This is an optimization exercise on Yosys and OpenROAD, whose aim is small area, not a production implementation.
At most, simulation tests tie the RTL to the original design; equivalence was not proved.
Some runs may be left out. An edit can pass the tests and still lose a function that they never use.
No functional check of the RTL was part of run 4.

--- flow/design.v: outline only ---
// module fir_45: 7071 lines
// module fir45_fa: 4 lines
// module fir45_ha: 4 lines
module fir_45
   #(parameter W = 20)
   (input clk,
    input reset_b,
    input  [W-1:0] data_input,
    output [W-1:0] data_output);
  // ...
==> flow/run.sh <==
#!/bin/bash
# synth_recipe.tcl (not shown) runs the flow's synth.tcl, then flattens the netlist and writes it again
# the make line also repeats each setting of config.mk as NAME=value (left out here)
make -C /OpenROAD-flow-scripts/flow DESIGN_CONFIG=/design/flow/config.mk WORK_HOME=/design/flow/orfs CLKGATE_MAP_FILE= SYNTH_SCRIPT=/design/flow/synth_recipe.tcl finish
==> flow/config.mk <==
export PLATFORM = sky130hd
export DESIGN_NAME = fir_45
export DESIGN_NICKNAME = fir_45
export VERILOG_FILES = /design/flow/design.v
export SDC_FILE = /design/flow/constraint.sdc
export NUM_CORES = 4
export LEC_CHECK = 0
export CAP_MARGIN = 20
export CORE_MARGIN = 2
export CORE_UTILIZATION = 40
export SLEW_MARGIN = 20
export SYNTH_HIERARCHICAL = 1
==> flow/constraint.sdc <==
create_clock -name core_clock -period 12.0 [get_ports {clk}]
set_input_delay 2.4000 -clock core_clock [delete_from_list [all_inputs] [get_ports {clk}]]
set_output_delay 2.4000 -clock core_clock [all_outputs]
set_load 0.01 [all_outputs]
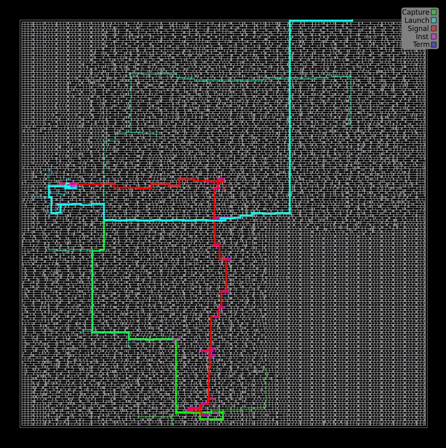
Run 1: critical path on the layout
fin crit period: 9.65 ns
post-layout util: 44.1%
non-filler cells, final: 8,084
Final TNS setup: 0 ns

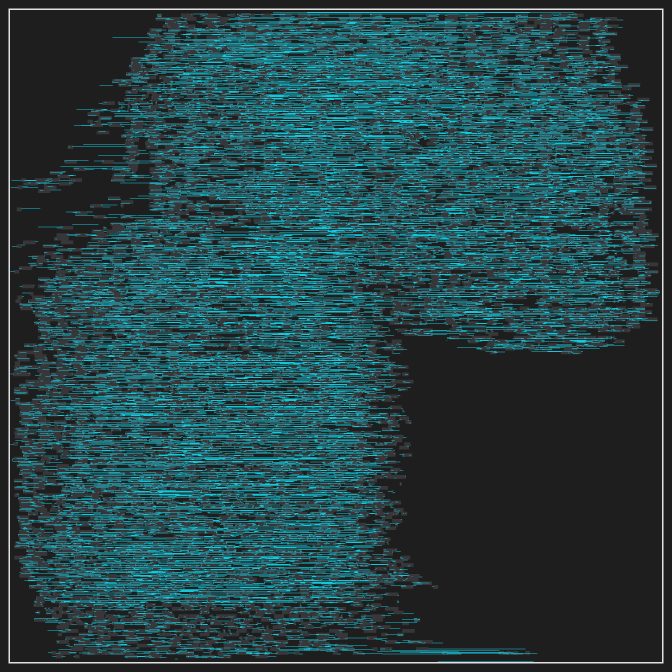
Run 1: the metal 1 layer
Cells faint in the background.
main direction: horizontal
share of all routed wire: 41%
wire length on this layer: 116 mm

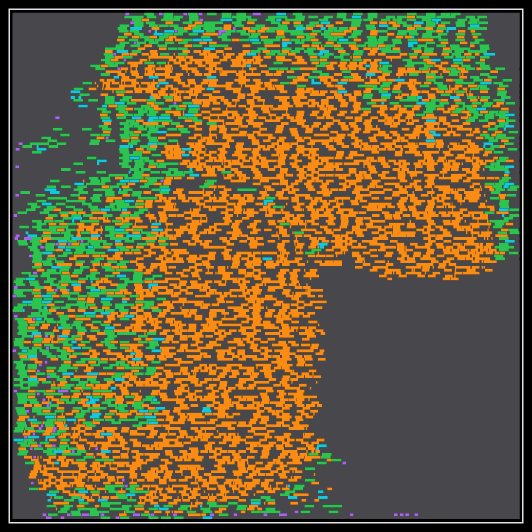
Run 1: placement by cell class
Fill, decap, tap and diode cells in grey.
| class | colour | cells | share of their area |
|---|---|---|---|
| all other logic | orange | 3,615 | 66% |
| flip-flops | green | 1,124 | 29% |
| clock drivers and dummy loads | cyan | 227 | 4.6% |
| other buffers and delay cells | purple | 91 | 0.88% |

==> results.py, run 1 <==
metrics = {
    "clock_network": {
        "cts_tree": "yes",
        "clock-sinks": 1124,
        "clkTransAtPathRegs_ns": 0.06,
        "cts-root-buf": "clkbuf_16",
        "numCtsBuffers": 130,
        "clockBufferDepth": 3,
        "htreeDepth": 4,
    },
    "worst_setup_path": {
        "worstPathArrival_ns": 10.37,
        "worstSetupEndpointType": "flip-flop",
        "path_class": "flip-flop to flip-flop",
        "r2r_slack_ns": 2.35,
        "crit_path_max_fanout": 6,
        "critPathRequiredTime_ns": 12.73,
    },
    "floorplanning": {
        "die_area_mm2": 0.234,
        "die_w_um": 484,
        "fp.dieH_um": 484,
        "core-area_mm2": 0.229,
        "io_pins": 42,
    },
    "synth": {
        "synthTopCellsByArea": "fa_1 (67%), dfrtp_1 (30%), inv_1 (2.0%), dfstp_2 (0.97%), ha_1 (0.86%)",
        "synthFlopType": "dfrtp_1",
        "netlist_instances": 4739,
        "synth_top_family_by_area": "adder cells",
        "async_reset_ff_share_pct": 100,
        "synth_top_area_share_pct": 66.5,
    },
    "timing": {
        "hold_violations": 0,
        "slew_viol_final": 0,
        "min_period_over_period_pct": 80.4,
    },
    "route": {
        "drtPass1Iterations": 5,
        "vias_per_cell": 5.24,
        "num_vias": 42388,
        "routedWlPerCell_um": 35.3,
    },
    "outcome": {
        "status": "timing/DRC/antenna clean",
    },
    "place": {
        "gp_congestion": 0.988,
    },
    "global_route": {
        "grt_start_max_net_pins": 173,
        "grt_overflow": 0,
    },
    "hold_path": {
        "worstHoldPathType": "flip-flop to flip-flop",
    },
    "layout": {
        "drive_gt1_share_pct": 5.89,
    },
}
run 1: through the flow:
step	instances
3_3_place_gp	7855
3_5_place_dp	7855
2_1_floorplan	4739
5_1_grt	8084
6_report	8084
4_1_cts	8082
run 1: worst max-delay path, cell delays in order, from the launching register on:
cell and delay (ns):
dfrtp_1 0.40, fa_1 1.00, fa_1 0.56, fa_1 0.41, fa_1 0.46, fa_1 0.47
fa_1 0.50, fa_1 0.50, fa_1 0.48, fa_1 0.44, fa_1 0.46, fa_1 0.43
fa_1 0.41, fa_1 0.47, fa_1 0.47, fa_1 0.40, fa_1 0.39, fa_1 0.39
fa_1 0.41, fa_1 0.50
run 1: metal layers:
layer	vias up	share of wire, %	global-route usage [%]
met5	-	0	0
met1	25621	41	36.7
li1	14398	-	-
met4	0	2.9	6.61
met2	1986	48	39.6
met3	383	8.9	7.26
run 1: area by class of cell:
type	count	area, µm²
fillers	19786	128000
multi-input cells	3129	62100
flip-flops and latches	1124	28200
well taps	3026	3790
clock buffers	175	3720
inverters	486	1820
repair buffers	91	860
clock inverters	52	718
diodes	1	2.50
run 1: logic make-up after synthesis:
| kind of cell | count (synthesis) |
|---|---|
| fa+ha+maj | 3126 |
| flops | 1124 |
| buf+inv | 486 |
| simple gates | 3 |
run 1: cell usage in the layout, fill, tap and decap left out, types with 3 or more instances in the layout:
cell type        synthesis  final
buf_4                    0     43
clkbuf_16                0    132
fa_1                  3063   3063
dfrtp_1               1090   1090
clkinvlp_4               0      8
clkbuf_1                 0     17
ha_1                    63     63
nor2b_4                  3      3
buf_6                    0      3
clkinv_2                 0     14
clkinv_8                 0      3
inv_1                  486    486
inv_16                   0      5
clkdlybuf4s50_1          0     40
buf_12                   0      3
clkbuf_8                 0     26
inv_6                    0      4
dfstp_2                 34     34
inv_8                    0      5
bufinv_16                0      9
Run 1, floorplan with the power grid:
Bar = 100 µm. Pins as bars on the die edge. Tap cells in grey.
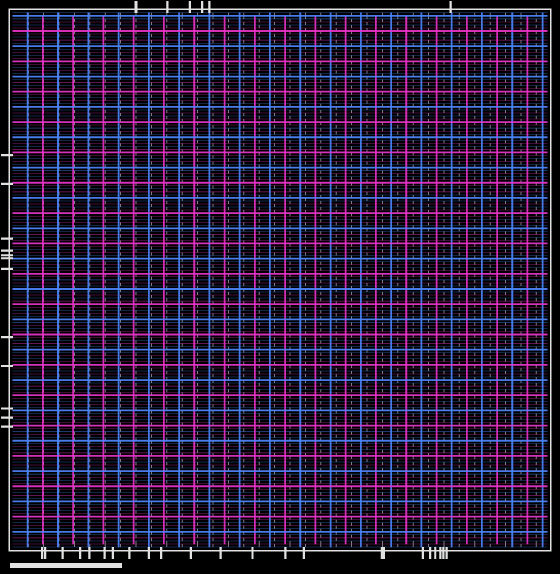

==> inputs of run 2 (changes only) <==
--- a/flow/config.mk
+++ b/flow/config.mk
@@ -8,5 +8,5 @@
 export CAP_MARGIN = 20
 export CORE_MARGIN = 2
-export CORE_UTILIZATION = 40
+export CORE_UTILIZATION = 65
 export SLEW_MARGIN = 20
 export SYNTH_HIERARCHICAL = 1
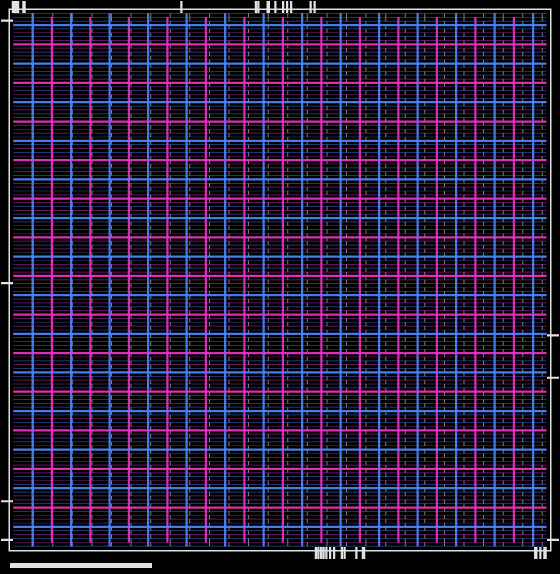
Run 2: floorplan with the power grid
Bar = 100 µm. Pins as bars on the die edge. Tap cells in grey.
| net | colour |
|---|---|
| VDD | magenta |
| VSS | blue |
signal pins: 42
met5 straps: 27
met1 rails: 139
rows: 138
met4 straps: 27

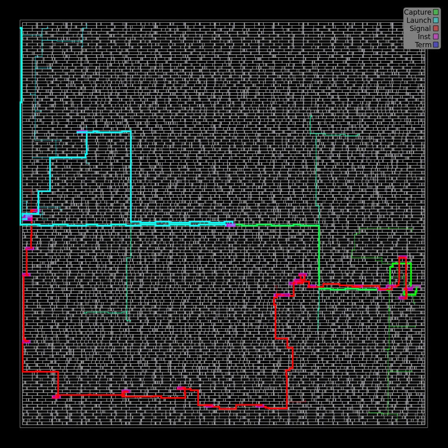
Run 2: critical path on the layout
non-filler cells, final: 6,908
Setup WS post-layout: 1.83 ns
fin crit period: 10.17 ns
post-layout util: 70.2%

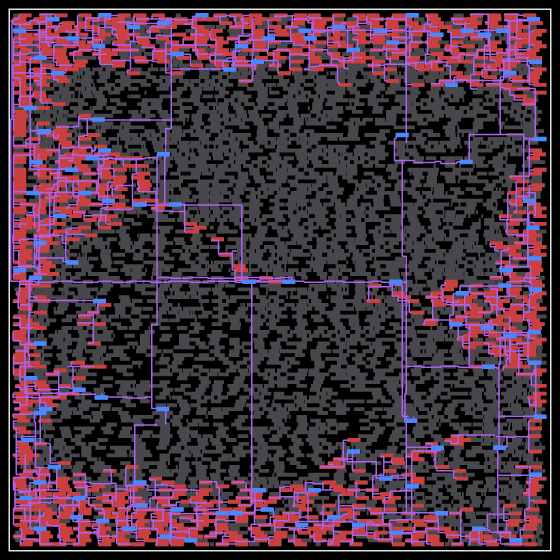
Run 2: clock network drawn from the DEF
[flip-flops] red | count: 1,124
[cells driving clock nets] blue | count: 109
[clock wires] purple | length: 13,600 µm
flops lie: spread over the die
routed clock nets: 110

==> results.py, run 2 <==
metrics = {
    "outcome": {
        "status": "timing/DRC/antenna clean",
    },
    "synth": {
        "synthTopCellsByArea": "fa_1 (67%), dfrtp_1 (30%), inv_1 (2.0%), dfstp_2 (0.97%), ha_1 (0.86%)",
        "async_reset_ff_share_pct": 100,
        "netlist_instances": 4739,
        "synthFlopType": "dfrtp_1",
    },
    "layout": {
        "mostFrequentLayoutCells": "fa_1 (3,063), dfrtp_1 (1,090), inv_1 (486)",
        "drive_gt1_share_pct": 4.78,
        "multi_input_area_mm2": 0.0621,
        "fillers": 8781,
    },
    "hold_path": {
        "worstHoldPathType": "flip-flop to flip-flop",
    },
    "timing": {
        "slew_viol_final": 0,
        "min_period_over_period_pct": 84.8,
        "finalSetupTns_ns": 0,
        "hold_violations": 0,
    },
    "floorplanning": {
        "die_area_mm2": 0.145,
        "io_pins": 42,
        "core-area_mm2": 0.141,
        "die_w_um": 381,
    },
    "route": {
        "num_vias": 44869,
        "routedWlPerCell_um": 45.0,
    },
    "worst_setup_path": {
        "critPathRequiredTime_ns": 12.70,
        "r2r_slack_ns": 1.83,
        "worstSetupEndpointType": "flip-flop",
        "path_class": "flip-flop to flip-flop",
        "crit_path_max_fanout": 8,
        "worstPathArrival_ns": 10.87,
    },
    "global_route": {
        "grt_start_max_net_pins": 173,
        "grt_overflow": 0,
    },
    "clock_network": {
        "clkTransAtPathRegs_ns": 0.07,
        "numCtsBuffers": 109,
        "clockBufferDepth": 3,
        "cts-root-buf": "clkbuf_16",
        "htreeDepth": 3,
        "cts_tree": "yes",
    },
    "place": {
        "placed_cells_incl_taps": 6689,
    },
}
==> run 2: cell counts after synthesis <==
No cell type changed its count.
==> run 2: critical path, cell delays in order (launching register included) <==
cell,delay (ns)
dfrtp_1,0.42
fa_1,0.48
fa_1,0.41
fa_1,0.45
fa_1,0.48
fa_1,0.50
fa_1,0.50
fa_1,0.46
fa_1,0.47
fa_1,1.04
fa_1,0.57
fa_1,0.58
fa_1,0.44
fa_1,0.40
fa_1,0.45
fa_1,0.49
fa_1,0.45
fa_1,0.49
inv_1,0.06
fa_1,0.43
fa_1,0.51
==> run 2: cells by family (layout without fill, tap and decap cells) <==
| logic type | after synthesis | count (layout) | synth area share (%) |
|---|---|---|---|
| DFF | 1124 | 1124 | 30.6 |
| adders and majority gates | 3126 | 3126 | 67.4 |
| and+or+nand+nor | 3 | 3 | 0.0448 |
| other | 0 | 15 | 0 |
| buffers and inverters | 486 | 750 | 1.98 |
==> run 2: stage by stage <==
| stage | area, µm² | worst slack [ns] | util, % | hold WS [ns] |
|---|---|---|---|---|
| 2_1_floorplan | 92100 | 3.09 | - | 0.331 |
| 3_3_place_gp | 95100 | 2.07 | 67.4 | 0.332 |
| 3_5_place_dp | 95100 | 2.01 | 67.4 | 0.335 |
| 4_1_cts | 99000 | 1.92 | 70.2 | 0.291 |
| 5_1_grt | 99000 | 1.67 | 70.2 | 0.310 |
| 6_report | 99000 | 1.83 | 70.2 | 0.300 |
==> run 2: layout make-up <==
class / instances / area share (%)
clock inverters: 55 / 0.792
clock buffers: 149 / 3.09
inverters: 486 / 1.84
well taps: 1890 / 2.39
flip-flops and latches: 1124 / 28.5
diodes: 15 / 0.0379
multi-input cells: 3129 / 62.8
repair buffers: 60 / 0.627
==> run 2: routing by layer <==
layer  vias up  global-route usage [%]  share of wire [%]
li1      14290                       -                  -
met3       707                    23.5                 16
met1     26031                    66.1                 36
met5         -                   0.794              0.071
met2      3831                    62.3                 42
met4        10                    19.9                5.5
Run 2, the metal 1 layer:
Cells faint in the background.
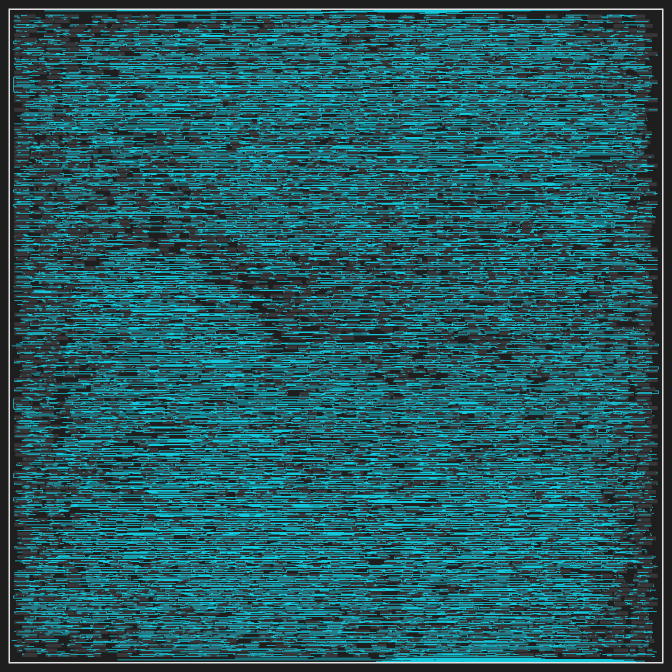

==> run 3: too many edits to list; what changed since run 2 <==
flow/design.v: 7079 -> 5420 lines; modules unchanged: 2
  fir_45: edited, 7071 -> 5412 lines
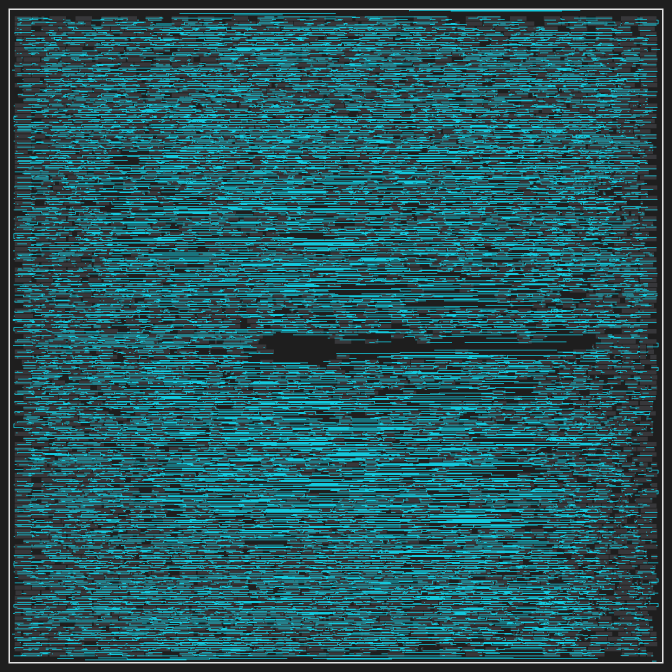
Run 3: the metal 1 layer
Cells faint in the background.
wire length on this layer: 94.4 mm
main direction: horizontal
longest straight run: 151 µm
nets with wire on the layer: 6,174

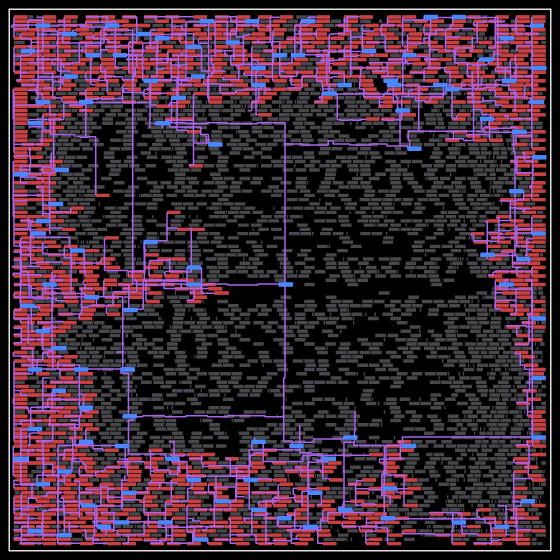
Run 3: clock network drawn from the DEF
[cells driving clock nets] blue | count: 110
[clock wires] purple | length: 13,800 µm
[flip-flops] red | count: 1,178
flops lie: spread over the die
routed clock nets: 111

==> results.py, run 3 <==
metrics = {
    "outcome": {
        "status": "timing/DRC/antenna clean",
    },
    "synth": {
        "async_reset_ff_share_pct": 100,
        "synth_top_area_share_pct": 56.4,
        "netlist_area_mm2": 0.0760,
        "synthTopCellsByArea": "fa_1 (56%), dfrtp_1 (37%), ha_1 (2.3%), inv_1 (2.2%), dfstp_2 (1.5%)",
        "synthFlopType": "dfrtp_1",
    },
    "clock_network": {
        "htreeDepth": 3,
        "cts_tree": "yes",
        "clock-sinks": 1178,
        "clkTransAtPathRegs_ns": 0.07,
        "clockBufferDepth": 3,
        "numCtsBuffers": 110,
        "cts-root-buf": "clkbuf_16",
    },
    "route": {
        "drtPass1Iterations": 5,
        "num_vias": 37023,
        "vias_per_cell": 6.49,
    },
    "worst_setup_path": {
        "path_class": "flip-flop to flip-flop",
        "worstPathArrival_ns": 11.52,
        "critPathRequiredTime_ns": 12.62,
        "worstSetupEndpointType": "flip-flop",
        "crit_slowest_cell": "fa_1",
        "crit_top_cell": "fa_1",
        "crit_path_max_fanout": 2,
        "max_stage_delay_ns": 0.92,
        "worstPathCellList": "fa_1 > fa_1 > fa_1 > fa_1 > fa_1 > fa_1 > fa_1 > fa_1 > fa_1 > fa_1 > inv_1 > fa_1 > fa_1 > fa_1 > fa_1 > fa_1 > fa_1 > fa_1 > fa_1 > fa_1 > fa_1",
        "critical_path_depth": 21,
    },
    "timing": {
        "fin_crit_ns": 10.91,
        "min_period_over_period_pct": 90.9,
        "hold_violations": 0,
        "slew_viol_final": 0,
        "finalSetupTns_ns": 0,
    },
    "layout": {
        "mostFrequentLayoutCells": "fa_1 (2,141), dfrtp_1 (1,136), inv_1 (455)",
        "fillers": 6726,
        "regArea_mm2": 0.0295,
        "final_common_cell": "fa_1",
        "fin_area_mm2": 0.0823,
        "drive_gt1_share_pct": 5.81,
        "diodes": 0,
    },
    "floorplanning": {
        "fp.dieH_um": 346,
        "core-area_mm2": 0.116,
        "io_pins": 42,
        "die_area_mm2": 0.120,
        "die_w_um": 346,
    },
    "global_route": {
        "grt_overflow": 0,
        "grt_use_total_pct": 45.7,
        "grt_start_max_net_pins": 207,
    },
    "hold_path": {
        "min_delay_path_depth": 0,
        "worstHoldPathType": "flip-flop to flip-flop",
    },
    "place": {
        "place_area_mm2": 0.0784,
        "gp_congestion": 1.11,
    },
}
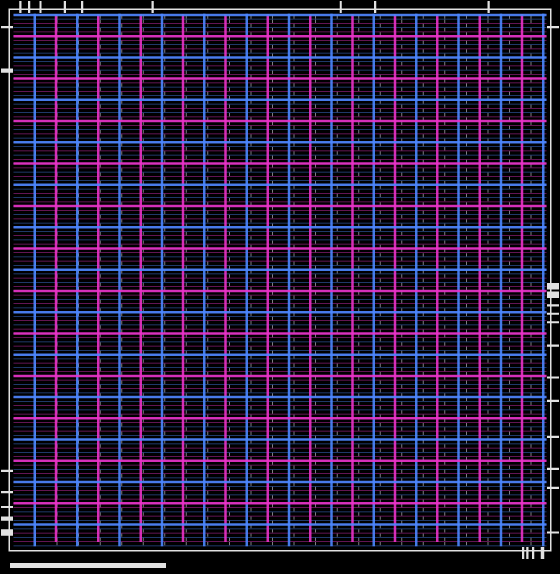
Run 3: floorplan with the power grid
Bar = 100 µm. Pins as bars on the die edge. Tap cells in grey.
| net | colour |
|---|---|
| VSS | blue |
| VDD | magenta |
met1 rails: 126
tap cells: 1,524
signal pins: 42
met5 straps: 25

==> run 3: cell count changes after synthesis, sizes merged <==
cell / delta
nor2b: +4
ha: +78
dfstp: +8
inv: -31
fa: -922
dfrtp: +46
nand2b: +1
==> run 3: worst reg2reg max path, stage by stage (launching register included) <==
cell and delay [ns]:
dfrtp_1 0.41, fa_1 0.48, fa_1 0.44, fa_1 0.58, fa_1 0.92, fa_1 0.55
fa_1 0.53, fa_1 0.47, fa_1 0.48, fa_1 0.51, fa_1 0.53, inv_1 0.06
fa_1 0.46, fa_1 0.74, fa_1 0.51, fa_1 0.44, fa_1 0.46, fa_1 0.43
fa_1 0.42, fa_1 0.48, fa_1 0.43, fa_1 0.43
==> run 3: layout make-up <==
class                   count  share of cell area (%)
flip-flops and latches   1178                    35.9
multi-input cells        2290                    54.4
well taps                1524                    2.32
repair buffers             53                   0.715
clock inverters            49                   0.820
clock buffers             155                    3.82
inverters                 455                    2.08
==> run 3: stage by stage <==
stage	hold slack, ns	worst slack (ns)	instances
after global routing	0.350	1.02	5704
after floorplan	0.331	2.53	3923
after CTS	0.346	1.25	5702
after detailed placement	0.335	1.35	5498
after global placement	0.332	1.43	5498
final	0.347	1.09	5704
==> run 3: cell families after synthesis <==
| group | synth area share, % |
|---|---|
| adders and majority gates | 58.7 |
| DFF | 38.9 |
| buffers and inverters | 2.25 |
| and+or+nand+nor | 0.135 |
==> run 3: per-layer routing <==
| layer | track usage, % | wire, µm | vias up | share of wire, % |
|---|---|---|---|---|
| met3 | 17.8 | 33500 | 714 | 13 |
| met4 | 22.3 | 16900 | 8 | 6.6 |
| met1 | 65.5 | 94400 | 21396 | 37 |
| li1 | - | - | 11958 | - |
| met2 | 63.0 | 109000 | 2947 | 43 |
| met5 | 0.280 | 76 | - | 0.030 |
Run 3, critical path on the layout:
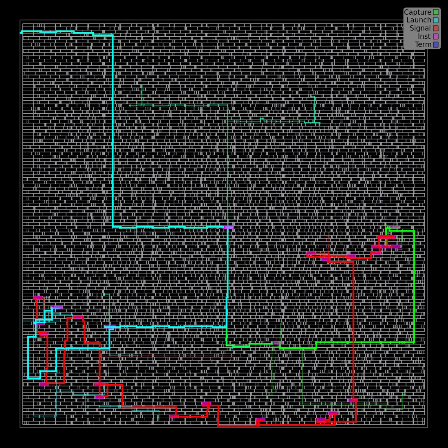

==> run 4: a larger rewrite; changed files in full <==
==> flow/design.v <==
module fir_45
   #(parameter W = 20)
   (input clk,
    input reset_b,
    input  [W-1:0] data_input,
    output [W-1:0] data_output);
    wire signed [W:0] rom_coef [0:22];
    assign rom_coef [0  ] = 21'b111111110100110100000;
    assign rom_coef [1  ] = 21'b000000000100110100101;
    assign rom_coef [2  ] = 21'b000000000111101101101;
    assign rom_coef [3  ] = 21'b000000001011100101001;
    assign rom_coef [4  ] = 21'b000000001111000001011;
    assign rom_coef [5  ] = 21'b000000010000100001111;
    assign rom_coef [6  ] = 21'b000000001110110010011;
    assign rom_coef [7  ] = 21'b000000001000111101100;
    assign rom_coef [8  ] = 21'b111111111111000010110;
    assign rom_coef [9  ] = 21'b111111110010000010101;
    assign rom_coef [10 ] = 21'b111111100100000001101;
    assign rom_coef [11 ] = 21'b111111010111111011010;
    assign rom_coef [12 ] = 21'b111111010001001001101;
    assign rom_coef [13 ] = 21'b111111010010111111011;
    assign rom_coef [14 ] = 21'b111111100000000000011;
    assign rom_coef [15 ] = 21'b111111111001011001110;
    assign rom_coef [16 ] = 21'b000000011110101001001;
    assign rom_coef [17 ] = 21'b000001001101010000111;
    assign rom_coef [18 ] = 21'b000010000001000101111;
    assign rom_coef [19 ] = 21'b000010110100101100100;
    assign rom_coef [20 ] = 21'b000011100010001101010;
    assign rom_coef [21 ] = 21'b000100000100000111010;
    assign rom_coef [22 ] = 21'b000100010110001111101;
    reg signed [W-1:0] rg [0:45];
    always @ (posedge clk, negedge reset_b) begin : line_delay
    integer i;
        if(~reset_b) begin
            for(i=0; i < 46; i=i+1)
                rg[i] <= {(W){1'b0}};
        end else begin
            rg[0] <= data_input;
            for(i=0; i < 45; i=i+1)
                rg[i+1] <= rg[i];
        end
    end
    reg signed [W:0] add_0 [0:22];
    always @ (posedge clk, negedge reset_b) begin : adder_0
    integer i;
        if(~reset_b) begin
            for (i=0; i<23; i=i+1)
                add_0[i] <= {(W+1){1'b0}};
        end else begin
            add_0[0 ] <= rg[0 ] + rg[45];
            add_0[1 ] <= rg[1 ] + rg[44];
            add_0[2 ] <= rg[2 ] + rg[43];
            add_0[3 ] <= rg[3 ] + rg[42];
            add_0[4 ] <= rg[4 ] + rg[41];
            add_0[5 ] <= rg[5 ] + rg[40];
            add_0[6 ] <= rg[6 ] + rg[39];
            add_0[7 ] <= rg[7 ] + rg[38];
            add_0[8 ] <= rg[8 ] + rg[37];
            add_0[9 ] <= rg[9 ] + rg[36];
            add_0[10] <= rg[10] + rg[35];
            add_0[11] <= rg[11] + rg[34];
            add_0[12] <= rg[12] + rg[33];
            add_0[13] <= rg[13] + rg[32];
            add_0[14] <= rg[14] + rg[31];
            add_0[15] <= rg[15] + rg[30];
            add_0[16] <= rg[16] + rg[29];
            add_0[17] <= rg[17] + rg[28];
            add_0[18] <= rg[18] + rg[27];
            add_0[19] <= rg[19] + rg[26];
            add_0[20] <= rg[20] + rg[25];
            add_0[21] <= rg[21] + rg[24];
            add_0[22] <= rg[22] + rg[23];
        end
    end
    reg signed [W*2:0] mult [0:22];
    always @ (posedge clk, negedge reset_b) begin : multipliers
    integer i;
        if(~reset_b) begin
            for (i=0; i<23; i=i+1)
                mult[i] <= {(W*2+1){1'b0}};
        end else begin
            mult[0 ] <= add_0[0 ] * rom_coef[0 ];
            mult[1 ] <= add_0[1 ] * rom_coef[1 ];
            mult[2 ] <= add_0[2 ] * rom_coef[2 ];
            mult[3 ] <= add_0[3 ] * rom_coef[3 ];
            mult[4 ] <= add_0[4 ] * rom_coef[4 ];
            mult[5 ] <= add_0[5 ] * rom_coef[5 ];
            mult[6 ] <= add_0[6 ] * rom_coef[6 ];
            mult[7 ] <= add_0[7 ] * rom_coef[7 ];
            mult[8 ] <= add_0[8 ] * rom_coef[8 ];
            mult[9 ] <= add_0[9 ] * rom_coef[9 ];
            mult[10] <= add_0[10] * rom_coef[10];
            mult[11] <= add_0[11] * rom_coef[11];
            mult[12] <= add_0[12] * rom_coef[12];
            mult[13] <= add_0[13] * rom_coef[13];
            mult[14] <= add_0[14] * rom_coef[14];
            mult[15] <= add_0[15] * rom_coef[15];
            mult[16] <= add_0[16] * rom_coef[16];
            mult[17] <= add_0[17] * rom_coef[17];
            mult[18] <= add_0[18] * rom_coef[18];
            mult[19] <= add_0[19] * rom_coef[19];
            mult[20] <= add_0[20] * rom_coef[20];
            mult[21] <= add_0[21] * rom_coef[21];
            mult[22] <= add_0[22] * rom_coef[22];
        end
    end
    reg signed [W*2:0] add_1 [0:11];
    reg signed [W*2:0] add_2 [0:5];
    reg signed [W*2:0] add_3 [0:2];
    always @ (posedge clk, negedge reset_b) begin : adder_1
    integer i;
        if(~reset_b) begin
            for (i=0; i<12; i=i+1)
                add_1[i] <= {(W*2+1){1'b0}};
        end else begin
            add_1[0 ] <= mult[0 ];
            add_1[1 ] <= mult[1 ] + mult[22];
            add_1[2 ] <= mult[2 ] + mult[21];
            add_1[3 ] <= mult[3 ] + mult[20];
            add_1[4 ] <= mult[4 ] + mult[19];
            add_1[5 ] <= mult[5 ] + mult[18];
            add_1[6 ] <= mult[6 ] + mult[17];
            add_1[7 ] <= mult[7 ] + mult[16];
            add_1[8 ] <= mult[8 ] + mult[15];
            add_1[9 ] <= mult[9 ] + mult[14];
            add_1[10] <= mult[10] + mult[13];
            add_1[11] <= mult[11] + mult[12];
        end
    end
    always @ (posedge clk, negedge reset_b)
        if(~reset_b) begin
            add_2[0] <= {(W*2+1){1'b0}};
            add_2[1] <= {(W*2+1){1'b0}};
            add_2[2] <= {(W*2+1){1'b0}};
            add_2[3] <= {(W*2+1){1'b0}};
            add_2[4] <= {(W*2+1){1'b0}};
            add_2[5] <= {(W*2+1){1'b0}};
        end else begin
            add_2[0 ] <= add_1[0 ] + add_1[11];
            add_2[1 ] <= add_1[1 ] + add_1[10];
            add_2[2 ] <= add_1[2 ] + add_1[9 ];
            add_2[3 ] <= add_1[3 ] + add_1[8 ];
            add_2[4 ] <= add_1[4 ] + add_1[7 ];
            add_2[5 ] <= add_1[5 ] + add_1[6 ];
        end
    always @ (posedge clk, negedge reset_b)
        if(~reset_b) begin
            add_3[0] <= {(W*2+1){1'b0}};
            add_3[1] <= {(W*2+1){1'b0}};
            add_3[2] <= {(W*2+1){1'b0}};
        end else begin
            add_3[0] <= add_2[0 ] + add_2[5 ];
            add_3[1] <= add_2[1 ] + add_2[4 ];
            add_3[2] <= add_2[2 ] + add_2[3 ];
        end
    reg signed [W*2:0] add_4;
    always @ (posedge clk, negedge reset_b)
        if(~reset_b) begin
            add_4 <= {(W*2+1){1'b0}};
        end else begin
            add_4 <= add_3[0] + add_3[1] + add_3[2];
        end
    reg signed [W-1:0] add_5;
    always @ (posedge clk, negedge reset_b)
        if(~reset_b) begin
            add_5 <= {(W){1'b0}};
        end else  begin
            add_5 <= add_4[W*2:W+1]+$signed(add_4[W]);
        end
    assign data_output = add_5;
endmodule
==> flow/config.mk <==
export PLATFORM = sky130hd
export DESIGN_NAME = fir_45
export DESIGN_NICKNAME = fir_45
export VERILOG_FILES = /design/flow/design.v
export SDC_FILE = /design/flow/constraint.sdc
export NUM_CORES = 4
export LEC_CHECK = 0
export CAP_MARGIN = 20
export CORE_MARGIN = 2
export CORE_UTILIZATION = 40
export SLEW_MARGIN = 20
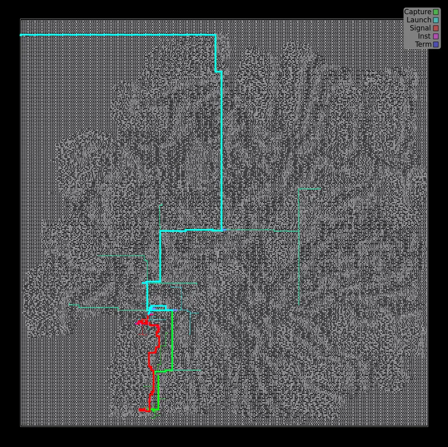
Run 4: critical path on the layout
non-filler cells, final: 34.3k
Setup WS post-layout: 5.32 ns
fin crit period: 6.68 ns
post-layout util: 43.9%

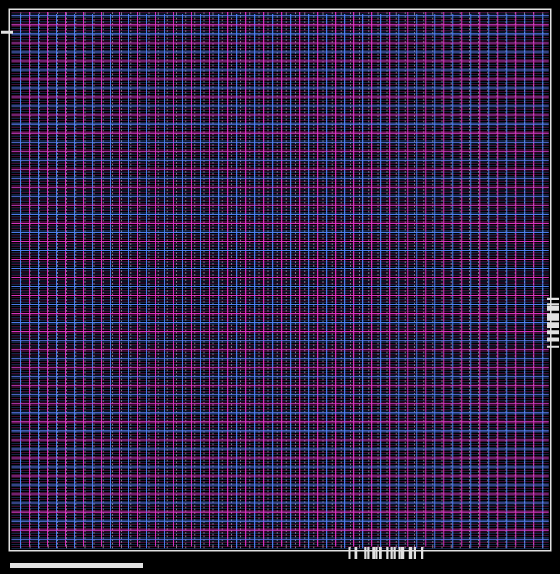
Run 4: floorplan with the power grid
Bar = 200 µm. Pins as bars on the die edge. Tap cells in grey.
| net | colour |
|---|---|
| VSS | blue |
| VDD | magenta |
met5 straps: 59
rows: 297
met1 rails: 298
met4 straps: 59

==> results.py, run 4 <==
metrics = {
    "outcome": {
        "status": "timing/DRC/antenna clean",
    },
    "timing": {
        "fin_hold_ws_ns": 0.314,
        "slew_viol_final": 0,
    },
    "worst_setup_path": {
        "r2r_slack_ns": 5.32,
        "worstSetupEndpointType": "flip-flop",
        "critPathRequiredTime_ns": 12.81,
        "crit_slowest_cell": "fa_1",
        "worstPathCellList": "fa_1 > fa_1 > inv_1 > fa_1 > inv_1 > ha_1 > ha_1 > inv_1 > fa_1 > inv_1 > ha_1 > nor2b_1 > o21a_1 > o21ai_0 > a21oi_1 > o21ai_0 > a211oi_1 > a311oi_1 > a21oi_1 > and2_1 > o31a_1 > nor4b_1 > a311oi_1",
        "max_stage_delay_ns": 0.55,
    },
    "clock_network": {
        "htreeDepth": 5,
        "clockBufferDepth": 4,
    },
    "layout": {
        "final_common_cell": "inv_1",
        "fillers": 61600,
        "fin_area_mm2": 0.287,
        "drive_gt1_share_pct": 3.41,
    },
    "synth": {
        "netlist_area_mm2": 0.262,
        "synthTopCellsByArea": "dfrtp_1 (30%), ha_1 (22%), fa_1 (18%), inv_1 (6.9%), xnor2_1 (4.5%)",
        "synth_xor_area_share_pct": 6.20,
        "synth_compound_area_share_pct": 11.3,
        "synth_top_family_by_area": "adder cells",
        "synth_top_area_share_pct": 29.6,
    },
    "route": {
        "vias_per_cell": 5.10,
        "drtPass1Iterations": 8,
        "routedWlPerCell_um": 22.2,
    },
    "place": {
        "placed_cells_incl_taps": 33508,
        "place_area_mm2": 0.274,
    },
    "floorplanning": {
        "io_pins": 42,
        "die_w_um": 814,
    },
    "hold_path": {
        "worstHoldPathType": "flip-flop to flip-flop",
    },
    "global_route": {
        "grt_use_total_pct": 22.9,
    },
}
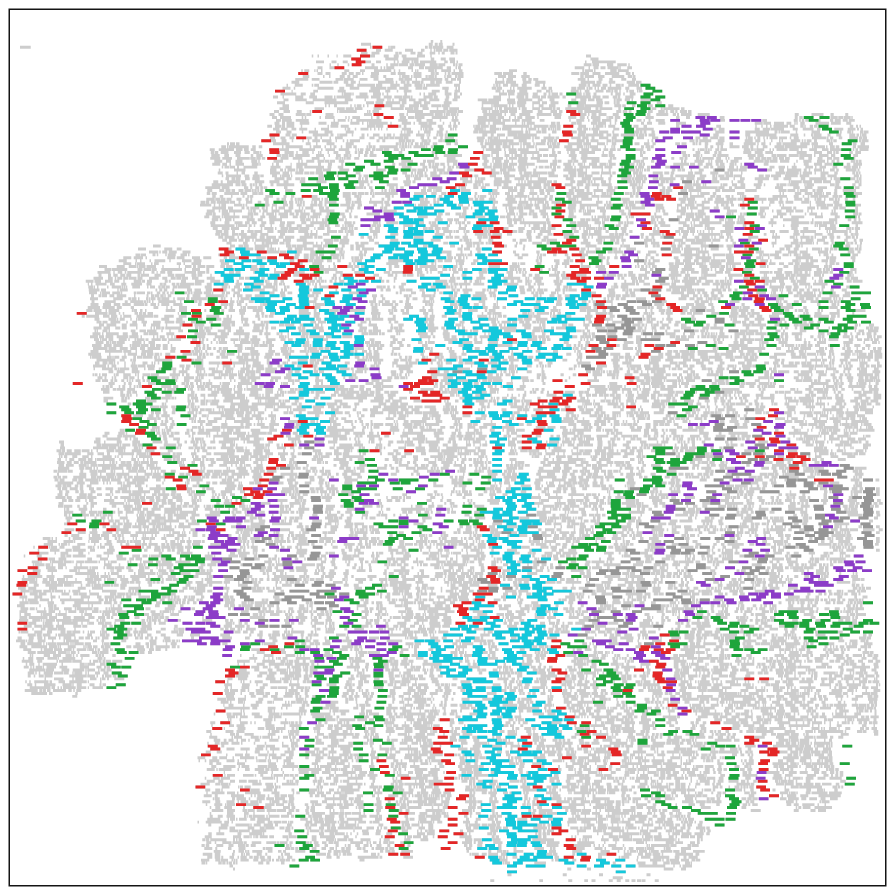
Run 4: sequential cells coloured by netlist name
Other sequential cells in the stronger grey, the rest of the logic in the fainter grey.
| name in the netlist | colour | placed flops |
|---|---|---|
| add_0 | red | 483 |
| mult | green | 819 |
| add_1 | purple | 470 |
| rg | cyan | 920 |

==> run 4: cell count changes in the layout (fill, tap and decap cells not counted), moves of 262 or more <==
cell / previous run / this run
dfrtp_1: 1136 / 3100
xnor2_1: 0 / 1338
a21o_1: 0 / 872
o21ai_0: 0 / 805
o21a_1: 0 / 269
nand2b_1: 1 / 263
nand3_1: 0 / 291
a21oi_1: 0 / 1452
nor2_1: 0 / 967
xor2_1: 0 / 499
nor2b_1: 0 / 267
nand2_1: 0 / 728
ha_1: 141 / 4512
inv_1: 455 / 4815
==> run 4: per-layer routing <==
metal	global-route usage [%]	share of wire, %	vias to the layer above
met2	36.2	45	3780
met1	31.9	46	87268
met4	9.08	4.7	32
met3	3.10	4.8	965
met5	0	0.027	-
li1	-	-	82844
==> run 4: critical path: cells and delay by family (launching register included) <==
| family | cells | cell delay [ns] |
|---|---|---|
| fa+ha+maj | 7 | 2.86 |
| compound gates | 9 | 2.30 |
| simple gates | 3 | 0.64 |
| flops | 1 | 0.51 |
| buf+inv | 4 | 0.18 |
==> run 4: cell families after synthesis <==
kind of cell	Yosys count
DFF	3102
AOI/OAI and AO/OA	4626
buffers and inverters	4922
muxes	61
xor gates and xnor gates	1856
and+or+nand+nor	3377
adders and majority gates	6855
==> run 4: final cells by class <==
type                       count  area [µm²]  area share, %
inverter                    4819       18100           6.30
sequential                  3102       77600           27.0
clock buffer                 442        9700           3.38
timing repair buffer         142        1360          0.472
clock inverter               206        2720          0.946
multi-input combinational  16775      166000           58.0
antenna                      126         315          0.110
tap                         8671       10800           3.78
==> run 4: through the flow <==
| stage | setup slack, ns | util, % |
|---|---|---|
| 2_1_floorplan | 5.96 | - |
| 3_3_place_gp | 5.30 | 41.9 |
| 3_5_place_dp | 5.31 | 41.9 |
| 4_1_cts | 5.31 | 43.8 |
| 5_1_grt | 4.86 | 43.9 |
| 6_report | 5.32 | 43.9 |
Run 4, placement by cell class:
Fill, decap, tap and diode cells in grey.
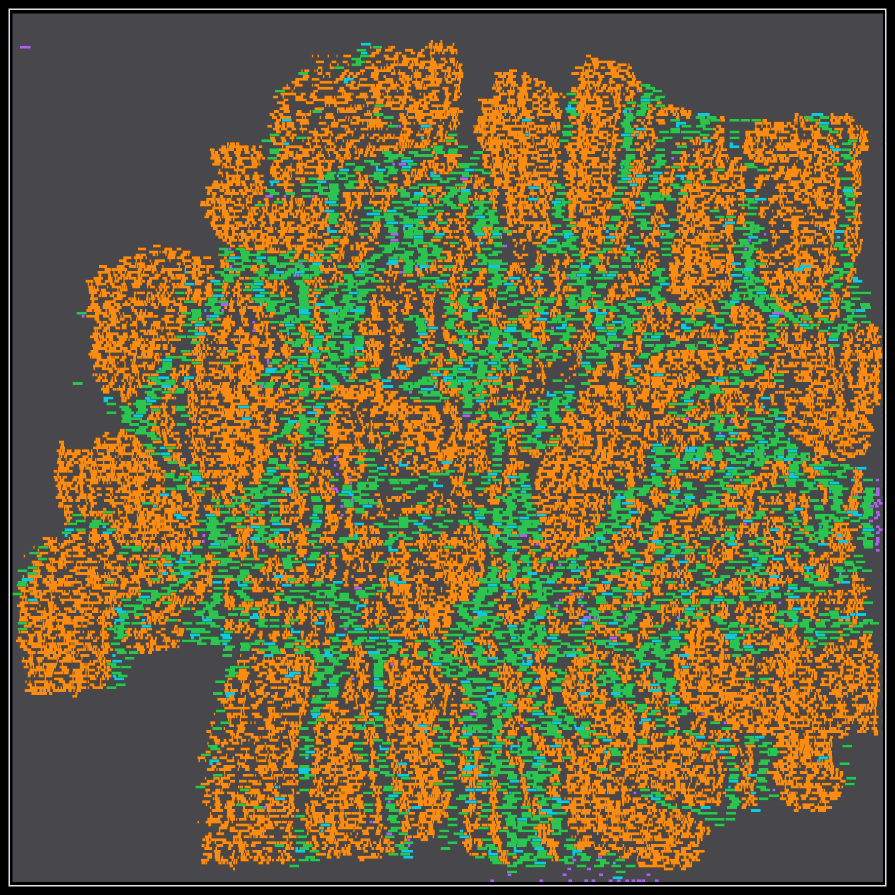

--- run 5: outline of the changes from run 4 ---
flow/design.v: 171 -> 5389 lines; modules unchanged: 0
  fir_45: edited, 171 -> 5381 lines
  fir45_fa: new, 4 lines
  fir45_ha: new, 4 lines
==> module fir45_ha as of run 5 <==
module fir45_ha (input a, input b, output s, output co);
    assign s = a ^ b;
    assign co = a & b;
endmodule
==> module fir45_fa as of run 5 <==
module fir45_fa (input a, input b, input c, output s, output co);
    assign s = a ^ b ^ c;
    assign co = (a & b) | (a & c) | (b & c);
endmodule
--- a/flow/config.mk
+++ b/flow/config.mk
@@ -8,4 +8,7 @@
 export CAP_MARGIN = 20
 export CORE_MARGIN = 2
-export CORE_UTILIZATION = 40
+export CORE_UTILIZATION = 65
+export CTS_CLUSTER_DIAMETER = 90
+export CTS_CLUSTER_SIZE = 25
 export SLEW_MARGIN = 20
+export SYNTH_HIERARCHICAL = 1
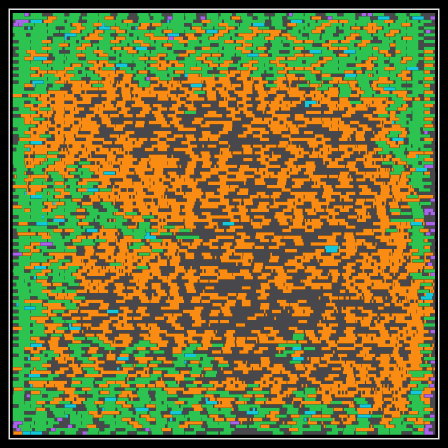
Run 5: placement by cell class
Fill, decap, tap and diode cells in grey.
| class | colour | cells | share of their area |
|---|---|---|---|
| other buffers and delay cells | purple | 53 | 0.75% |
| clock drivers and dummy loads | cyan | 90 | 2.0% |
| all other logic | orange | 2,750 | 60% |
| flip-flops | green | 1,165 | 38% |

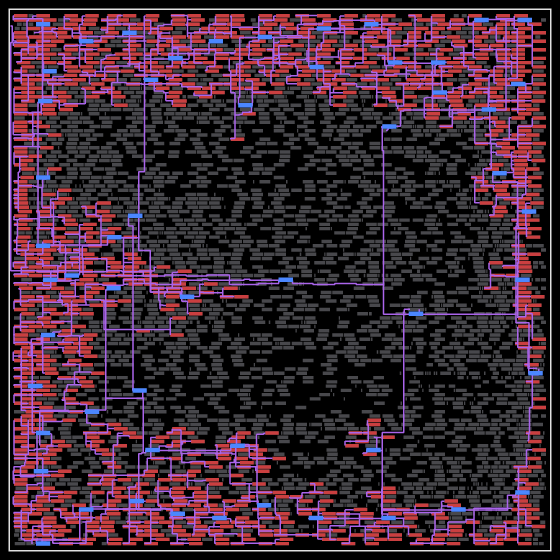
Run 5: clock network drawn from the DEF
[cells driving clock nets] blue | count: 54
[clock wires] purple | length: 11,400 µm
[flip-flops] red | count: 1,165
flops lie: spread over the die

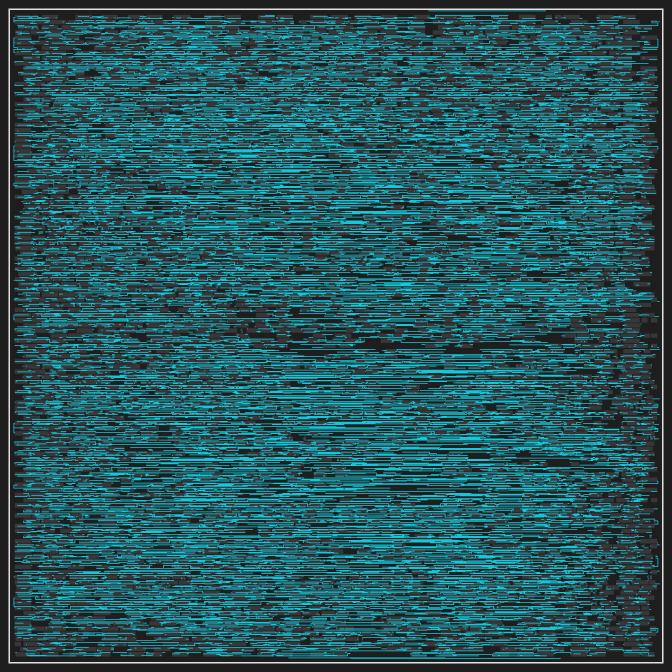
Run 5: the metal 1 layer
Cells faint in the background.
share of all routed wire: 38%
main direction: horizontal

==> results.py, run 5 <==
metrics = {
    "outcome": {
        "status": "timing/DRC/antenna clean",
    },
    "worst_setup_path": {
        "max_stage_delay_ns": 0.78,
        "worstPathCellList": "fa_1 > fa_1 > fa_1 > fa_1 > fa_1 > fa_1 > fa_1 > inv_1 > fa_1 > fa_1 > fa_1 > fa_1 > fa_1 > fa_1 > fa_1 > fa_1 > fa_1 > fa_1 > inv_1 > fa_1 > fa_1 > fa_1 > fa_1",
        "path_class": "flip-flop to flip-flop",
        "crit_slowest_cell": "fa_1",
        "crit_top_cell": "fa_1",
        "critPathRequiredTime_ns": 12.62,
    },
    "route": {
        "num_vias": 35671,
    },
    "timing": {
        "setup_slack_ns": 1.08,
        "min_period_over_period_pct": 91.0,
        "fin_crit_ns": 10.92,
        "finalSetupTns_ns": 0,
    },
    "synth": {
        "synthTopCellsByArea": "fa_1 (57%), dfrtp_1 (37%), ha_1 (2.3%), inv_1 (2.3%), dfstp_2 (1.6%)",
        "synth_top_area_share_pct": 56.7,
        "netlist_area_mm2": 0.0756,
        "async_reset_ff_share_pct": 100,
        "netlist_instances": 3915,
        "synthFlopType": "dfrtp_1",
    },
    "floorplanning": {
        "core-area_mm2": 0.116,
        "io_pins": 42,
        "die_w_um": 345,
        "die_area_mm2": 0.119,
    },
    "layout": {
        "fin_area_mm2": 0.0797,
        "final_cell_count_no_fill": 5582,
        "final_common_cell": "fa_1",
        "diodes": 0,
        "fillers": 7159,
    },
    "place": {
        "place_ws_ns": 1.30,
        "placed_cells_incl_taps": 5491,
    },
    "clock_network": {
        "clockBufferDepth": 3,
        "cts_tree": "yes",
        "htreeDepth": 2,
    },
    "global_route": {
        "grt_use_total_pct": 44.5,
        "grt_overflow": 0,
    },
}
[run 5: cells by family after synthesis]
| family | after synthesis | synth area share (%) |
|---|---|---|
| DFF | 1165 | 38.6 |
| adders and majority gates | 2282 | 59.0 |
| buffers and inverters | 460 | 2.28 |
| and+or+nand+nor | 8 | 0.0662 |
[run 5: metal layers]
metal  up-vias  share of wire, %  track usage, %
li1      11764                 -               -
met1     20801                38            65.1
met2      2580                44            61.9
met3       524                13            16.3
met4         2               5.8            19.2
met5         -            0.0049               0
[run 5: metrics by stage]
stage	hold WS [ns]
after floorplan	0.331
after global placement	0.331
after detailed placement	0.335
after CTS	0.341
after global routing	0.345
final	0.344
[run 5: final cells by class]
type / instances / area [µm²] / area share [%]
sequential: 1165 / 29200 / 36.7
clock inverter: 8 / 136 / 0.171
inverter: 460 / 1730 / 2.17
multi-input combinational: 2290 / 44700 / 56.1
clock buffer: 82 / 1460 / 1.83
timing repair buffer: 53 / 587 / 0.736
tap: 1524 / 1910 / 2.39
[run 5: worst max-delay path: cells and delay by family, from the launching register on]
family | cells | cell delay [ns]
flops | 1 | 0.47
buf+inv | 2 | 0.21
fa+ha+maj | 21 | 10.16
Run 5, floorplan with the power grid:
Bar = 100 µm. Pins as bars on the die edge. Tap cells in grey.
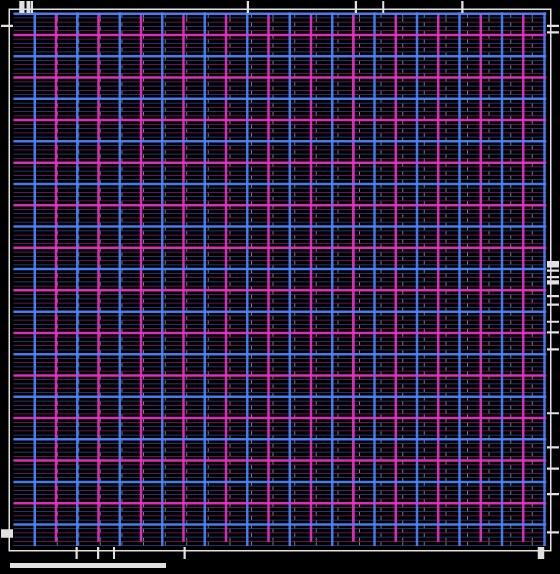

==> run 6: too many edits to list; what changed since run 5 <==
flow/design.v: 5389 -> 5332 lines; modules unchanged: 2
  fir_45: edited, 5381 -> 5324 lines
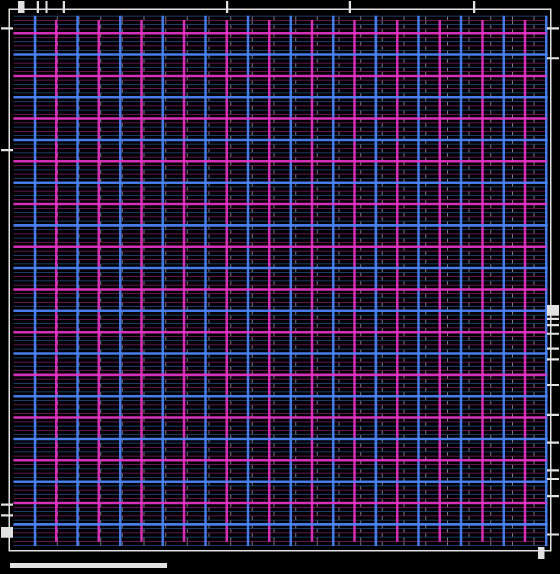
Run 6: floorplan with the power grid
Bar = 100 µm. Pins as bars on the die edge. Tap cells in grey.
| net | colour |
|---|---|
| VSS | blue |
| VDD | magenta |
signal pins: 42
met1 rails: 125
met4 straps: 25

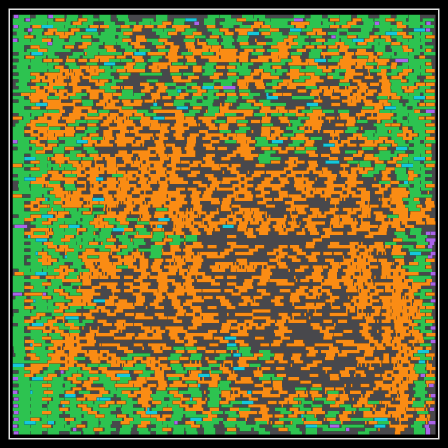
Run 6: placement by cell class
Fill, decap, tap and diode cells in grey.
| class | colour | cells | share of their area |
|---|---|---|---|
| other buffers and delay cells | purple | 54 | 0.81% |
| clock drivers and dummy loads | cyan | 83 | 2.1% |
| flip-flops | green | 1,161 | 38% |
| all other logic | orange | 2,705 | 59% |

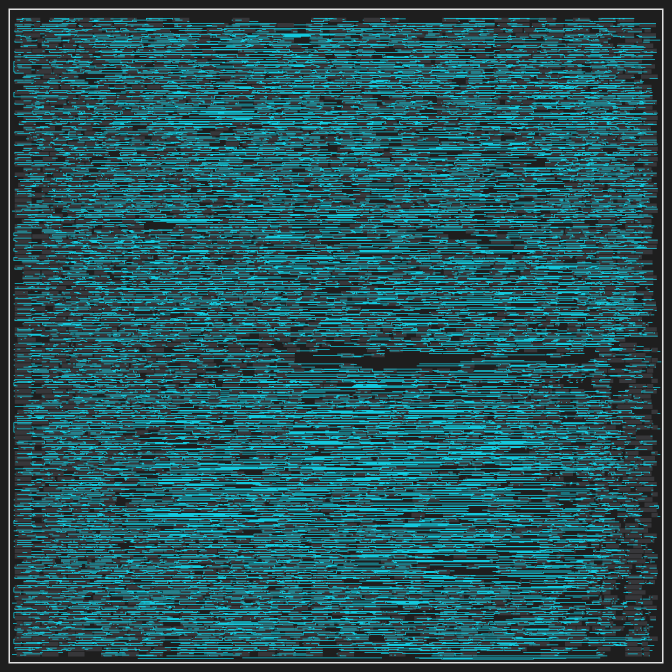
Run 6: the metal 1 layer
Cells faint in the background.
wire length on this layer: 91.1 mm
longest straight run: 107 µm
main direction: horizontal
share of all routed wire: 38%

==> results.py, run 6 <==
metrics = {
    "outcome": {
        "status": "timing/DRC/antenna clean",
    },
    "clock_network": {
        "clkTransAtPathRegs_ns": 0.10,
        "numCtsBuffers": 55,
        "cts-root-buf": "clkbuf_16",
        "htreeDepth": 2,
        "clock-sinks": 1161,
        "clockBufferDepth": 3,
        "cts_tree": "yes",
    },
    "timing": {
        "slew_viol_final": 0,
        "hold_violations": 0,
        "fin_hold_ws_ns": 0.351,
        "finalSetupTns_ns": 0,
        "fin_crit_ns": 10.71,
    },
    "layout": {
        "multi_input_area_mm2": 0.0444,
        "diodes": 0,
        "drive_gt1_share_pct": 2.82,
        "mostFrequentLayoutCells": "fa_1 (2,127), dfrtp_1 (1,129), inv_1 (433)",
        "final_cell_count_no_fill": 5515,
        "fin_area_mm2": 0.0792,
        "fillers": 7084,
        "final_common_cell": "fa_1",
        "regArea_mm2": 0.0291,
    },
    "synth": {
        "synthFlopType": "dfrtp_1",
        "async_reset_ff_share_pct": 100,
        "netlist_instances": 3866,
        "synthTopCellsByArea": "fa_1 (57%), dfrtp_1 (38%), ha_1 (2.3%), inv_1 (2.2%), dfstp_2 (1.1%)",
        "synth_top_area_share_pct": 56.7,
    },
    "floorplanning": {
        "die_area_mm2": 0.118,
        "die_w_um": 344,
        "io_pins": 42,
        "fp.dieH_um": 344,
        "core-area_mm2": 0.115,
    },
    "hold_path": {
        "min_delay_path_depth": 0,
    },
    "worst_setup_path": {
        "crit_slowest_cell": "fa_1",
        "critical_path_depth": 22,
        "crit_top_cell": "fa_1",
        "critPathRequiredTime_ns": 12.63,
        "path_class": "flip-flop to flip-flop",
        "worstPathCellList": "ha_1 > fa_1 > fa_1 > fa_1 > fa_1 > fa_1 > fa_1 > fa_1 > fa_1 > fa_1 > fa_1 > fa_1 > fa_1 > fa_1 > fa_1 > fa_1 > fa_1 > fa_1 > inv_1 > fa_1 > fa_1 > fa_1",
        "worstPathArrival_ns": 11.34,
        "cp_top_family": "adder cells",
        "max_stage_delay_ns": 0.70,
        "r2r_slack_ns": 1.29,
        "worstSetupEndpointType": "flip-flop",
        "crit_buf_inv": 1,
    },
    "route": {
        "finalWirelength_um": 239000,
        "num_vias": 35384,
        "routedWlPerCell_um": 43.4,
    },
    "place": {
        "gp_congestion": 1.10,
        "placed_cells_incl_taps": 5429,
        "place_area_mm2": 0.0775,
    },
    "global_route": {
        "grt_start_max_net_pins": 209,
        "grt_overflow": 0,
    },
}
[run 6: logic make-up after synthesis]
logic type               Yosys count  share of synthesized area (%)
buffers and inverters            433                           2.16
adder cells (fa/ha/maj)         2267                           59.0
flip-flops                      1161                           38.7
AND/OR/NAND/NOR                    4                         0.0333
XOR/XNOR                           1                         0.0117
[run 6: final cells by class]
class / count / area share (%)
multi-input combinational: 2272 / 56.0
tap: 1512 / 2.39
sequential: 1161 / 36.7
clock inverter: 10 / 0.201
timing repair buffer: 54 / 0.791
clock buffer: 73 / 1.85
inverter: 433 / 2.05
[run 6: per-layer routing]
layer,vias to the layer above,routed length (µm),part of all wire [%],track usage [%]
met3,514,31600,13,17.6
met5,-,0,0,0
met1,20613,91100,38,63.5
met2,2612,103000,43,60.1
met4,0,13500,5.6,18.6
li1,11645,-,-,-
[run 6: worst reg2reg max path, stage by stage, from the launching register on]
cell and delay [ns]:
dfrtp_1 0.42, ha_1 0.23, fa_1 0.41, fa_1 0.61, fa_1 0.49, fa_1 0.40, fa_1 0.68, fa_1 0.57
fa_1 0.47, fa_1 0.40, fa_1 0.41, fa_1 0.51, fa_1 0.61, fa_1 0.70, fa_1 0.49, fa_1 0.49
fa_1 0.40, fa_1 0.43, fa_1 0.55, inv_1 0.08, fa_1 0.40, fa_1 0.40, fa_1 0.50
[run 6: metrics by stage]
stage	setup WS [ns]
global placement	1.30
finish	1.29
global route	1.16
floorplan	2.56
CTS	1.35
detailed placement	1.40
Run 6, critical path on the layout:
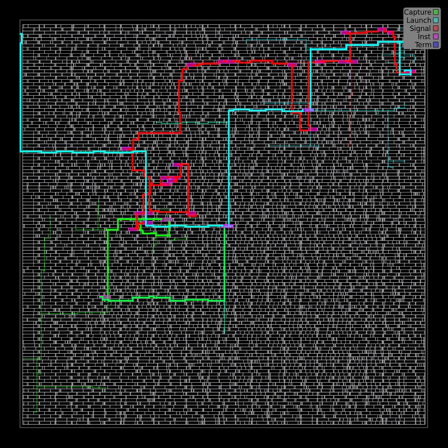

==> inputs of run 7 (changes only) <==
--- a/flow/config.mk
+++ b/flow/config.mk
@@ -8,5 +8,5 @@
 export CAP_MARGIN = 20
 export CORE_MARGIN = 2
-export CORE_UTILIZATION = 65
+export CORE_UTILIZATION = 80
 export CTS_CLUSTER_DIAMETER = 90
 export CTS_CLUSTER_SIZE = 25
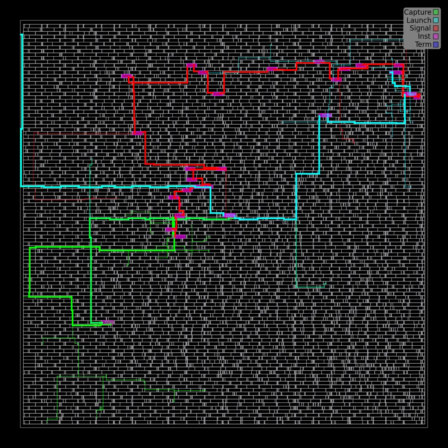
Run 7: critical path on the layout
non-filler cells, final: 5,264
Setup WS post-layout: 1.21 ns
fin crit period: 10.79 ns
post-layout util: 84.8%

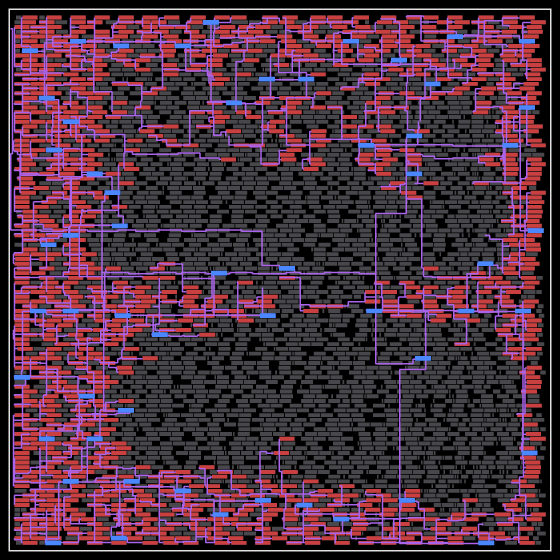
Run 7: clock network drawn from the DEF
[clock wires] purple | length: 11,700 µm
[cells driving clock nets] blue | count: 56
[flip-flops] red | count: 1,161
routed clock nets: 57
flops lie: spread over the die

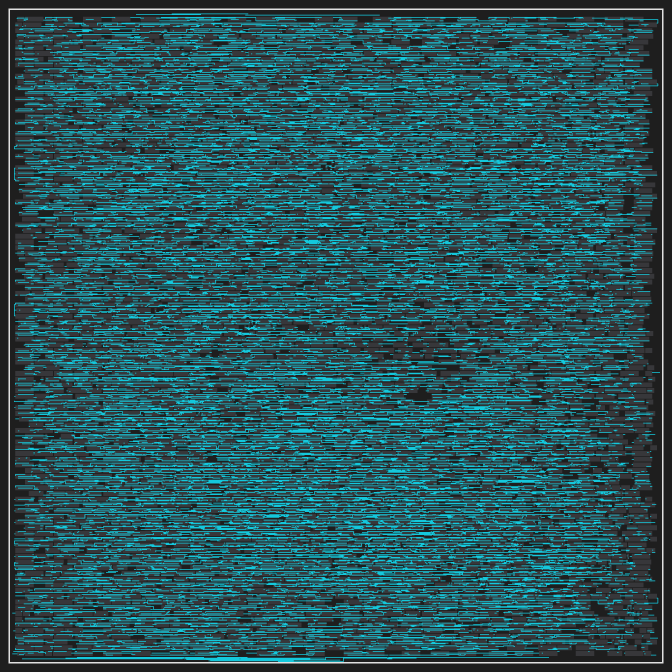
Run 7: the metal 1 layer
Cells faint in the background.
longest straight run: 91.5 µm
nets with wire on the layer: 5,983
main direction: horizontal
wire length on this layer: 72.0 mm

==> results.py, run 7 <==
metrics = {
    "outcome": {
        "status": "timing/DRC/antenna clean",
    },
    "clock_network": {
        "cts-root-buf": "clkbuf_16",
        "cts_tree": "yes",
    },
    "timing": {
        "slew_viol_final": 0,
        "min_period_over_period_pct": 89.9,
        "finalSetupTns_ns": 0,
    },
    "synth": {
        "async_reset_ff_share_pct": 100,
        "synthTopCellsByArea": "fa_1 (57%), dfrtp_1 (38%), ha_1 (2.3%), inv_1 (2.2%), dfstp_2 (1.1%)",
        "netlist_area_mm2": 0.0751,
        "synthFlopType": "dfrtp_1",
        "netlist_instances": 3866,
    },
    "layout": {
        "mostFrequentLayoutCells": "fa_1 (2,127), dfrtp_1 (1,129), inv_1 (433)",
        "fillers": 4000,
        "regArea_mm2": 0.0291,
        "drive_gt1_share_pct": 2.87,
    },
    "place": {
        "gp_congestion": 1.28,
    },
    "worst_setup_path": {
        "crit_path_max_fanout": 3,
        "r2r_slack_ns": 1.21,
        "critPathRequiredTime_ns": 12.70,
        "path_class": "flip-flop to flip-flop",
        "worstSetupEndpointType": "flip-flop",
    },
    "route": {
        "finalWirelength_um": 222000,
        "routedWlPerCell_um": 42.2,
        "vias_per_cell": 7.04,
        "num_vias": 37064,
    },
    "floorplanning": {
        "io_pins": 42,
        "core-area_mm2": 0.0932,
        "die_area_mm2": 0.0963,
        "die_w_um": 310,
    },
    "global_route": {
        "grt_start_max_net_pins": 216,
    },
    "hold_path": {
        "worstHoldPathType": "flip-flop to flip-flop",
    },
}
[run 7: logic make-up after synthesis]
family / Yosys count / share of synthesized area [%]
buffers and inverters: 433 / 2.16
and+or+nand+nor: 4 / 0.0333
xor gates and xnor gates: 1 / 0.0117
DFF: 1161 / 38.7
adders and majority gates: 2267 / 59.0
[run 7: routing by layer]
layer | track usage (%) | vias up | part of all wire [%]
li1 | - | 11640 | -
met1 | 69.0 | 20462 | 32
met2 | 67.6 | 3918 | 42
met3 | 26.5 | 1028 | 17
met4 | 29.1 | 16 | 8.1
met5 | 1.62 | - | 0.14
[run 7: layout make-up]
type	count	share of cell area (%)
Clock buffer	74	1.87
Antenna cell	4	0.0127
Timing Repair Buffer	53	0.779
Multi-Input combinational cell	2272	56.1
Tap cell	1254	1.99
Inverter	433	2.06
Clock inverter	13	0.334
Sequential cell	1161	36.8
[run 7: worst max-delay path, cell delays in order (launching register included)]
cell and delay, ns:
dfrtp_1 0.43, ha_1 0.25, fa_1 0.42, fa_1 0.61, fa_1 0.49, fa_1 0.41, fa_1 0.44, fa_1 0.47
fa_1 0.43, fa_1 0.40, fa_1 0.47, fa_1 0.89, fa_1 0.63, fa_1 0.72, fa_1 0.49, fa_1 0.50
fa_1 0.40, fa_1 0.43, fa_1 0.43, fa_1 0.49, inv_1 0.06, fa_1 0.41, fa_1 0.49
[run 7: through the flow]
step | util [%] | cell area, µm² | setup WS (ns) | std cells
after global placement | 82.8 | 77200 | 1.58 | 5170
final | 84.8 | 79000 | 1.21 | 5264
after global routing | 84.8 | 79000 | 1.09 | 5260
after floorplan | - | 75100 | 2.56 | 3866
after CTS | 84.7 | 78900 | 1.53 | 5257
after detailed placement | 82.8 | 77200 | 1.52 | 5170
Run 7, placement by cell class:
Fill, decap, tap and diode cells in grey.
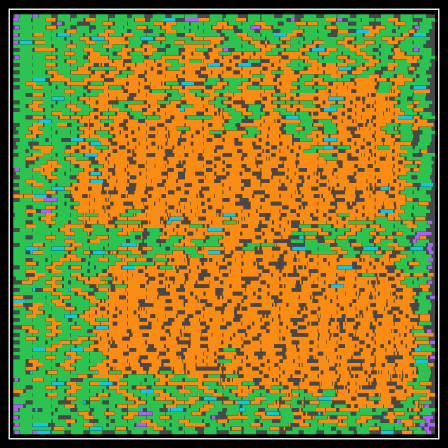

==> run 8: too many edits to list; what changed since run 7 <==
flow/design.v: 5332 -> 5347 lines; modules unchanged: 2
  fir_45: edited, 5324 -> 5339 lines
--- a/flow/config.mk
+++ b/flow/config.mk
@@ -8,5 +8,5 @@
 export CAP_MARGIN = 20
 export CORE_MARGIN = 2
-export CORE_UTILIZATION = 80
+export CORE_UTILIZATION = 65
 export CTS_CLUSTER_DIAMETER = 90
 export CTS_CLUSTER_SIZE = 25
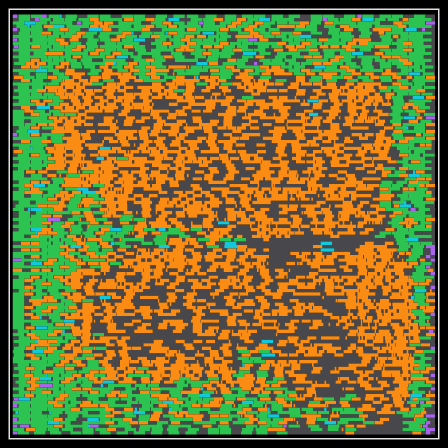
Run 8: placement by cell class
Fill, decap, tap and diode cells in grey.
| class | colour | cells | share of their area |
|---|---|---|---|
| clock drivers and dummy loads | cyan | 96 | 2.2% |
| other buffers and delay cells | purple | 51 | 0.76% |
| all other logic | orange | 2,642 | 59% |
| flip-flops | green | 1,165 | 38% |

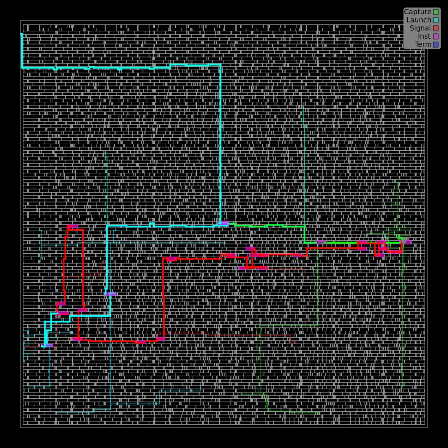
Run 8: critical path on the layout
post-layout util: 69.2%
non-filler cells, final: 5,466
Setup WS post-layout: 1.21 ns
fin crit period: 10.79 ns

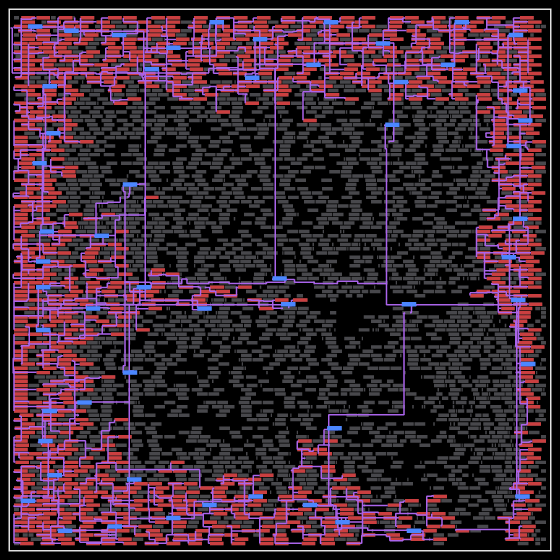
Run 8: clock network drawn from the DEF
[flip-flops] red | count: 1,165
[clock wires] purple | length: 11,500 µm
[cells driving clock nets] blue | count: 55
routed clock nets: 56
flops lie: spread over the die

==> results.py, run 8 <==
metrics = {
    "clock_network": {
        "numCtsBuffers": 55,
        "cts-root-buf": "clkbuf_16",
        "clockBufferDepth": 3,
        "htreeDepth": 2,
        "clock-sinks": 1165,
    },
    "worst_setup_path": {
        "crit_slowest_cell": "fa_1",
        "crit_top_cell": "fa_1",
        "crit_path_max_fanout": 3,
        "worstPathCellList": "fa_1 > fa_1 > fa_1 > fa_1 > fa_1 > fa_1 > fa_1 > fa_1 > fa_1 > fa_1 > fa_1 > fa_1 > fa_1 > fa_1 > fa_1 > fa_1 > fa_1 > fa_1 > fa_1 > ha_1 > ha_1",
        "worstPathArrival_ns": 11.35,
        "path_class": "flip-flop to flip-flop",
        "r2r_slack_ns": 1.21,
    },
    "global_route": {
        "grt_start_max_net_pins": 210,
        "grt_overflow": 0,
    },
    "floorplanning": {
        "die_w_um": 344,
        "io_pins": 42,
        "fp.dieH_um": 344,
        "core-area_mm2": 0.114,
        "initial_core_util_pct": 65.6,
        "die_area_mm2": 0.118,
    },
    "layout": {
        "final_common_cell": "fa_1",
        "drive_gt1_share_pct": 3.01,
        "fillers": 6890,
        "fin_nets": 6207,
        "mostFrequentLayoutCells": "fa_1 (2,126), dfrtp_1 (1,126), inv_1 (370)",
        "regArea_mm2": 0.0292,
    },
    "synth": {
        "yosys.area_share.adder_pct": 59.2,
        "synth_mux_area_share_pct": 0,
        "synthFlopType": "dfrtp_1",
        "synth_top_family_by_area": "adder cells",
        "synthTopCellsByArea": "fa_1 (57%), dfrtp_1 (38%), ha_1 (2.4%), inv_1 (1.9%), dfstp_2 (1.4%)",
        "synth_xor_area_share_pct": 0,
        "synthSimpleGateAreaFrac_pct": 0.0367,
        "netlist_instances": 3807,
        "synth_edf_count": 0,
        "async_reset_ff_share_pct": 100,
    },
    "route": {
        "finalWirelength_um": 235000,
        "vias_per_cell": 6.40,
        "drtPass1Iterations": 7,
    },
    "timing": {
        "max_clock_freq_mhz": 92.7,
        "min_period_over_period_pct": 89.9,
        "slew_viol_final": 0,
        "hold_violations": 0,
    },
    "place": {
        "io_buffers": 41,
    },
    "hold_path": {
        "min_delay_path_depth": 0,
        "worstHoldPathType": "flip-flop to flip-flop",
    },
    "outcome": {
        "status": "timing/DRC/antenna clean",
    },
}
## run 8: logic make-up after synthesis
group / count (synthesis)
buffers and inverters: 370
DFF: 1165
adders and majority gates: 2270
and+or+nand+nor: 2
## run 8: cell type report
class,instances,share of cell area (%)
flip-flops and latches,1165,36.9
repair buffers,51,0.745
clock inverters,12,0.259
multi-input cells,2272,56.1
inverters,370,1.75
clock buffers,84,1.88
well taps,1512,2.39
## run 8: critical path: cells and delay by family, from the launching register on
family | cells | cell delay, ns
adders and majority gates | 21 | 10.16
DFF | 1 | 0.46
## run 8: layer usage
metal  vias to the layer above  GRT usage (%)  share of wire, %
met5                         -              0                 0
li1                      11529              -                 -
met3                       558           16.5                13
met1                     20317           64.0                38
met4                         0           17.6               5.4
met2                      2585           59.5                43
## run 8: stage by stage
| step | setup slack, ns | cell area (µm²) | util, % | hold WS, ns |
|---|---|---|---|---|
| 6_report | 1.21 | 79200 | 69.2 | 0.344 |
| 4_1_cts | 1.35 | 79100 | 69.2 | 0.343 |
| 3_5_place_dp | 1.34 | 77400 | 67.7 | 0.335 |
| 5_1_grt | 1.06 | 79200 | 69.2 | 0.352 |
| 2_1_floorplan | 2.52 | 75000 | - | 0.331 |
| 3_3_place_gp | 1.30 | 77400 | 67.7 | 0.332 |
Run 8, floorplan with the power grid:
Bar = 100 µm. Pins as bars on the die edge. Tap cells in grey.
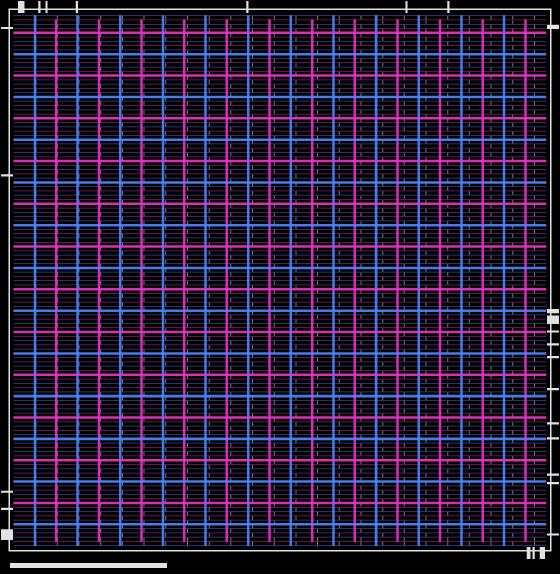

## Run 9: large edit since run 8, in outline
flow/design.v: 5347 -> 5284 lines; modules unchanged: 2
  fir_45: edited, 5339 -> 5276 lines
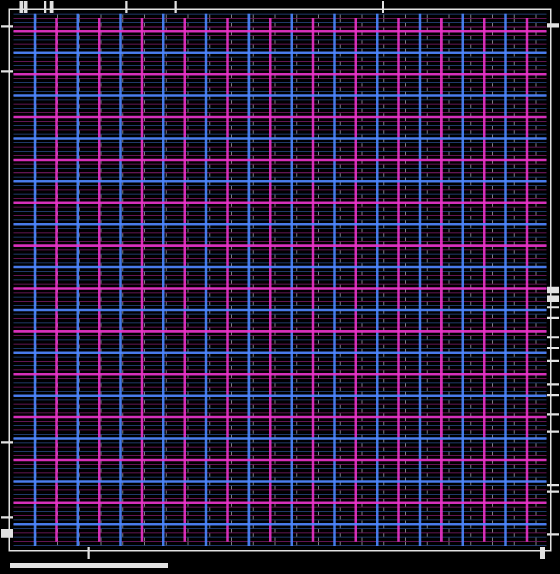
Run 9: floorplan with the power grid
Bar = 100 µm. Pins as bars on the die edge. Tap cells in grey.
| net | colour |
|---|---|
| VDD | magenta |
| VSS | blue |
tap cells: 1,512
met5 straps: 24
met1 rails: 125
met4 straps: 24

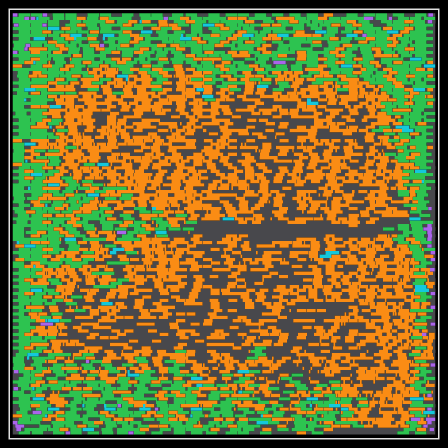
Run 9: placement by cell class
Fill, decap, tap and diode cells in grey.
| class | colour | cells | share of their area |
|---|---|---|---|
| flip-flops | green | 1,168 | 38% |
| other buffers and delay cells | purple | 54 | 0.80% |
| all other logic | orange | 2,618 | 59% |
| clock drivers and dummy loads | cyan | 91 | 2.2% |

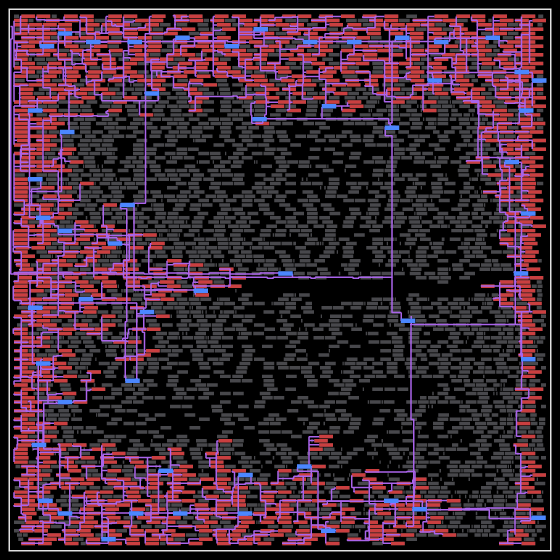
Run 9: clock network drawn from the DEF
[clock wires] purple | length: 11,600 µm
[cells driving clock nets] blue | count: 54
[flip-flops] red | count: 1,168
flops lie: spread over the die

==> results.py, run 9 <==
metrics = {
    "outcome": {
        "status": "timing/DRC/antenna clean",
    },
    "timing": {
        "min_period_over_period_pct": 91.5,
        "finalSetupTns_ns": 0,
        "max_clock_freq_mhz": 91.0,
    },
    "route": {
        "finalWirelength_um": 242000,
        "num_vias": 35138,
    },
    "global_route": {
        "grt_start_max_net_pins": 198,
        "grt_overflow": 0,
    },
    "worst_setup_path": {
        "worstPathArrival_ns": 11.61,
        "critical_path_depth": 22,
        "crit_top_cell": "fa_1",
        "cp_top_family": "adder cells",
        "crit_path_max_fanout": 3,
        "worstPathCellList": "fa_1 > fa_1 > fa_1 > fa_1 > fa_1 > fa_1 > inv_1 > fa_1 > fa_1 > fa_1 > fa_1 > fa_1 > fa_1 > fa_1 > fa_1 > fa_1 > fa_1 > fa_1 > fa_1 > fa_1 > fa_1 > fa_1",
        "crit_slowest_cell": "fa_1",
    },
    "synth": {
        "synth_edf_count": 0,
        "synthTopCellsByArea": "fa_1 (56%), dfrtp_1 (38%), ha_1 (2.5%), inv_1 (1.8%), dfstp_2 (1.2%)",
        "async_reset_ff_share_pct": 100,
        "netlist_area_mm2": 0.0745,
        "synthFlopType": "dfrtp_1",
        "synth_top_area_share_pct": 56.3,
    },
    "place": {
        "place_ws_ns": 1.09,
    },
    "hold_path": {
        "min_delay_path_depth": 0,
        "worstHoldPathType": "flip-flop to flip-flop",
    },
    "layout": {
        "multi_input_area_mm2": 0.0439,
        "regArea_mm2": 0.0293,
        "fillers": 6917,
    },
    "clock_network": {
        "cts-root-buf": "clkbuf_16",
        "numCtsBuffers": 54,
        "clock-sinks": 1168,
        "clkTransAtPathRegs_ns": 0.11,
        "htreeDepth": 2,
        "cts_tree": "yes",
    },
    "floorplanning": {
        "die_area_mm2": 0.117,
        "io_pins": 42,
        "initial_core_util_pct": 65.4,
        "die_w_um": 343,
    },
}
-- run 9: changes by cell type in the layout (fill, tap and decap cells not counted), moves of 4 or more --
| cell | delta |
|---|---|
| diode_2 | +4 |
| nor2b_1 | +6 |
| fa_1 | -29 |
| inv_1 | -5 |
| ha_1 | +4 |
| dfstp_2 | -4 |
| dfrtp_1 | +7 |
| clkbuf_1 | -4 |
-- run 9: metal layers --
layer	vias to the layer above	track usage, %	part of all wire (%)
li1	11484	-	-
met1	20444	64.6	38
met2	2630	62.7	44
met3	576	15.8	12
met4	4	19.2	5.8
met5	-	0	0.012
-- run 9: cell families (layout without fill, tap and decap cells) --
family	count (synthesis)	in the layout	synth area share, %
adders and majority gates	2245	2245	58.8
buffers and inverters	365	510	1.84
xor gates and xnor gates	1	1	0.0118
and+or+nand+nor	7	7	0.0672
DFF	1168	1168	39.3
other	0	4	0
-- run 9: through the flow --
| step | hold slack, ns |
|---|---|
| after floorplan | 0.331 |
| after global placement | 0.332 |
| after detailed placement | 0.335 |
| after CTS | 0.349 |
| after global routing | 0.361 |
| final | 0.343 |
-- run 9: final cells by class --
type | instances | share of cell area [%]
Antenna cell | 4 | 0.0127
Clock buffer | 81 | 1.87
Clock inverter | 10 | 0.234
Inverter | 365 | 1.74
Multi-Input combinational cell | 2253 | 55.8
Sequential cell | 1168 | 37.2
Tap cell | 1512 | 2.40
Timing Repair Buffer | 54 | 0.777
-- run 9: worst reg2reg max path: stages, from the launching register on --
cell	delay (ns)
dfrtp_1	0.46
fa_1	0.51
fa_1	0.42
fa_1	0.44
fa_1	0.60
fa_1	0.50
fa_1	0.86
inv_1	0.14
fa_1	0.51
fa_1	0.46
fa_1	0.50
fa_1	0.58
fa_1	0.44
fa_1	0.41
fa_1	0.42
fa_1	0.44
fa_1	0.42
fa_1	0.51
fa_1	0.45
fa_1	0.47
fa_1	0.41
fa_1	0.43
fa_1	0.53
Run 9, the metal 1 layer:
Cells faint in the background.
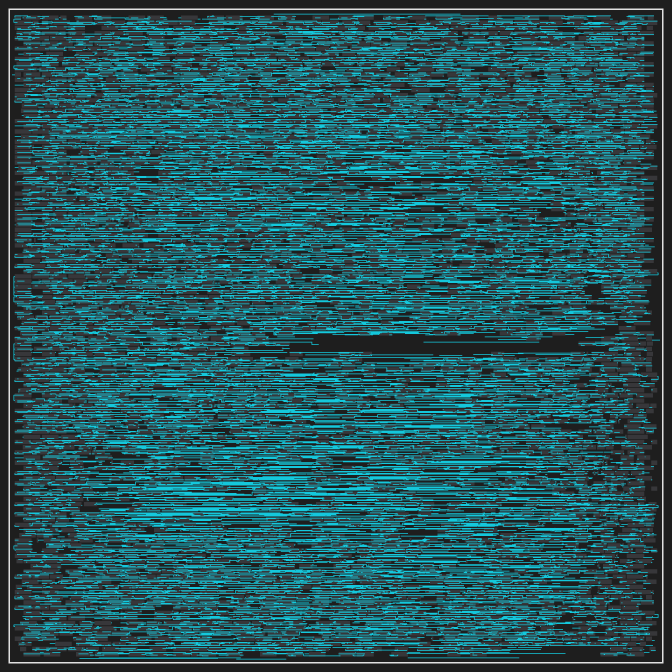

## Run 10: large edit since run 9, in outline
flow/design.v: 5284 -> 5272 lines; modules unchanged: 2
  fir_45: edited, 5276 -> 5264 lines
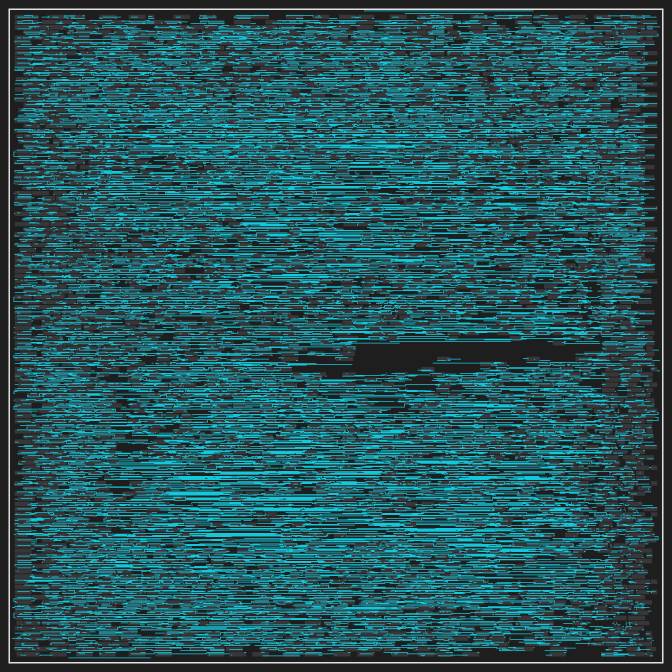
Run 10: the metal 1 layer
Cells faint in the background.
share of all routed wire: 37%
nets with wire on the layer: 5,903
main direction: horizontal

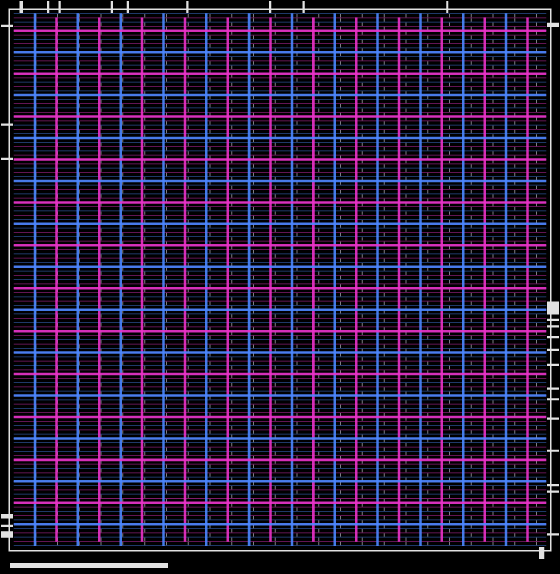
Run 10: floorplan with the power grid
Bar = 100 µm. Pins as bars on the die edge. Tap cells in grey.
| net | colour |
|---|---|
| VDD | magenta |
| VSS | blue |
met5 straps: 24
signal pins: 42
met4 straps: 24
rows: 124

==> results.py, run 10 <==
metrics = {
    "outcome": {
        "status": "timing/DRC/antenna clean",
    },
    "global_route": {
        "grt_overflow": 0,
        "grt_start_max_net_pins": 195,
        "grt_use_total_pct": 44.4,
    },
    "layout": {
        "fin_nets": 6153,
        "drive_gt1_share_pct": 2.83,
        "syn_to_final_growth_pct": 5.56,
        "mostFrequentLayoutCells": "fa_1 (2,097), dfrtp_1 (1,129), inv_1 (364)",
        "final_common_cell": "fa_1",
        "regArea_mm2": 0.0291,
        "multi_input_area_mm2": 0.0439,
        "final_util_pct": 68.9,
    },
    "floorplanning": {
        "die_w_um": 342,
        "fp.dieH_um": 342,
        "core-area_mm2": 0.114,
        "initial_core_util_pct": 65.3,
        "die_area_mm2": 0.117,
        "io_pins": 42,
    },
    "route": {
        "finalWirelength_um": 240000,
        "routedWlPerCell_um": 44.2,
        "vias_per_cell": 6.48,
        "drtPass1Iterations": 5,
    },
    "hold_path": {
        "min_delay_path_depth": 0,
        "worstHoldPathType": "flip-flop to flip-flop",
    },
    "timing": {
        "finalSetupTns_ns": 0,
        "min_period_over_period_pct": 96.1,
        "hold_violations": 0,
        "max_clock_freq_mhz": 86.7,
        "slew_viol_final": 0,
        "fin_crit_ns": 11.53,
    },
    "worst_setup_path": {
        "worstPathArrival_ns": 12.11,
        "r2r_slack_ns": 0.47,
        "path_class": "flip-flop to flip-flop",
        "worstSetupEndpointType": "flip-flop",
        "crit_path_max_fanout": 3,
    },
    "clock_network": {
        "clkTransAtPathRegs_ns": 0.11,
        "clock-sinks": 1162,
        "cts-root-buf": "clkbuf_16",
        "clockBufferDepth": 3,
        "cts_tree": "yes",
        "numCtsBuffers": 55,
    },
    "synth": {
        "synthFlopType": "dfrtp_1",
        "synthTopCellsByArea": "fa_1 (56%), dfrtp_1 (38%), ha_1 (2.5%), inv_1 (1.8%), dfstp_2 (1.2%)",
        "synth_edf_count": 0,
        "async_reset_ff_share_pct": 100,
    },
}
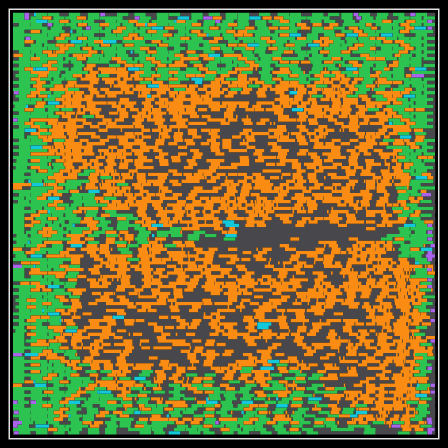
Run 10: placement by cell class
Fill, decap, tap and diode cells in grey.
| class | colour | cells | share of their area |
|---|---|---|---|
| clock drivers and dummy loads | cyan | 94 | 2.2% |
| other buffers and delay cells | purple | 50 | 0.75% |
| flip-flops | green | 1,162 | 38% |
| all other logic | orange | 2,617 | 59% |

## run 10: cell types whose count changed after synthesis
| cell | change |
|---|---|
| inv_1 | -1 |
| dfrtp_1 | -4 |
| dfstp_2 | -2 |
## run 10: cell type report
class,count,share of cell area [%]
clock buffers,83,1.90
repair buffers,50,0.730
well taps,1512,2.41
inverters,364,1.74
flip-flops and latches,1162,37.1
diodes,2,0.00637
clock inverters,11,0.222
multi-input cells,2253,55.9
## run 10: cell families after synthesis
| family | Yosys count | share of synthesized area (%) |
|---|---|---|
| xor+xnor | 1 | 0.0118 |
| fa+ha+maj | 2245 | 58.9 |
| buf+inv | 364 | 1.84 |
| flops | 1162 | 39.2 |
| simple gates | 7 | 0.0673 |
## run 10: worst max-delay path: stages, from the launching register on
cell	delay, ns
dfrtp_1	0.43
fa_1	0.54
fa_1	0.47
fa_1	0.56
fa_1	0.45
fa_1	0.50
fa_1	0.46
fa_1	0.92
fa_1	0.55
fa_1	0.43
inv_1	0.08
fa_1	0.44
fa_1	0.61
fa_1	0.47
fa_1	0.47
fa_1	0.43
fa_1	0.45
fa_1	0.43
fa_1	0.44
fa_1	0.52
inv_1	0.06
fa_1	0.50
inv_1	0.05
ha_1	0.21
fa_1	0.41
fa_1	0.45
## run 10: layer usage
metal | GRT usage, % | wire [µm] | vias to the layer above
li1 | - | - | 11464
met1 | 63.6 | 89400 | 20598
met2 | 62.3 | 106000 | 2556
met3 | 16.3 | 29500 | 633
met4 | 20.6 | 15100 | 4
met5 | 0.654 | 117 | -
## run 10: per-stage QoR
step,setup WS [ns],hold slack (ns),cell area (µm²),instances
2_1_floorplan,1.99,0.331,74400,3779
3_3_place_gp,0.800,0.332,76800,5340
3_5_place_dp,0.776,0.335,76800,5340
4_1_cts,0.566,0.345,78500,5434
5_1_grt,0.287,0.357,78500,5435
6_report,0.468,0.349,78500,5437

==> gallery <==
Clock network drawn from the DEF.
panel A
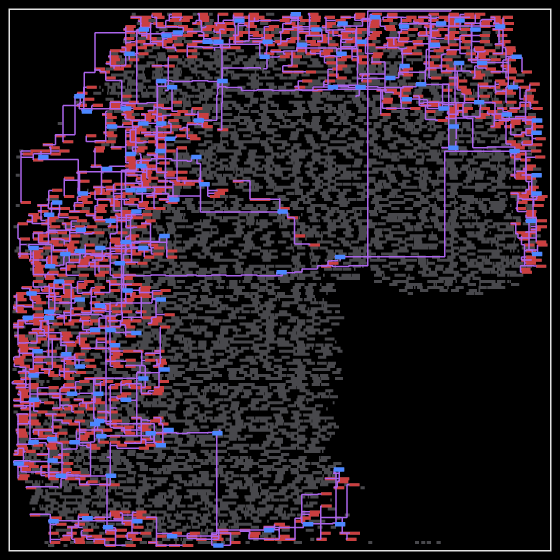
panel B
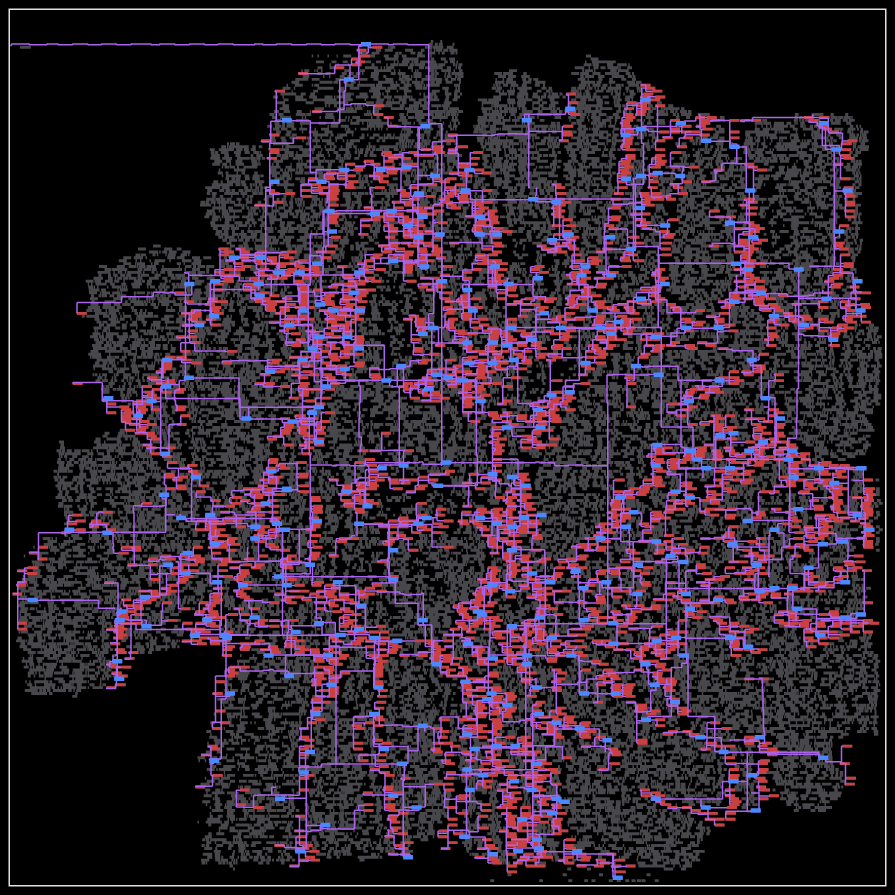
panel C
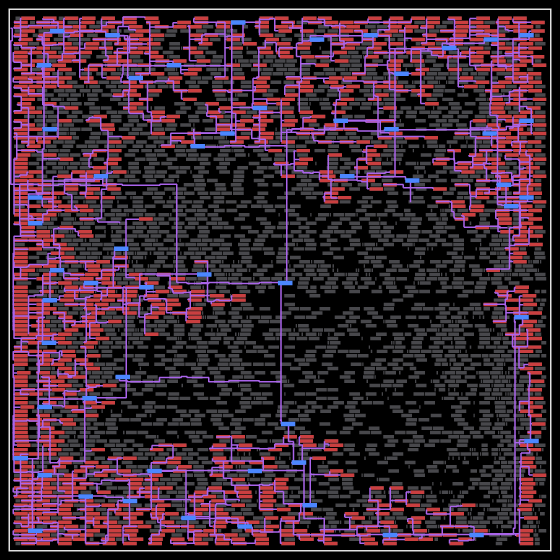
panel D
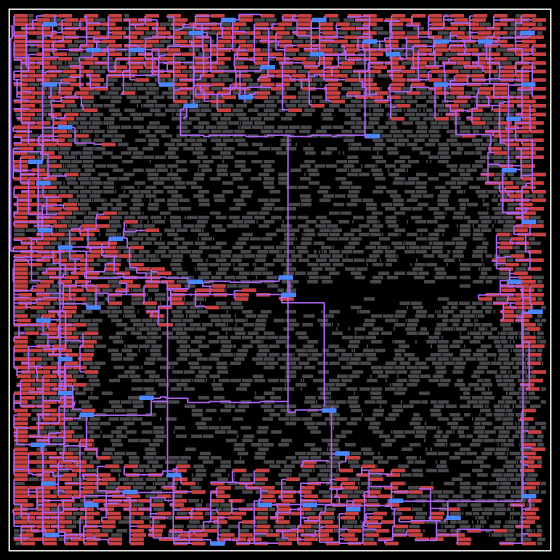
- most sequential cells: panel B
Panel D is run 10.
Panel B is run 4.
Panel C is run 6.
Panel A is run 1.

Key to panel D:
[clock wires] purple | length: 11,400 µm
[cells driving clock nets] blue | count: 55
[flip-flops] red | count: 1,162
flops lie: spread over the die

==> what the ideal ports hide <==
The flow's constraints put no driver on any port. The routed layouts listed below were extracted and timed again, unchanged, in two steps.
Step 1 assumes that a clkbuf_16 drives the clock port and a buf_2 every other input.
Step 2 times the ports against the registers' clock, not the clock port: input delays grow and output delays shrink by t, the midpoint of the rising clock arrivals with the driver on.
a / b / c = ideal / step 1 / step 2; a / b = the first two.
run | shift t [ns] | setup WS [ns] | cell pins on the clock port's net
run 1 | 0.894 | 2.354 / 2.354 / 2.354 | 1
run 2 | 0.820 | 1.826 / 1.826 / 1.826 | 1
run 3 | 0.802 | 1.095 / 1.095 / 1.095 | 1
run 4 | 1.123 | 5.324 / 5.324 / 5.324 | 1
run 5 | 0.760 | 1.078 / 1.078 / 1.078 | 1
run 6 | 0.771 | 1.292 / 1.292 / 1.292 | 1
run 7 | 0.785 | 1.211 / 1.211 / 1.211 | 1
run 8 | 0.782 | 1.210 / 1.210 / 1.210 | 1
run 9 | 0.760 | 1.016 / 1.016 / 1.016 | 1
run 10 | 0.784 | 0.468 / 0.468 / 0.468 | 1
After both steps setup and hold are still met in every run listed.
